This design comes from an exercise in tuning for small area on the open sky130 flow, not from production work.
At most, simulation tests tie the RTL to the original design; equivalence was not proved.
The series may have gaps, and a smaller design here may also do less where the tests do not look.
Function not checked in run 4: the RTL went through the layout flow alone.

Figure 1. Selected gate families (run 1).
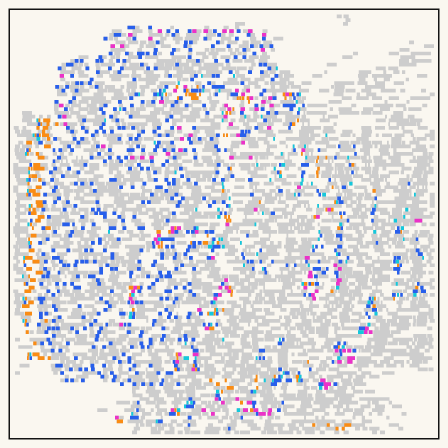
Figure 2. Placement view (run 1).
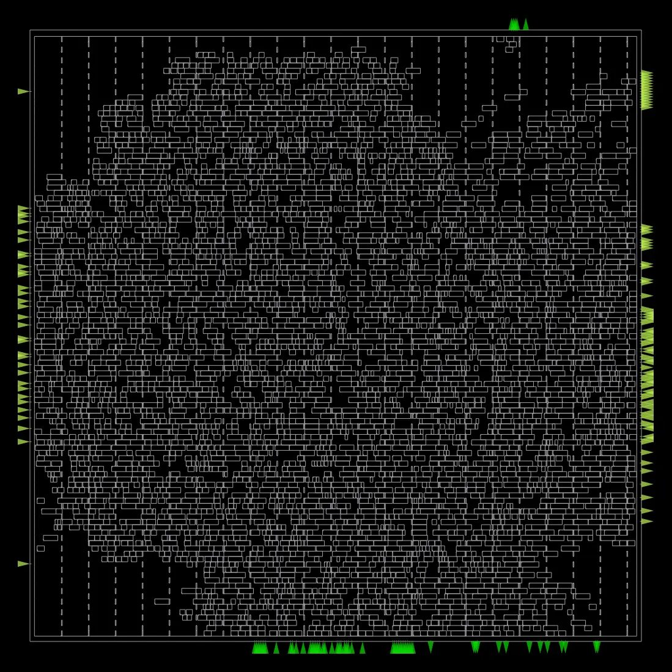
Figure 3. Pin map (run 1).
Pins as bars across the die edge, other pins in gray.
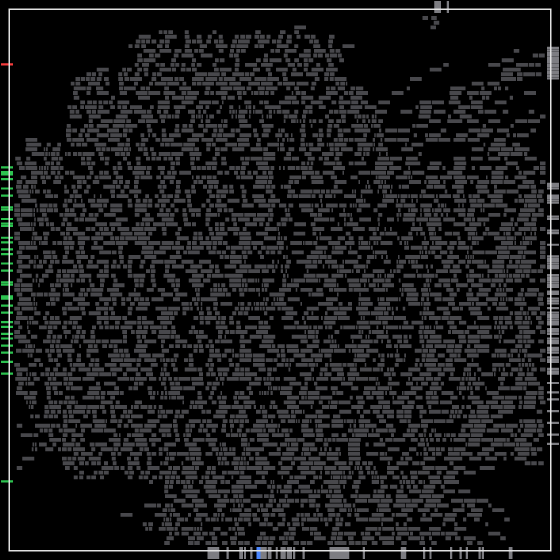
## flow/design.v in outline (module list and top-level ports)
// module butterfly: 4381 lines
// module bf_fa: 6 lines
// module bf_ha: 6 lines
// module bf_bsel: 5 lines
// module bf_bseln: 5 lines
module butterfly(clk, rst, mode, a, b, w, c, d);
  // ...
==> flow/run.sh <==
#!/bin/bash
# synth_recipe.tcl (not shown) runs the flow's synth.tcl, then flattens the netlist and writes it again
# the make line also repeats each setting of config.mk as NAME=value (left out here)
make -C /OpenROAD-flow-scripts/flow DESIGN_CONFIG=/design/flow/config.mk WORK_HOME=/design/flow/orfs CLKGATE_MAP_FILE= SYNTH_SCRIPT=/design/flow/synth_recipe.tcl finish
==> flow/config.mk <==
export PLATFORM = sky130hd
export DESIGN_NAME = butterfly
export DESIGN_NICKNAME = butterfly
export VERILOG_FILES = /design/flow/design.v
export SDC_FILE = /design/flow/constraint.sdc
export NUM_CORES = 4
export LEC_CHECK = 0
export CAP_MARGIN = 20
export CORE_MARGIN = 2
export CORE_UTILIZATION = 45
export SLEW_MARGIN = 20
export SYNTH_HIERARCHICAL = 1
==> flow/constraint.sdc <==
create_clock -name core_clock -period 10.0 [get_ports {clk}]
set_input_delay 2.0000 -clock core_clock [delete_from_list [all_inputs] [get_ports {clk}]]
set_output_delay 2.0000 -clock core_clock [all_outputs]
set_load 0.01 [all_outputs]
==> metrics.md, run 1 <==
| Metric | Value |
|---|---|
| Crit Path Class | `flip-flop to flip-flop` |
| Hold Crit Class | `flip-flop to flip-flop` |
| Slowest cell on the critical path | `fa_1` |
| Cell family with most CP delay | `adder cells` |
| Top Ports | `164` |
| Synth top area share | `28.8%` |
| # rows | `113` |
| Top sig layer | `met5` |
| Fmax | `0.105 GHz` |
| NumNets Final | `5138` |
| Post-Synth Simple-Gate Area | `5.62%` |
| DPL Wire Length | `96.9 mm` |
| Largest stage delay, worst path | `0.53 ns` |
| Clock-cell share | `3.49%` |
| First drt pass iteration count | `6` |
| First-pass GRT wire length | `206 mm` |
| Combinational family with the most area after synthesis | `adder cells` |
| Arrival time worst endpoint | `10.05 ns` |
| Clk_skew | `0.0485 ns` |
| Post-DP Area | `0.0463 sq mm` |
| Metal2 WL | `62.8 mm` |
| Final setup viols | `0` |
| Antenna-violating nets left | `0` |
| NonClk Buf Share | `5.24%` |
| Max reg flops | `64` |
| Setup Fix Bufs, Post-CTS | `0` |
| Area grow syn2layout | `11.5%` |
| Required time worst endpoint | `10.49 ns` |
| Outcome | `finished clean` |
| Max FO, Critical Path | `3` |
| Crit end category | `flip-flop` |
| Final worst path period share | `95.6%` |
| Share of layout cells above drive strength 1 | `7.39%` |
| Yosys top cell by area | `fa_1` |
| Largest net degree at the start of global routing | `65` |
| H-tree levels | `2` |
| Sequential share of cell area | `19.2%` |
Notes on Figure 1 above:
| family | color | cells | most used |
|---|---|---|---|
| AND-OR and OR-AND gates | magenta | 119 | a21o_1 |
| NAND gates | cyan | 141 | nand2_1 |
| NOR gates | orange | 186 | nor2_1 |
| inverting AOI/OAI gates | blue | 724 | a22oi_1 |
commonest non-fill, non-tap cell in the layout: fa_1
multi-input logic portion of the cell area: 67.1%
Finished Layout Cells: 5324

Notes on Figure 2 above:
Core ar.: 0.0949 sq mm
TAP cells: 1265

Notes on Figure 3 above:
| port | color | pins | direction | edge |
|---|---|---|---|---|
| `mode` | blue | 2 | input | bottom |
| `w` | green | 32 | input | left |
| `clk` | red | 1 | input | left |
Die Width: 313 um
# port buffers: 163
chip height: 313 um

Figure 4. Wiring heat map (run 1).
The die is cut into 31 by 31 equal tiles; dark purple is low, yellow is high, scaled to the fullest tile. Values are wire area over tile area, all layers added.
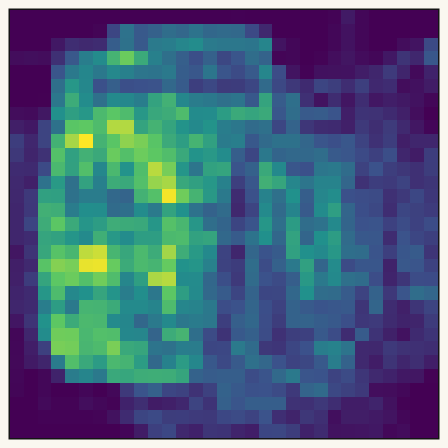

==> run 2: too many edits to list; what changed since run 1 <==
flow/design.v: 4403 -> 4459 lines; modules unchanged: 4
  butterfly: edited, 4381 -> 4430 lines
  bf_benc: new, 7 lines
==> module bf_benc as of run 2 <==
module bf_benc(hi, mid, lo, one, two, neg);
  input hi, mid, lo;
  output one, two, neg;
  assign one = mid ^ lo;
  assign two = (hi & ~mid & ~lo) | (~hi & mid & lo);
  assign neg = hi;
endmodule
==> flow/flow/run.sh (new file) <==
#!/bin/bash
# Own flow: the standard layout (standard.sh), with smaller port buffers and a
# lighter clock tree (no dummy loads). standard.sh's output goes to flow_standard.log in
# this folder; ORFS's per-step logs stay under orfs/logs.
set -euo pipefail
export BUFFER_PORTS_ARGS="-buffer_cell sky130_fd_sc_hd__buf_1"
export CTS_ARGS="-sink_clustering_enable -repair_clock_nets -dont_use_dummy_load -buf_list {sky130_fd_sc_hd__clkbuf_4 sky130_fd_sc_hd__clkbuf_8 sky130_fd_sc_hd__clkbuf_16}"
bash standard.sh > flow_standard.log 2>&1
==> flow/standard.sh (new file) <==
#!/bin/bash
# synth_recipe.tcl (not shown) runs the flow's synth.tcl, then flattens the netlist and writes it again
# the make line also repeats each setting of config.mk as NAME=value (left out here)
make -C /OpenROAD-flow-scripts/flow DESIGN_CONFIG=/design/flow/config.mk WORK_HOME=/design/flow/orfs CLKGATE_MAP_FILE= SYNTH_SCRIPT=/design/flow/synth_recipe.tcl "${@:-finish}"
removed: flow/run.sh
Figure 5. Wiring heat map (run 2).
The die is cut into 31 by 31 equal tiles; dark purple is low, yellow is high, scaled to the fullest tile. Values are wire area over tile area, all layers added.
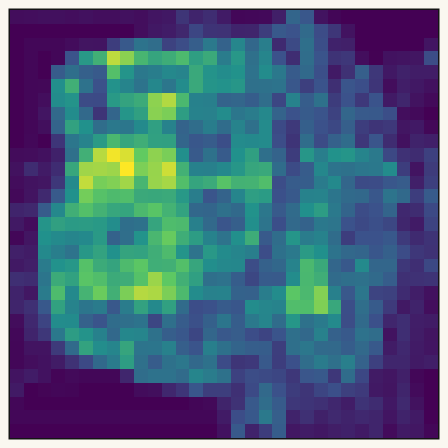
tiles over half the peak: 19%
mean over tiles: 0.23
fullest tile: 0.77
emptiest ninth of the die: upper right
nearly empty tiles: 12%
drt wl/cell: 25.0 um
Post-Route WL: 133 mm
gr usage total: 27.2%
routed via count: 31227

Figure 6. Pin map (run 2).
Pins as bars across the die edge, other pins in gray.
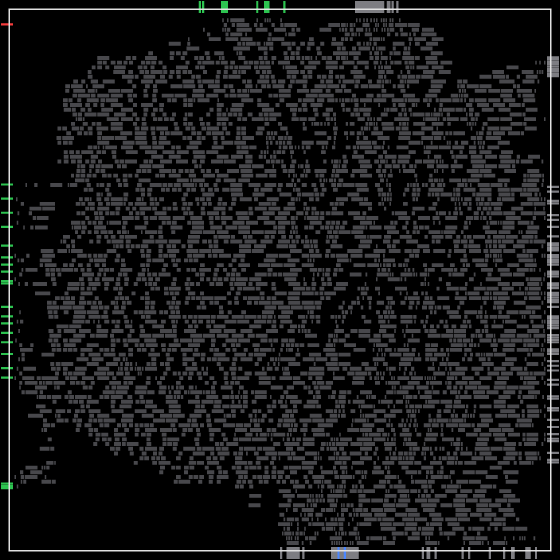
Die Width: 312 um
chip height: 312 um

==> run 2 against run 1 <==
Still clean. Sequential share of layout area is 0.97 points higher. Synthesized cell count increased by 2.8%. Non-clock buffer count shrank 20. Die area shrank 0.92%. Cell count rose by 0.32%. Via count about the same. Critical endpoint is now p2[53]. Largest cell class unchanged.
==> metrics.md, run 2 <==
| Metric | Value |
|---|---|
| Combinational family with the most area after synthesis | `adder cells (unchanged)` |
| DPL Wire Length | `95.5 mm (was 96.9 mm)` |
| Largest net degree at the start of global routing | `100 (was 65)` |
| TAP cells | `1254 (was 1265)` |
| Top Ports | `164 (unchanged)` |
| Yosys top cell by area | `fa_1 (unchanged)` |
| First-pass GRT wire length | `201 mm (was 206 mm)` |
| Hold Crit Class | `flip-flop to flip-flop (unchanged)` |
| Top sig layer | `met4 (was met5)` |
| # rows | `112 (was 113)` |
| H-tree levels | `2 (unchanged)` |
| Fmax | `0.122 GHz (was 0.105 GHz)` |
| Outcome | `finished clean (unchanged)` |
| NonClk Buf Share | `2.98% (was 5.24%)` |
| First drt pass iteration count | `6 (unchanged)` |
| Slowest cell on the critical path | `o22ai_4 (was fa_1)` |
| Crit end category | `flip-flop (unchanged)` |
| Setup Fix Bufs, Post-CTS | `0 (unchanged)` |
| Arrival time worst endpoint | `8.67 ns (was 10.05 ns)` |
| Synth top area share | `27.7% (was 28.8%)` |
| Area grow syn2layout | `7.08% (was 11.5%)` |
| Share of layout cells above drive strength 1 | `6.02% (was 7.39%)` |
| # port buffers | `163 (unchanged)` |
| Core ar. | `0.0936 sq mm (was 0.0949 sq mm)` |
| Final worst path period share | `81.8% (was 95.6%)` |
Figure 7. Selected gate families (run 2).
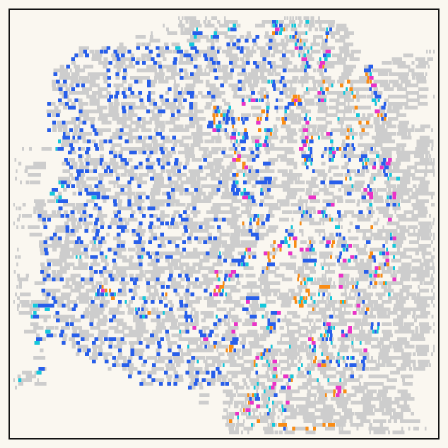
| family | color | cells | most used |
|---|---|---|---|
| inverting AOI/OAI gates | blue | 821 | a22oi_1 |
| AND-OR and OR-AND gates | magenta | 101 | a21o_1 |
| NOR gates | orange | 161 | nor2_1 |
| NAND gates | cyan | 238 | nand2_1 |
multi-input logic portion of the cell area: 69.1%
Finished Layout Cells: 5341

Figure 8. Where the registers sit (run 2).
Scale bar: 100 um. Other sequential cells in the stronger gray, the rest of the logic in the fainter gray.
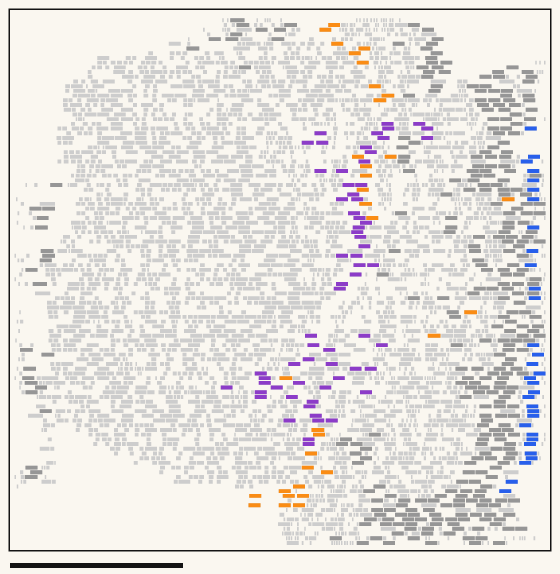

## Run 3: what changed since run 2
==> flow/flow/run.sh (replaced) <==
#!/bin/bash
# Own flow: the standard layout (standard.sh), with smaller port buffers and a
# lighter clock tree (no dummy loads). standard.sh's output goes to flow_standard.log in
# this folder; ORFS's per-step logs stay under orfs/logs.
set -euo pipefail
export BUFFER_PORTS_ARGS="-buffer_cell sky130_fd_sc_hd__buf_1"
export CTS_ARGS="-sink_clustering_enable -repair_clock_nets -dont_use_dummy_load -buf_list {sky130_fd_sc_hd__clkbuf_8}"
bash standard.sh > flow_standard.log 2>&1
Figure 9. Where the registers sit (run 3).
Scale bar: 100 um. Other sequential cells in the stronger gray, the rest of the logic in the fainter gray.
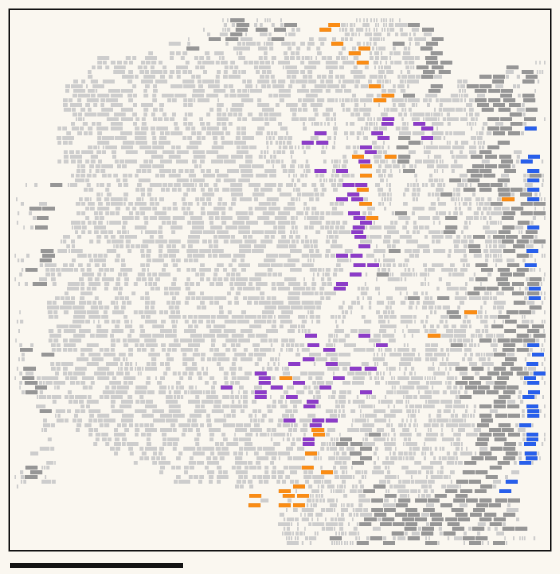
| name in the netlist | color | flops |
|---|---|---|
| `y1` | orange | 33 |
| `d` | blue | 32 |
| `p2` | purple | 64 |
not colored: 329
final core occ: 48.6%
sequential share of cell area: 20.2%
total area of sequential cells: 0.00921 sq mm

Figure 10. Wiring heat map (run 3).
The die is cut into 31 by 31 equal tiles; dark purple is low, yellow is high, scaled to the fullest tile. Values are wire area over tile area, all layers added.
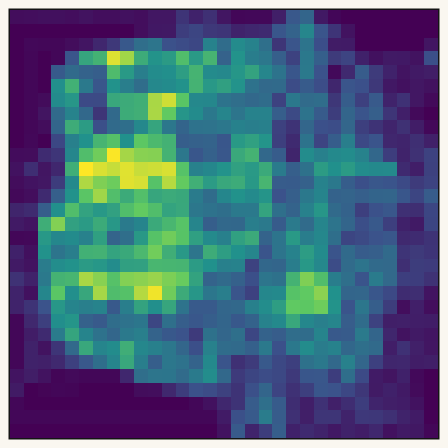
nearly empty tiles: 12%
tiles over half the peak: 20%
fullest tile: 0.75
emptiest ninth of the die: upper right
mean over tiles: 0.23
Post-Route WL: 134 mm
drt wl/cell: 24.9 um
gr usage total: 27.3%

Figure 11. Placement view (run 3).
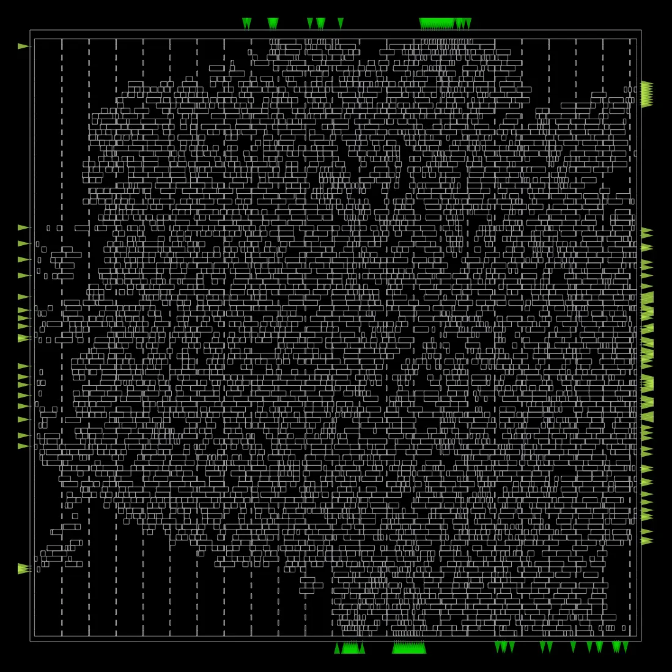
Filler Cells Inserted: 8780
# rows: 112

==> run 3 against run 2 <==
Still clean on timing, DRC and antenna. Routed wire length rose by 0.28%. Register-to-register slack gained 0.08 ns. Via count grew 0.89%. First-iteration DRC count rose by 3.4%. Global-route usage increased by 0.13 points. Die area is the same. Critical path type unchanged. Largest cell class unchanged.
==> metrics.md, run 3 <==
| Metric | Value |
|---|---|
| Outcome | `finished clean (unchanged)` |
| Arrival time worst endpoint | `8.68 ns (was 8.67 ns)` |
| Worst path depth | `19 (unchanged)` |
| First drt pass iteration count | `6 (unchanged)` |
| Final worst path period share | `81.0% (was 81.8%)` |
| Crit start category | `flip-flop (unchanged)` |
| Final hold slack | `0.266 ns (was 0.296 ns)` |
| H-tree levels | `3 (was 2)` |
| Chip height | `312 um (unchanged)` |
| Post-DP Area | `0.0444 sq mm (unchanged)` |
| Metal2 WL | `60.3 mm (was 60.2 mm)` |
| Share of layout cells above drive strength 1 | `6.64% (was 6.02%)` |
| NonClk Buf Share | `2.99% (was 2.98%)` |
| Max reg flops | `64 (unchanged)` |
| RSZ-0062 raised after global routing | `no (unchanged)` |
| Combinational family with the most area after synthesis | `adder cells (unchanged)` |
| Mapped Cells | `4122 (unchanged)` |
| Die Width | `312 um (unchanged)` |
| Setup Fix Bufs, Post-CTS | `0 (unchanged)` |
| Core ar. | `0.0936 sq mm (unchanged)` |
| Crit Path Class | `flip-flop to flip-flop (unchanged)` |
| Clock-cell share | `2.33% (was 2.74%)` |
| Synth top area share | `27.7% (unchanged)` |
| Top Ports | `164 (unchanged)` |
| Top sig layer | `met5 (was met4)` |
| Cell family with most CP delay | `compound AO/OA/AOI/OAI gates (unchanged)` |
| Largest net degree at the start of global routing | `100 (unchanged)` |
| Clk_skew | `0.0811 ns (was 0.0417 ns)` |
| Antenna-violating nets left | `0 (unchanged)` |
| Final setup viols | `0 (unchanged)` |
| Finished Layout Cells | `5371 (was 5341)` |
| Fmax | `0.124 GHz (was 0.122 GHz)` |
| Routed via count | `31504 (was 31227)` |
| NumNets Final | `5076 (was 5049)` |
| First-pass GRT wire length | `202 mm (was 201 mm)` |
| Number of max-cap violations | `0 (unchanged)` |
| Slowest cell on the critical path | `o22ai_4 (unchanged)` |
| Area grow syn2layout | `6.64% (was 7.08%)` |
| Hold Crit Class | `flip-flop to flip-flop (unchanged)` |
| Most used cell, CP | `fa_1 (unchanged)` |
| # port buffers | `163 (unchanged)` |
| Max FO, Critical Path | `22 (unchanged)` |
| DPL Wire Length | `95.5 mm (unchanged)` |
| Crit end category | `flip-flop (unchanged)` |
| Required time worst endpoint | `10.58 ns (was 10.50 ns)` |
| Multi-input logic portion of the cell area | `69.4% (was 69.1%)` |
| TAP cells | `1254 (unchanged)` |
Figure 12. Pin map (run 3).
Pins as bars across the die edge, other pins in gray.
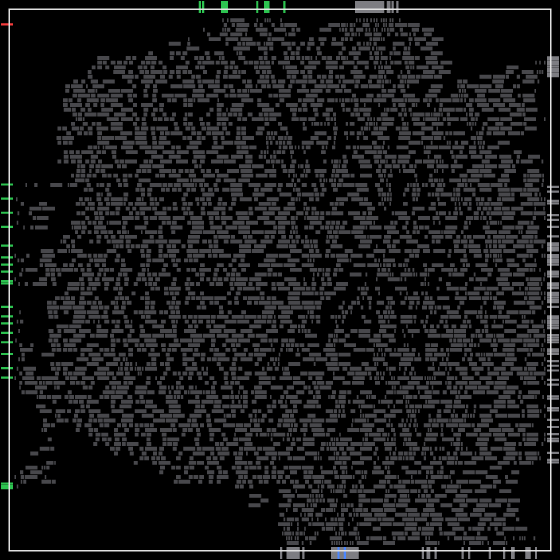

--- run 4: outline of the changes from run 3 ---
flow/design.v: 4459 -> 4435 lines; modules unchanged: 5
  butterfly: edited, 4430 -> 4399 lines
  bf_udec: new, 7 lines
==> module bf_udec as of run 4 <==
module bf_udec(y1, y0, one, two, three);
  input y1, y0;
  output one, two, three;
  assign one = ~y1 & y0;
  assign two = y1 & ~y0;
  assign three = y1 & y0;
endmodule
Figure 13. Pin map (run 4).
Pins as bars across the die edge, other pins in gray.
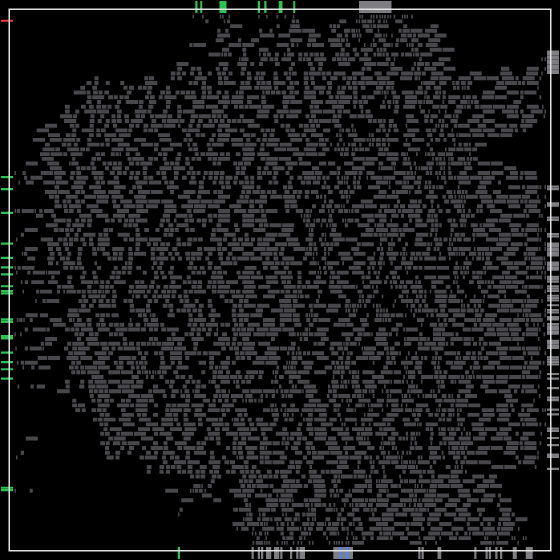
| port | color | pins | direction | edge |
|---|---|---|---|---|
| `clk` | red | 1 | input | left |
| `mode` | blue | 2 | input | bottom |
| `w` | green | 32 | input | 20 left, 11 top, 1 bottom |
all pins by edge: 69 right, 43 bottom, 31 top, 21 left
Die Width: 310 um
chip height: 310 um

Figure 14. Where the registers sit (run 4).
Scale bar: 100 um. Other sequential cells in the stronger gray, the rest of the logic in the fainter gray.
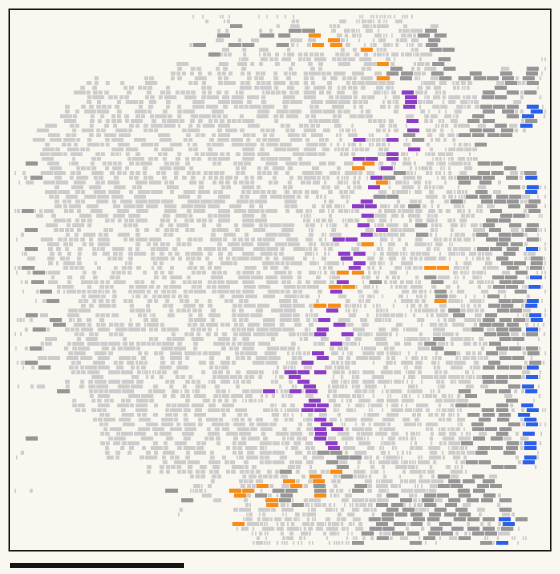
| name in the netlist | color | flops |
|---|---|---|
| `p2` | purple | 64 |
| `d` | blue | 32 |
| `y1` | orange | 33 |
final core occ: 48.3%
total area of sequential cells: 0.00920 sq mm
sequential share of cell area: 20.5%

==> run 4 against run 3 <==
Die area fell by 1.4%. Still clean on timing, DRC and antenna. Routed wire length fell by 2.9%. Highest routed layer is now met4. Critical endpoint is now p2[63].
==> metrics.md, run 4 <==
| Metric | Value |
|---|---|
| NumNets Final | `5009 (was 5076)` |
| Clock-cell share | `2.33% (about the same)` |
| Clk_skew | `0.0616 ns (was 0.0811 ns)` |
| Final worst path period share | `83.1% (was 81.0%)` |
| Most frequent cells in the layout | `xnor2_1 (604), fa_1 (557), a22oi_1 (513) (was xnor2_1 (591), fa_1 (591), a22oi_1 (514))` |
| RSZ-0062 raised after global routing | `no (unchanged)` |
| Crit Path Class | `flip-flop to flip-flop (unchanged)` |
| Area grow syn2layout | `6.79% (was 6.64%)` |
| Post-Route WL | `130 mm (was 134 mm)` |
| Largest net degree at the start of global routing | `97 (was 100)` |
| Max FO, Critical Path | `23 (was 22)` |
| First-pass GRT wire length | `197 mm (was 202 mm)` |
| Final setup viols | `0 (unchanged)` |
| Metal2 WL | `57.3 mm (was 60.3 mm)` |
| Number of max-cap violations | `0 (unchanged)` |
| Routed via count | `31079 (was 31504)` |
| Share of layout cells above drive strength 1 | `6.92% (was 6.64%)` |
| Slowest cell on the critical path | `dfxtp_2 (was o22ai_4)` |
| Crit end category | `flip-flop (unchanged)` |
| Commonest non-fill, non-tap cell in the layout | `xnor2_1` |
| Synth top area share | `26.5% (was 27.7%)` |
| # rows | `112 (unchanged)` |
| Final hold slack | `0.301 ns (was 0.266 ns)` |
| Gr usage total | `27.3% (about the same)` |
| DPL Wire Length | `94.9 mm (was 95.5 mm)` |
| Post-DP Area | `0.0439 sq mm (was 0.0444 sq mm)` |
| Mapped Cells | `4066 (was 4122)` |
| Required time worst endpoint | `10.54 ns (was 10.58 ns)` |
| # port buffers | `163 (unchanged)` |
| Largest stage delay, worst path | `0.92 ns (was 0.85 ns)` |
| Yosys top cell by area | `fa_1 (unchanged)` |
| Drt wl/cell | `24.4 um (was 24.9 um)` |
| Antenna-violating nets left | `0 (unchanged)` |
| Top Ports | `164 (unchanged)` |
| Multi-input logic portion of the cell area | `69.3% (was 69.4%)` |
| H-tree levels | `3 (unchanged)` |
| Worst path depth | `21 (was 19)` |
| Crit start category | `flip-flop (unchanged)` |
| Max reg flops | `64 (unchanged)` |
| Outcome | `finished clean (unchanged)` |
| Hold Crit Class | `flip-flop to flip-flop (unchanged)` |
| First drt pass iteration count | `7 (was 6)` |
| Most used cell, CP | `fa_1 (unchanged)` |
| Fmax | `0.120 GHz (was 0.124 GHz)` |
| Setup Fix Bufs, Post-CTS | `0 (unchanged)` |
Figure 15. Placement view (run 4).
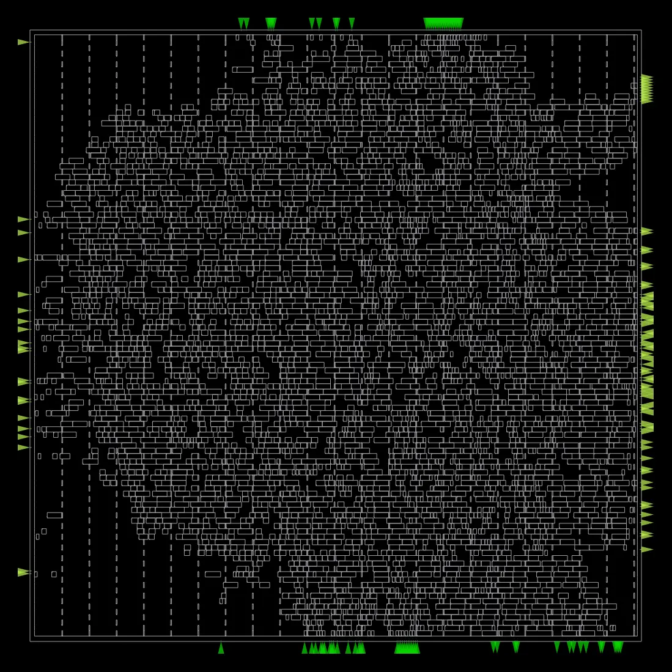
Finished Layout Cells: 5319
Filler Cells Inserted: 8682
TAP cells: 1254
Core ar.: 0.0930 sq mm
Seq Cell Count: 458

Figure 16. Wiring heat map (run 4).
The die is cut into 31 by 31 equal tiles; dark purple is low, yellow is high, scaled to the fullest tile. Values are wire area over tile area, all layers added.
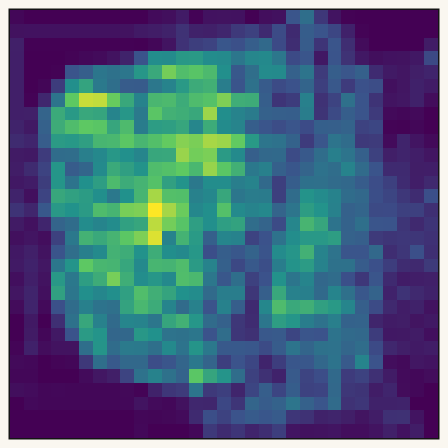

## Run 5: what changed since run 4
--- a/flow/design.v
+++ b/flow/design.v
@@ -4388,5 +4388,5 @@
   reg v3, v4, v5;
   always @(posedge clk) begin
-    c3 <= {s2_837, s2_836, s2_835, s2_834, s2_833, s2_832, s2_831, s2_830, s2_829, s2_828, s2_827, s2_826, s2_825, s2_824, s2_823, s2_822, s2_821, s2_820, s2_819, s2_818, s2_817, s2_816, s2_815, s2_814, s2_813, s2_812, s2_811, s2_810, s2_809, s2_808, s2_807, s2_503}; d3 <= {s2_1332, s2_1331, s2_1330, s2_1329, s2_1328, s2_1327, s2_1326, s2_1325, s2_1324, s2_1323, s2_1322, s2_1321, s2_1320, s2_1319, s2_1318, s2_1317, s2_1316, s2_1315, s2_1314, s2_1313, s2_1312, s2_1311, s2_1310, s2_1309, s2_1308, s2_1307, s2_1306, s2_1305, s2_1304, s2_1303, s2_1302, s2_1301};
+    c3 <= ~{s2_837, s2_836, s2_835, s2_834, s2_833, s2_832, s2_831, s2_830, s2_829, s2_828, s2_827, s2_826, s2_825, s2_824, s2_823, s2_822, s2_821, s2_820, s2_819, s2_818, s2_817, s2_816, s2_815, s2_814, s2_813, s2_812, s2_811, s2_810, s2_809, s2_808, s2_807, s2_503}; d3 <= ~{s2_1332, s2_1331, s2_1330, s2_1329, s2_1328, s2_1327, s2_1326, s2_1325, s2_1324, s2_1323, s2_1322, s2_1321, s2_1320, s2_1319, s2_1318, s2_1317, s2_1316, s2_1315, s2_1314, s2_1313, s2_1312, s2_1311, s2_1310, s2_1309, s2_1308, s2_1307, s2_1306, s2_1305, s2_1304, s2_1303, s2_1302, s2_1301};
     c4 <= c3; d4 <= d3;
     c5 <= c4; d5 <= d4;
@@ -4394,6 +4394,6 @@
     v4 <= v3 & ~rst;
     v5 <= v4 & ~rst;
-    c <= (v5 & ~rst) ? c5 : 32'd0;
-    d <= (v5 & ~rst) ? d5 : 32'd0;
+    c <= ~(c5 | {32{~v5 | rst}});
+    d <= ~(d5 | {32{~v5 | rst}});
   end
 endmodule
--- a/flow/flow/run.sh
+++ b/flow/flow/run.sh
@@ -5,4 +5,4 @@
 set -euo pipefail
 export BUFFER_PORTS_ARGS="-buffer_cell sky130_fd_sc_hd__buf_1"
-export CTS_ARGS="-sink_clustering_enable -repair_clock_nets -dont_use_dummy_load -buf_list {sky130_fd_sc_hd__clkbuf_8}"
+export CTS_ARGS="-sink_clustering_enable -repair_clock_nets -dont_use_dummy_load -buf_list {sky130_fd_sc_hd__clkbuf_4}"
 bash standard.sh > flow_standard.log 2>&1
Figure 17. Wiring heat map (run 5).
The die is cut into 31 by 31 equal tiles; dark purple is low, yellow is high, scaled to the fullest tile. Values are wire area over tile area, all layers added.
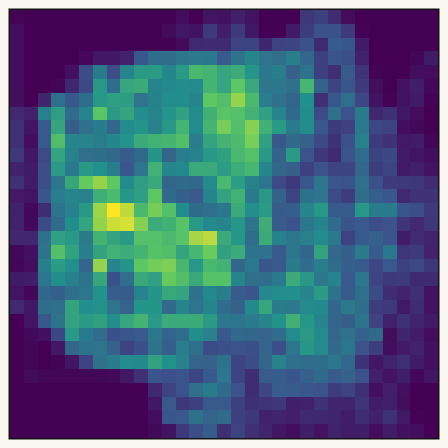
tiles over half the peak: 19%
mean over tiles: 0.23
densest ninth of the die: center
nearly empty tiles: 15%
fullest tile: 0.78
drt wl/cell: 24.2 um
Post-Route WL: 126 mm
gr usage total: 26.9%

Figure 18. Where the registers sit (run 5).
Scale bar: 100 um. Other sequential cells in the stronger gray, the rest of the logic in the fainter gray.
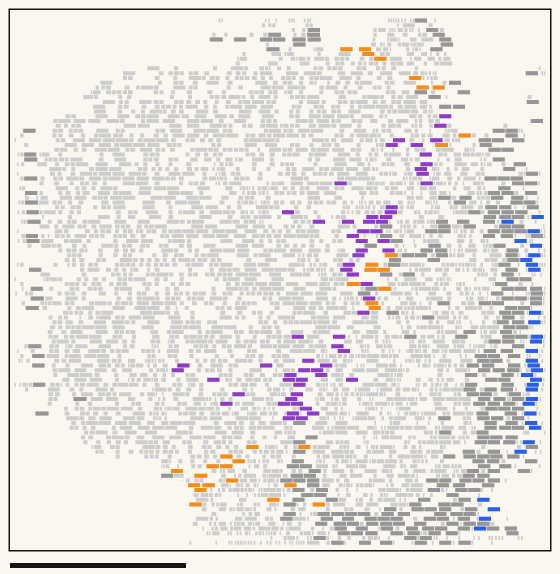
| name in the netlist | color | flops |
|---|---|---|
| `d` | blue | 32 |
| `y1` | orange | 33 |
| `p2` | purple | 64 |
total area of sequential cells: 0.00920 sq mm
sequential share of cell area: 20.9%
final core occ: 48.7%

Figure 19. Pin map (run 5).
Pins as bars across the die edge, other pins in gray.
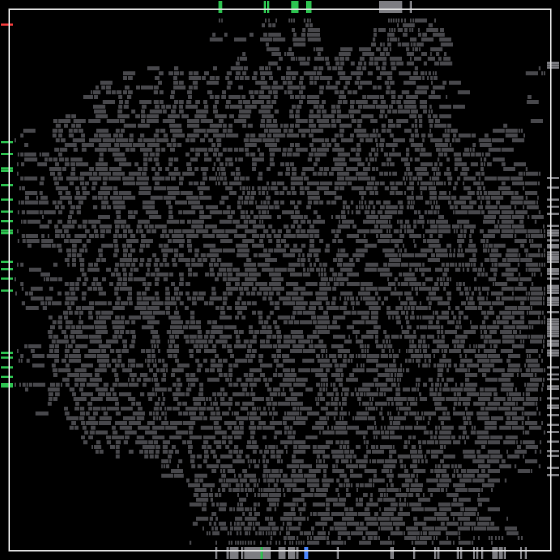
chip height: 306 um
Die Width: 306 um

==> run 5 against run 4 <==
Still clean on timing, DRC and antenna. Clock skew is 0.071 ns higher. Global-route usage is 0.41 points lower. Critical endpoint is now p2[57]. Register-to-register slack worse by 0.33 ns. Die area is 2.1% lower. Final area is 2.2% lower. Sequential share of layout area is 0.45 points higher. Area after synthesis is 2.2% lower. Fmax is 3.8% lower. Worst hold slack worse by 0.035 ns. Highest routed layer is now met5. First-iteration DRC count is 5.5% lower.
==> metrics.md, run 5 <==
| Metric | Value |
|---|---|
| Multi-input logic portion of the cell area | `69.0% (was 69.3%)` |
| Mapped Cells | `3956 (was 4066)` |
| Commonest non-fill, non-tap cell in the layout | `xnor2_1 (unchanged)` |
| Clk_skew | `0.133 ns (was 0.0616 ns)` |
| Vias per cell | `5.83 (was 5.84)` |
| # rows | `110 (was 112)` |
| Core ar. | `0.0903 sq mm (was 0.0930 sq mm)` |
| Worst path depth | `23 (was 21)` |
| NumNets Final | `4969 (was 5009)` |
| Antenna-violating nets left | `0 (unchanged)` |
| Most frequent cells in the layout | `xnor2_1 (615), fa_1 (557), a22oi_1 (513) (was xnor2_1 (604), fa_1 (557), a22oi_1 (513))` |
| Final worst path period share | `86.3% (was 83.1%)` |
| Area grow syn2layout | `6.75% (was 6.79%)` |
| Most used cell, CP | `fa_1 (unchanged)` |
| Slowest cell on the critical path | `dfxtp_2 (unchanged)` |
| Post-Synth Simple-Gate Area | `7.24% (was 7.88%)` |
| Fmax | `0.116 GHz (was 0.120 GHz)` |
| Combinational family with the most area after synthesis | `adder cells (unchanged)` |
| Hold Crit Class | `flip-flop to flip-flop (unchanged)` |
| Routed via count | `30325 (was 31079)` |
| TAP cells | `1176 (was 1254)` |
| H-tree levels | `3 (unchanged)` |
| DPL Wire Length | `94.0 mm (was 94.9 mm)` |
| Crit Path Class | `flip-flop to flip-flop (unchanged)` |
| Initial antenna violation count | `7 (was 4)` |
| First-pass GRT wire length | `190 mm (was 197 mm)` |
| Fin. Hold Viols | `0 (unchanged)` |
| Top Ports | `164 (unchanged)` |
| Clock-cell share | `1.98% (was 2.33%)` |
| Final hold slack | `0.266 ns (was 0.301 ns)` |
| Share of layout cells above drive strength 1 | `7.98% (was 6.92%)` |
| Synth top area share | `27.1% (was 26.5%)` |
| NonClk Buf Share | `3.58% (was 3.05%)` |
| Finished Layout Cells | `5203 (was 5319)` |
| CTS buffer count | `116 (was 76)` |
| First drt pass iteration count | `7 (unchanged)` |
| Setup Fix Bufs, Post-CTS | `0 (unchanged)` |
| Yosys top cell by area | `fa_1 (unchanged)` |
| Filler Cells Inserted | `8408 (was 8682)` |
| Max reg flops | `64 (unchanged)` |
| Largest net degree at the start of global routing | `97 (unchanged)` |
| Cell family with most CP delay | `adder cells (unchanged)` |
| Arrival time worst endpoint | `9.44 ns (was 8.84 ns)` |
| Outcome | `finished clean (unchanged)` |
| Metal2 WL | `56.2 mm (was 57.3 mm)` |
| Required time worst endpoint | `10.81 ns (was 10.54 ns)` |
| Crit start category | `flip-flop (unchanged)` |
| Largest stage delay, worst path | `0.80 ns (was 0.92 ns)` |
| # port buffers | `163 (unchanged)` |
| Seq Cell Count | `458 (unchanged)` |
Figure 20. Placement view (run 5).
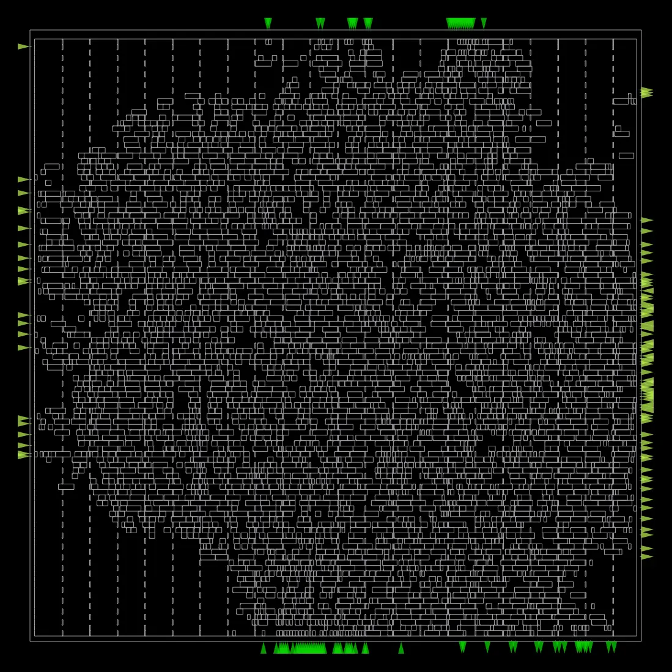

## Run 6: what changed since run 5
--- a/flow/flow/run.sh
+++ b/flow/flow/run.sh
@@ -5,4 +5,4 @@
 set -euo pipefail
 export BUFFER_PORTS_ARGS="-buffer_cell sky130_fd_sc_hd__buf_1"
-export CTS_ARGS="-sink_clustering_enable -repair_clock_nets -dont_use_dummy_load -buf_list {sky130_fd_sc_hd__clkbuf_4}"
+export CTS_ARGS="-sink_clustering_enable -repair_clock_nets -dont_use_dummy_load -buf_list {sky130_fd_sc_hd__clkbuf_8} -sink_clustering_size 20 -sink_clustering_max_diameter 100"
 bash standard.sh > flow_standard.log 2>&1
Figure 21. Placement view (run 6).
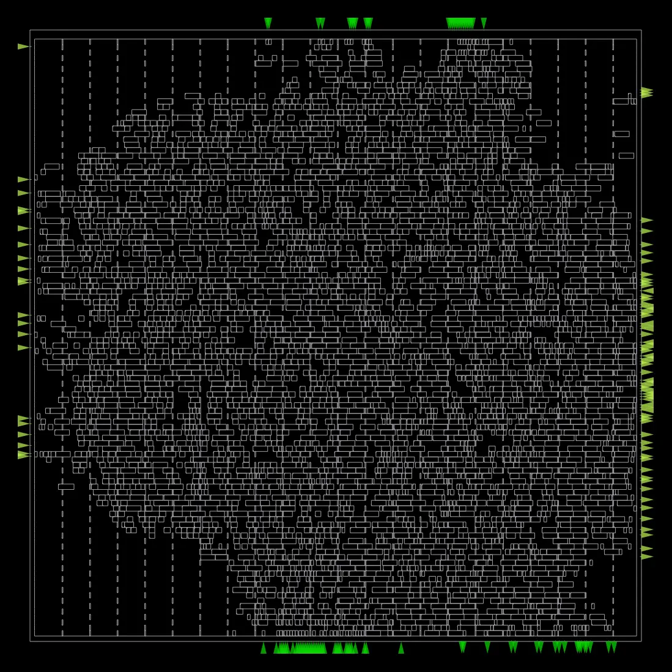
Core ar.: 0.0903 sq mm
# rows: 110
Filler Cells Inserted: 8412
final core occ: 48.2%

Figure 22. Pin map (run 6).
Pins as bars across the die edge, other pins in gray.
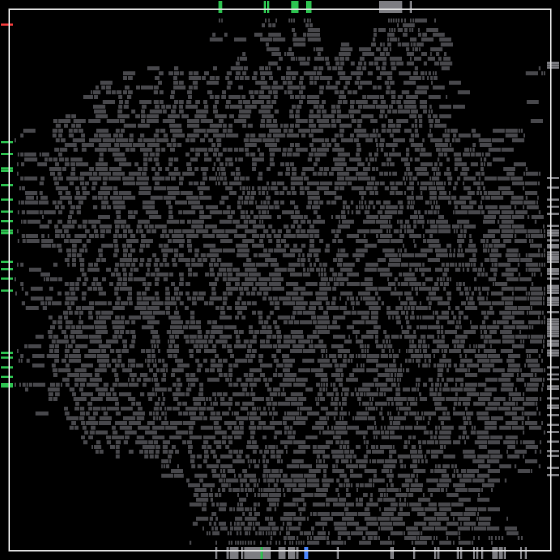
| port | color | pins | direction | edge |
|---|---|---|---|---|
| `w` | green | 32 | input | 20 left, 11 top, 1 bottom |
| `mode` | blue | 2 | input | bottom |
| `clk` | red | 1 | input | left |
all pins by edge: 63 right, 54 bottom, 26 top, 21 left

Figure 23. Wiring heat map (run 6).
The die is cut into 31 by 31 equal tiles; dark purple is low, yellow is high, scaled to the fullest tile. Values are wire area over tile area, all layers added.
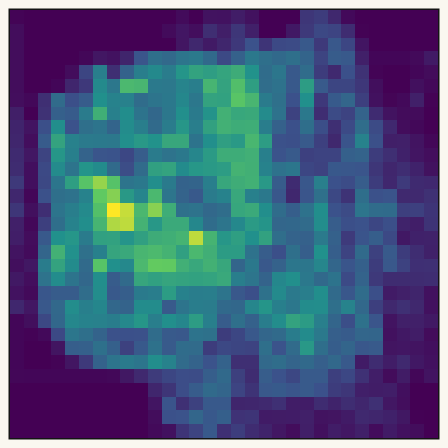
tiles over half the peak: 13%
mean over tiles: 0.22
densest ninth of the die: center
fullest tile: 0.85
nearly empty tiles: 15%
Post-Route WL: 126 mm
routed via count: 29925

==> run 6 against run 5 <==
Sequential cell count did not move. Sequential share of layout area rose by 0.20 points. Largest cell class unchanged. Area after synthesis did not move. Final area fell by 0.93%. Critical path type unchanged. Via count fell by 1.3%.
==> metrics.md, run 6 <==
| Metric | Value |
|---|---|
| Outcome | `finished clean (unchanged)` |
| Hold Crit Class | `flip-flop to flip-flop (unchanged)` |
| Setup Fix Bufs, Post-CTS | `0 (unchanged)` |
| H-tree levels | `2 (was 3)` |
| Clock-cell share | `1.07% (was 1.98%)` |
| CTS buffer count | `34 (was 116)` |
| # port buffers | `163 (unchanged)` |
| First-pass GRT wire length | `189 mm (was 190 mm)` |
| Arrival time worst endpoint | `9.21 ns (was 9.44 ns)` |
| Slowest cell on the critical path | `dfxtp_2 (unchanged)` |
| Final worst path period share | `85.9% (was 86.3%)` |
| Fin. Hold Viols | `0 (unchanged)` |
| Mean Syn Cell Area | `10.4 sq um (unchanged)` |
| Yosys top cell by area | `fa_1 (unchanged)` |
| Top sig layer | `met5 (unchanged)` |
| Final hold slack | `0.293 ns (was 0.266 ns)` |
| Commonest non-fill, non-tap cell in the layout | `xnor2_1 (unchanged)` |
| Crit start category | `flip-flop (unchanged)` |
| Most frequent cells in the layout | `xnor2_1 (615), fa_1 (557), a22oi_1 (513) (unchanged)` |
| Die Width | `306 um (unchanged)` |
| RSZ-0062 raised after global routing | `no (unchanged)` |
| Vias per cell | `5.85 (was 5.83)` |
| Largest stage delay, worst path | `0.80 ns (about the same)` |
| Finished Layout Cells | `5118 (was 5203)` |
| Required time worst endpoint | `10.62 ns (was 10.81 ns)` |
| Share of layout cells above drive strength 1 | `6.07% (was 7.98%)` |
| Final setup viols | `0 (unchanged)` |
| Fmax | `0.116 GHz (about the same)` |
| Max reg flops | `64 (unchanged)` |
| Initial antenna violation count | `5 (was 7)` |
| Post-DP Area | `0.0431 sq mm (unchanged)` |
| Number of max-cap violations | `0 (unchanged)` |
| Drt wl/cell | `24.5 um (was 24.2 um)` |
| Chip height | `306 um (unchanged)` |
| Seq Cell Count | `458 (unchanged)` |
| Total area of sequential cells | `0.00920 sq mm (unchanged)` |
| Synth top area share | `27.1% (unchanged)` |
| Max FO, Critical Path | `23 (unchanged)` |
| Multi-input logic portion of the cell area | `69.7% (was 69.0%)` |
| Area grow syn2layout | `5.75% (was 6.75%)` |
| Largest net degree at the start of global routing | `97 (unchanged)` |
| Mapped Cells | `3956 (unchanged)` |
| Antenna-violating nets left | `0 (unchanged)` |
| Worst path depth | `23 (unchanged)` |
| Gr usage total | `26.6% (was 26.9%)` |
| Crit end category | `flip-flop (unchanged)` |
| Most used cell, CP | `fa_1 (unchanged)` |
| Post-Synth Simple-Gate Area | `7.24% (unchanged)` |
| NumNets Final | `4887 (was 4969)` |
| Combinational family with the most area after synthesis | `adder cells (unchanged)` |
Figure 24. Selected gate families (run 6).
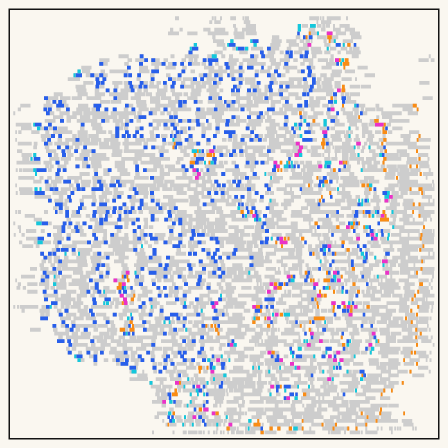

## Run 7: what changed since run 6
==> flow/flow/run.sh (replaced) <==
#!/bin/bash
# Own flow: the standard layout (standard.sh), with smaller port buffers and a
# lighter clock tree (no dummy loads). standard.sh's output goes to flow_standard.log in
# this folder; ORFS's per-step logs stay under orfs/logs.
set -euo pipefail
export BUFFER_PORTS_ARGS="-buffer_cell sky130_fd_sc_hd__buf_1"
export CTS_ARGS="-sink_clustering_enable -repair_clock_nets -dont_use_dummy_load -buf_list {sky130_fd_sc_hd__clkbuf_8} -sink_clustering_size 16 -sink_clustering_max_diameter 80"
bash standard.sh > flow_standard.log 2>&1
--- a/flow/config.mk
+++ b/flow/config.mk
@@ -8,5 +8,5 @@
 export CAP_MARGIN = 20
 export CORE_MARGIN = 2
-export CORE_UTILIZATION = 45
+export CORE_UTILIZATION = 58
 export SLEW_MARGIN = 20
 export SYNTH_HIERARCHICAL = 1
Figure 25. Selected gate families (run 7).
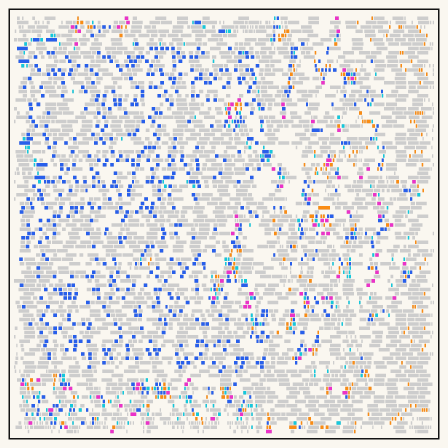
| family | color | cells | most used | where |
|---|---|---|---|---|
| AND-OR and OR-AND gates | magenta | 85 | a21o_1 | widely spread |
| inverting AOI/OAI gates | blue | 778 | a22oi_1 | widely spread |
| NAND gates | cyan | 197 | nand2_1 | widely spread |
| NOR gates | orange | 238 | nor2_1 | widely spread |
commonest non-fill, non-tap cell in the layout: xnor2_1
Finished Layout Cells: 4860
multi-input logic portion of the cell area: 70.4%

Figure 26. Wiring heat map (run 7).
The die is cut into 27 by 27 equal tiles; dark purple is low, yellow is high, scaled to the fullest tile. Values are wire area over tile area, all layers added.
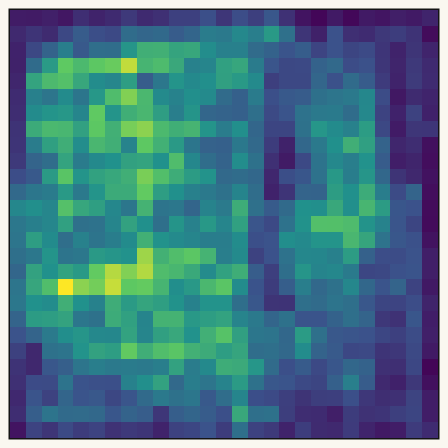
densest ninth of the die: middle left
nearly empty tiles: 0.30%
tiles over half the peak: 27%
fullest tile: 0.85
Post-Route WL: 134 mm
drt wl/cell: 27.6 um
gr usage total: 36.6%
routed via count: 30862

==> run 7 against run 6 <==
Sequential share of layout area increased by 0.23 points. Non-clock buffer count decreased by 29. Critical endpoint is now p2[56]. Synthesized cell count is the same. Still clean on timing, DRC and antenna. Routed wire length rose by 6.7%. Fmax shrank 6.4%.
==> metrics.md, run 7 <==
| Metric | Value |
|---|---|
| Most frequent cells in the layout | `xnor2_1 (615), fa_1 (557), a22oi_1 (513) (unchanged)` |
| Largest stage delay, worst path | `0.86 ns (was 0.80 ns)` |
| Vias per cell | `6.35 (was 5.85)` |
| Share of layout cells above drive strength 1 | `5.90% (was 6.07%)` |
| Setup Fix Bufs, Post-CTS | `0 (unchanged)` |
| Core ar. | `0.0701 sq mm (was 0.0903 sq mm)` |
| Top sig layer | `met5 (unchanged)` |
| Initial antenna violation count | `9 (was 5)` |
| Largest net degree at the start of global routing | `95 (was 97)` |
| TAP cells | `940 (was 1176)` |
| Fmax | `0.109 GHz (was 0.116 GHz)` |
| First drt pass iteration count | `7 (was 6)` |
| Outcome | `finished clean (unchanged)` |
| RSZ-0062 raised after global routing | `no (unchanged)` |
| Slowest cell on the critical path | `o22ai_2 (was dfxtp_2)` |
| # rows | `97 (was 110)` |
| Final setup viols | `0 (unchanged)` |
| NonClk Buf Share | `3.10% (was 3.62%)` |
| Hold Crit Class | `flip-flop to flip-flop (unchanged)` |
| CTS buffer count | `41 (was 34)` |
| Final hold slack | `0.272 ns (was 0.293 ns)` |
| Antenna-violating nets left | `0 (unchanged)` |
| Max reg flops | `64 (unchanged)` |
| Area grow syn2layout | `4.84% (was 5.75%)` |
| Post-DP Area | `0.0426 sq mm (was 0.0431 sq mm)` |
| Final core occ | `61.5% (was 48.2%)` |
| Crit start category | `flip-flop (unchanged)` |
| Most used cell, CP | `fa_1 (unchanged)` |
| Max FO, Critical Path | `22 (was 23)` |
| NumNets Final | `4865 (was 4887)` |
| Mapped Cells | `3956 (unchanged)` |
| Clk_skew | `0.0890 ns (was 0.102 ns)` |
| # port buffers | `163 (unchanged)` |
| Die Width | `270 um (was 306 um)` |
| Filler Cells Inserted | `5953 (was 8412)` |
| Mean Syn Cell Area | `10.4 sq um (unchanged)` |
Figure 27. Where the registers sit (run 7).
Scale bar: 100 um. Other sequential cells in the stronger gray, the rest of the logic in the fainter gray.
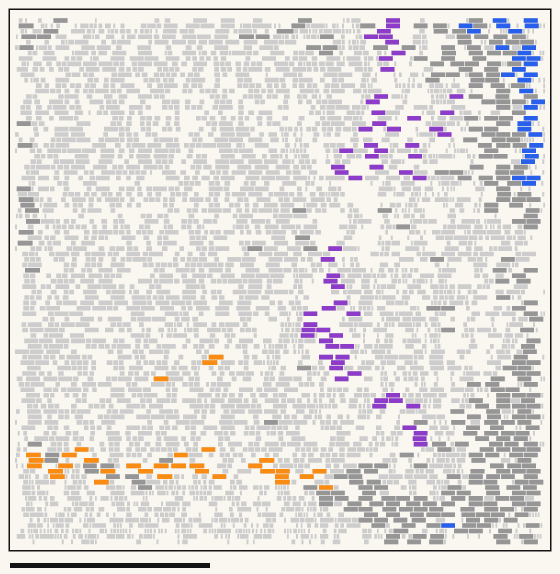
sequential share of cell area: 21.4%
total area of sequential cells: 0.00922 sq mm

Figure 28. Placement view (run 7).
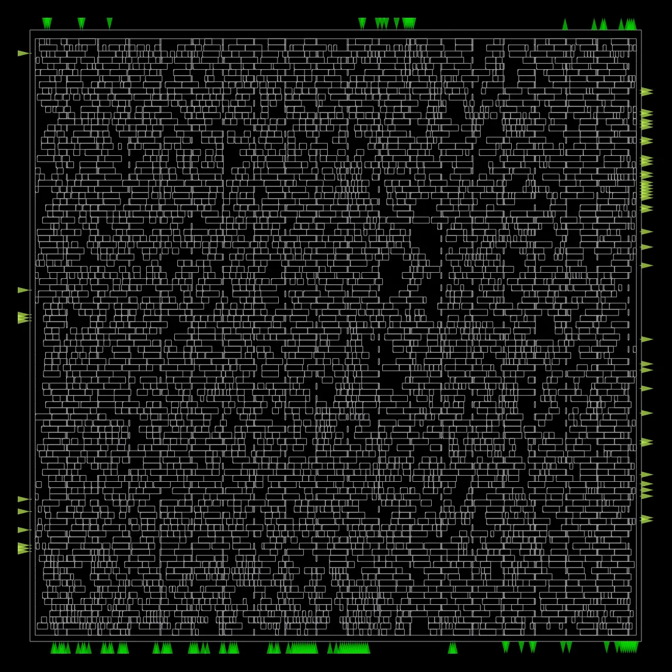

## Run 8: what changed since run 7
--- a/flow/config.mk
+++ b/flow/config.mk
@@ -8,5 +8,5 @@
 export CAP_MARGIN = 20
 export CORE_MARGIN = 2
-export CORE_UTILIZATION = 58
+export CORE_UTILIZATION = 64
 export SLEW_MARGIN = 20
 export SYNTH_HIERARCHICAL = 1
Figure 29. Placement view (run 8).
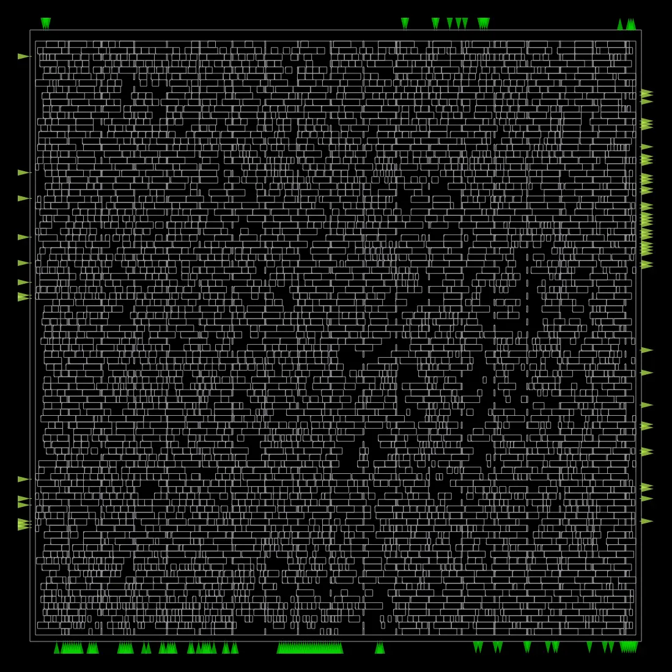
sequential share of cell area: 21.4%
Finished Layout Cells: 4759

Figure 30. Pin map (run 8).
Pins as bars across the die edge, other pins in gray.
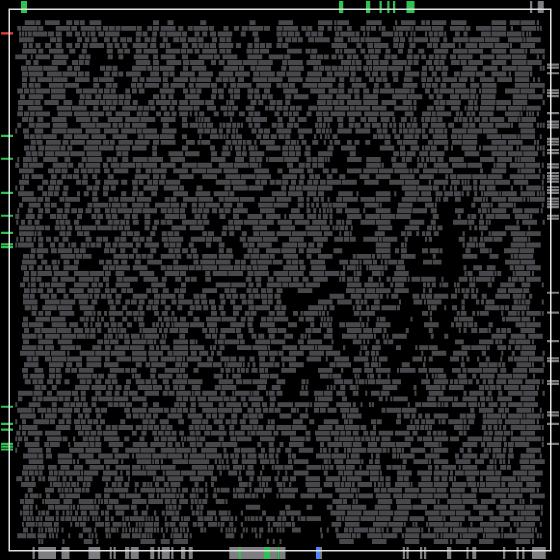
| port | color | pins | direction | edge |
|---|---|---|---|---|
| `mode` | blue | 2 | input | bottom |
| `w` | green | 32 | input | 14 top, 13 left, 5 bottom |
| `clk` | red | 1 | input | left |
all pins by edge: 91 bottom, 41 right, 18 top, 14 left
Die Width: 258 um
chip height: 258 um

Figure 31. Selected gate families (run 8).
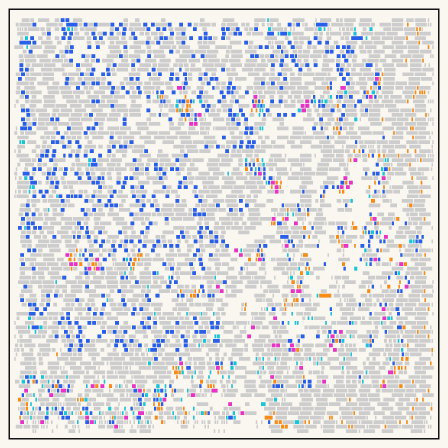
| family | color | cells | most used | where |
|---|---|---|---|---|
| inverting AOI/OAI gates | blue | 778 | a22oi_1 | widely spread |
| NAND gates | cyan | 197 | nand2_1 | widely spread |
| NOR gates | orange | 238 | nor2_1 | widely spread |
| AND-OR and OR-AND gates | magenta | 85 | a21o_1 | widely spread |
multi-input logic portion of the cell area: 70.7%

==> run 8 against run 7 <==
Still clean. Register-to-register slack improved by 0.45 ns. Sequential share of layout area rose by 0.084 points. Sequential cell count unchanged. Area after synthesis stayed put. Core utilization up 6.3 points. Via count increased by 1.2%.
==> metrics.md, run 8 <==
| Metric | Value |
|---|---|
| Final worst path period share | `87.3% (was 91.8%)` |
| Post-Route WL | `130 mm (was 134 mm)` |
| TAP cells | `846 (was 940)` |
| Metal2 WL | `58.1 mm (was 60.8 mm)` |
| RSZ-0062 raised after global routing | `no (unchanged)` |
| Initial antenna violation count | `5 (was 9)` |
| Area grow syn2layout | `4.30% (was 4.84%)` |
| Final hold slack | `0.247 ns (was 0.272 ns)` |
| Hold Crit Class | `flip-flop to flip-flop (unchanged)` |
| Gr usage total | `39.2% (was 36.6%)` |
| NumNets Final | `4858 (was 4865)` |
| Clock-cell share | `1.25% (was 1.31%)` |
| Combinational family with the most area after synthesis | `adder cells (unchanged)` |
| Top Ports | `164 (unchanged)` |
| Share of layout cells above drive strength 1 | `5.58% (was 5.90%)` |
| Crit end category | `flip-flop (unchanged)` |
| Yosys top cell by area | `fa_1 (unchanged)` |
| Routed via count | `31246 (was 30862)` |
| Largest stage delay, worst path | `0.88 ns (was 0.86 ns)` |
| Max FO, Critical Path | `22 (unchanged)` |
| Post-DP Area | `0.0424 sq mm (was 0.0426 sq mm)` |
| First-pass GRT wire length | `196 mm (was 201 mm)` |
| # rows | `92 (was 97)` |
| Mapped Cells | `3956 (unchanged)` |
| Outcome | `finished clean (unchanged)` |
| # port buffers | `163 (unchanged)` |
| DPL Wire Length | `96.5 mm (was 101 mm)` |
| Cell family with most CP delay | `adder cells (was compound AO/OA/AOI/OAI gates)` |
| Fmax | `0.115 GHz (was 0.109 GHz)` |
| Final setup viols | `0 (unchanged)` |
| Total area of sequential cells | `0.00921 sq mm (was 0.00922 sq mm)` |
Figure 32. Wiring heat map (run 8).
The die is cut into 26 by 26 equal tiles; dark purple is low, yellow is high, scaled to the fullest tile. Values are wire area over tile area, all layers added.
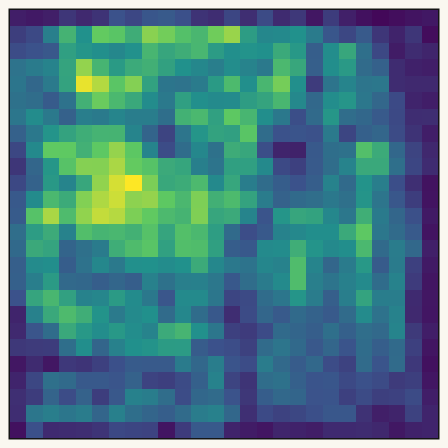

## Run 9: what changed since run 8
--- a/flow/config.mk
+++ b/flow/config.mk
@@ -8,5 +8,5 @@
 export CAP_MARGIN = 20
 export CORE_MARGIN = 2
-export CORE_UTILIZATION = 64
+export CORE_UTILIZATION = 45
 export SLEW_MARGIN = 20
 export SYNTH_HIERARCHICAL = 1
Figure 33. Wiring heat map (run 9).
The die is cut into 31 by 31 equal tiles; dark purple is low, yellow is high, scaled to the fullest tile. Values are wire area over tile area, all layers added.
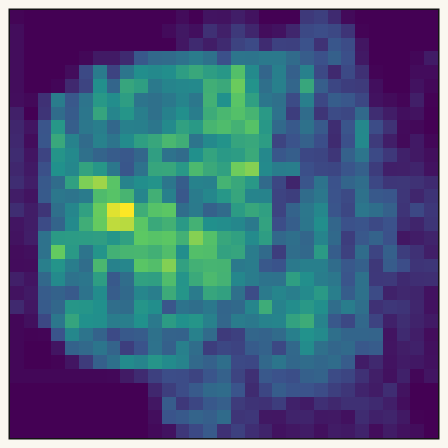
tiles over half the peak: 16%
mean over tiles: 0.22
nearly empty tiles: 15%
gr usage total: 26.7%
drt wl/cell: 24.6 um

Figure 34. Placement view (run 9).
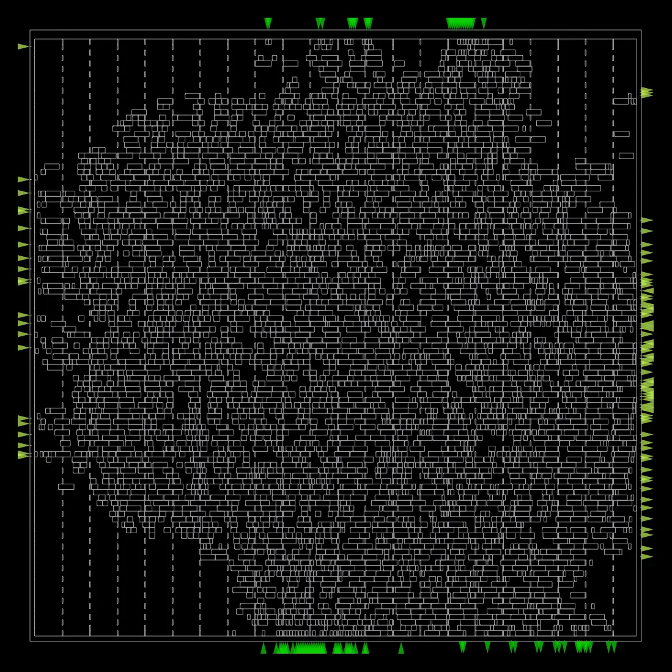
TAP cells: 1176
Filler Cells Inserted: 8403

Figure 35. Selected gate families (run 9).
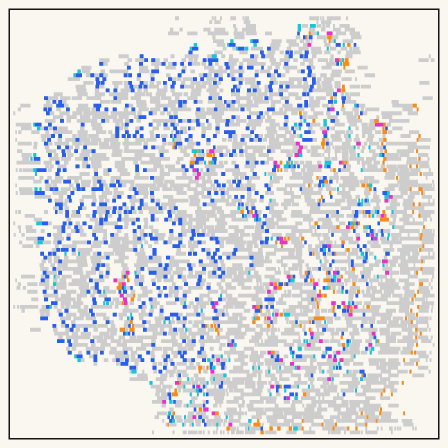
| family | color | cells | most used |
|---|---|---|---|
| AND-OR and OR-AND gates | magenta | 85 | a21o_1 |
| NOR gates | orange | 238 | nor2_1 |
| inverting AOI/OAI gates | blue | 778 | a22oi_1 |
| NAND gates | cyan | 197 | nand2_1 |
Finished Layout Cells: 5125
multi-input logic portion of the cell area: 69.5%

==> run 9 against run 8 <==
Sequential share of layout area shrank 0.36 points. Synthesized cell count is the same. Setup slack gained 0.14 ns. Non-clock buffer count grew 34. Critical path depth grew 1. Sequential cell count is the same.
==> metrics.md, run 9 <==
| Metric | Value |
|---|---|
| Outcome | `finished clean (unchanged)` |
| Final worst path period share | `85.9% (was 87.3%)` |
| Worst path depth | `23 (was 22)` |
| Share of layout cells above drive strength 1 | `6.23% (was 5.58%)` |
| Crit start category | `flip-flop (unchanged)` |
| Final hold slack | `0.295 ns (was 0.247 ns)` |
| Antenna-violating nets left | `0 (unchanged)` |
| Total area of sequential cells | `0.00920 sq mm (was 0.00921 sq mm)` |
| Most frequent cells in the layout | `xnor2_1 (615), fa_1 (557), a22oi_1 (513) (unchanged)` |
| RSZ-0062 raised after global routing | `no (unchanged)` |
| Required time worst endpoint | `10.61 ns (was 10.60 ns)` |
| Die Width | `306 um (was 258 um)` |
| # rows | `110 (was 92)` |
| Seq Cell Count | `458 (unchanged)` |
| Largest stage delay, worst path | `0.79 ns (was 0.88 ns)` |
| Arrival time worst endpoint | `9.20 ns (was 9.33 ns)` |
| Top Ports | `164 (unchanged)` |
| Fmax | `0.116 GHz (was 0.115 GHz)` |
| Area grow syn2layout | `5.99% (was 4.30%)` |
| Post-Route WL | `126 mm (was 130 mm)` |
| NumNets Final | `4894 (was 4858)` |
| Number of max-cap violations | `0 (unchanged)` |
| Clk_skew | `0.0783 ns (was 0.0934 ns)` |
| Most used cell, CP | `fa_1 (unchanged)` |
| Top sig layer | `met5 (unchanged)` |
Figure 36. Pin map (run 9).
Pins as bars across the die edge, other pins in gray.
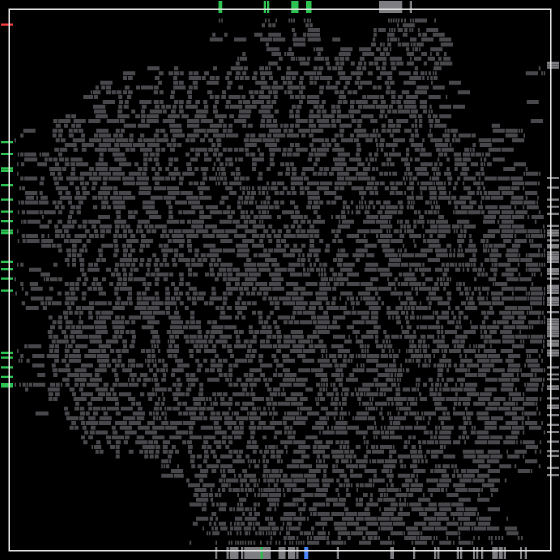

## Run 10: what changed since run 9
--- a/flow/config.mk
+++ b/flow/config.mk
@@ -8,5 +8,5 @@
 export CAP_MARGIN = 20
 export CORE_MARGIN = 2
-export CORE_UTILIZATION = 45
+export CORE_UTILIZATION = 52
 export SLEW_MARGIN = 20
 export SYNTH_HIERARCHICAL = 1
Figure 37. Pin map (run 10).
Pins as bars across the die edge, other pins in gray.
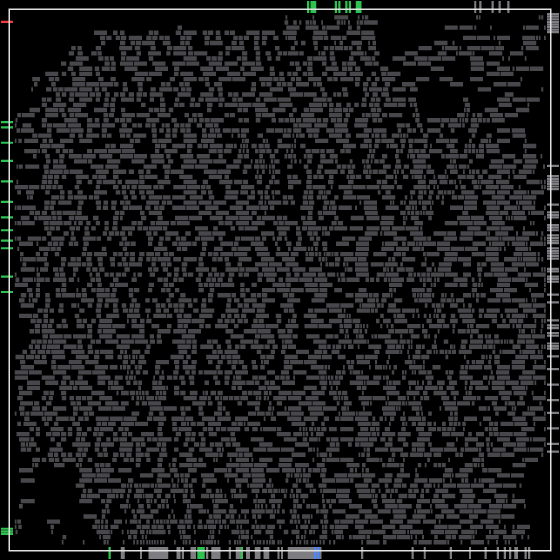
| port | color | pins | direction | edge |
|---|---|---|---|---|
| `clk` | red | 1 | input | left |
| `w` | green | 32 | input | 15 left, 11 top, 6 bottom |
| `mode` | blue | 2 | input | bottom |
all pins by edge: 78 bottom, 54 right, 16 left, 16 top
chip height: 285 um
Die Width: 285 um

Figure 38. Wiring heat map (run 10).
The die is cut into 29 by 29 equal tiles; dark purple is low, yellow is high, scaled to the fullest tile. Values are wire area over tile area, all layers added.
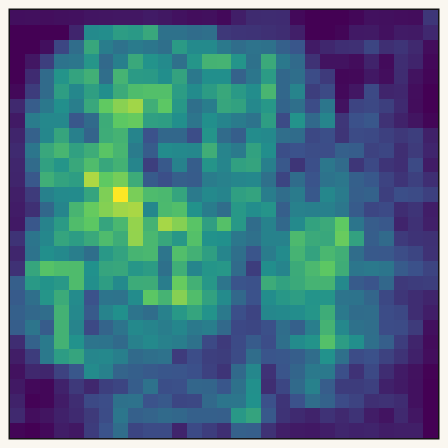
Post-Route WL: 127 mm
drt wl/cell: 25.5 um
gr usage total: 31.2%
routed via count: 29825

Figure 39. Placement view (run 10).
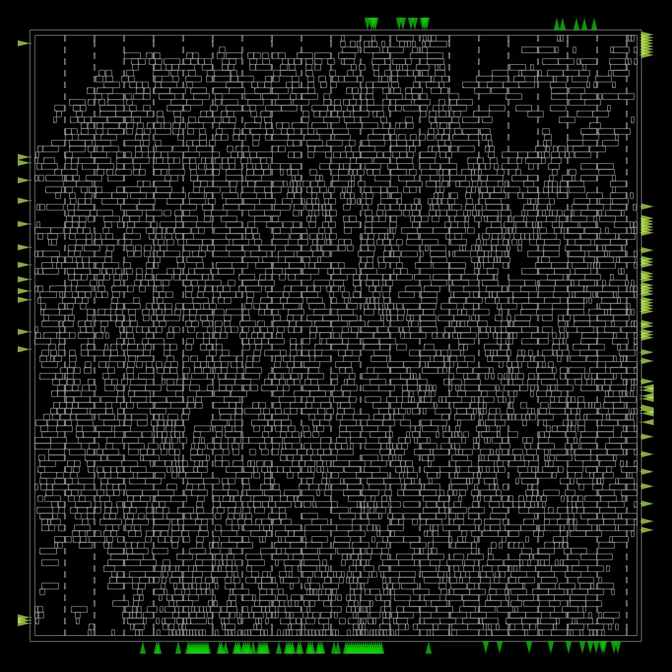
Filler Cells Inserted: 7061
TAP cells: 1050

==> run 10 against run 9 <==
Worst hold slack better by 0.029 ns. Area after synthesis unchanged. Via count about the same. Global-route usage up 4.5 points. Core utilization up 6.5 points. Final area down 0.99%. First-iteration DRC count down 9.5%. Critical path type unchanged. Clock skew down 0.010 ns.
==> metrics.md, run 10 <==
| Metric | Value |
|---|---|
| First drt pass iteration count | `6 (was 7)` |
| Cell family with most CP delay | `compound AO/OA/AOI/OAI gates (was adder cells)` |
| Multi-input logic portion of the cell area | `70.2% (was 69.5%)` |
| Fin. Hold Viols | `0 (unchanged)` |
| Final core occ | `54.9% (was 48.3%)` |
| Clk_skew | `0.0679 ns (was 0.0783 ns)` |
| Post-DP Area | `0.0427 sq mm (was 0.0431 sq mm)` |
| Final hold slack | `0.323 ns (was 0.295 ns)` |
| Top sig layer | `met4 (was met5)` |
| Combinational family with the most area after synthesis | `adder cells (unchanged)` |
| Final worst path period share | `83.2% (was 85.9%)` |
| Outcome | `finished clean (unchanged)` |
| Largest stage delay, worst path | `0.79 ns (about the same)` |
| Seq Cell Count | `458 (unchanged)` |
| DPL Wire Length | `94.3 mm (was 94.0 mm)` |
| Vias per cell | `6.01 (was 5.82)` |
| Mapped Cells | `3956 (unchanged)` |
| Top Ports | `164 (unchanged)` |
| Mean Syn Cell Area | `10.4 sq um (unchanged)` |
| Metal2 WL | `57.9 mm (was 56.0 mm)` |
| Arrival time worst endpoint | `8.90 ns (was 9.20 ns)` |
| Largest net degree at the start of global routing | `96 (was 97)` |
| Number of max-cap violations | `0 (unchanged)` |
| Crit end category | `flip-flop (unchanged)` |
| Synth top area share | `27.1% (unchanged)` |
| # rows | `103 (was 110)` |
| Fmax | `0.120 GHz (was 0.116 GHz)` |
| # port buffers | `163 (unchanged)` |
| Worst path depth | `27 (was 23)` |
| Commonest non-fill, non-tap cell in the layout | `xnor2_1 (unchanged)` |
| Initial antenna violation count | `7 (was 5)` |
| Yosys top cell by area | `fa_1 (unchanged)` |
| Final setup viols | `0 (unchanged)` |
| Crit start category | `flip-flop (unchanged)` |
| Slowest cell on the critical path | `a2111oi_0 (was dfxtp_2)` |
| Sequential share of cell area | `21.3% (was 21.1%)` |
| Max reg flops | `64 (unchanged)` |
| Max FO, Critical Path | `5 (was 23)` |
| Required time worst endpoint | `10.58 ns (was 10.61 ns)` |
| Area grow syn2layout | `4.94% (was 5.99%)` |
| Post-Synth Simple-Gate Area | `7.24% (unchanged)` |

-- static timing again, ports no longer ideal --
How much do the figures lean on ideal ports? The routed layouts below were timed once more, with nothing changed but the port constraints. Step 1, drivers: a clkbuf_16 drives clk and a buf_2 each remaining input, both assumed. Step 2, shift: input delay + t, output delay - t, t = (earliest + latest rising clock arrival at the registers) / 2. This alone moves slack from input paths to output paths. Three values: no drivers, after step 1, after step 2; two values: the first two.
run | t (ns) | setup slack, ns | worst hold slack (ns) | worst slew at a driven data input, ns | pins driven straight from the clock port
run 1 | 0.690 | 0.442 / 0.442 / 0.442 | 0.299 / 0.299 / 0.299 | 0.07 | 1
run 2 | 0.677 | 1.824 / 1.824 / 1.824 | 0.296 / 0.296 / 0.296 | 0.11 | 1
run 3 | 0.754 | 1.904 / 1.904 / 1.904 | 0.266 / 0.266 / 0.266 | 0.11 | 1
run 4 | 0.719 | 1.694 / 1.694 / 1.694 | 0.301 / 0.301 / 0.301 | 0.11 | 1
run 5 | 0.925 | 1.369 / 1.369 / 1.369 | 0.266 / 0.266 / 0.266 | 0.07 | 1
run 6 | 0.716 | 1.406 / 1.406 / 1.406 | 0.293 / 0.293 / 0.293 | 0.07 | 1
run 7 | 0.691 | 0.821 / 0.821 / 0.821 | 0.272 / 0.272 / 0.272 | 0.06 | 1
run 8 | 0.688 | 1.273 / 1.273 / 1.273 | 0.247 / 0.247 / 0.247 | 0.05 | 1
run 9 | 0.721 | 1.412 / 1.412 / 1.412 | 0.295 / 0.295 / 0.295 | 0.07 | 1
run 10 | 0.669 | 1.678 / 1.678 / 1.678 | 0.323 / 0.323 / 0.323 | 0.08 | 1
After both steps setup and hold are still met in every run listed.
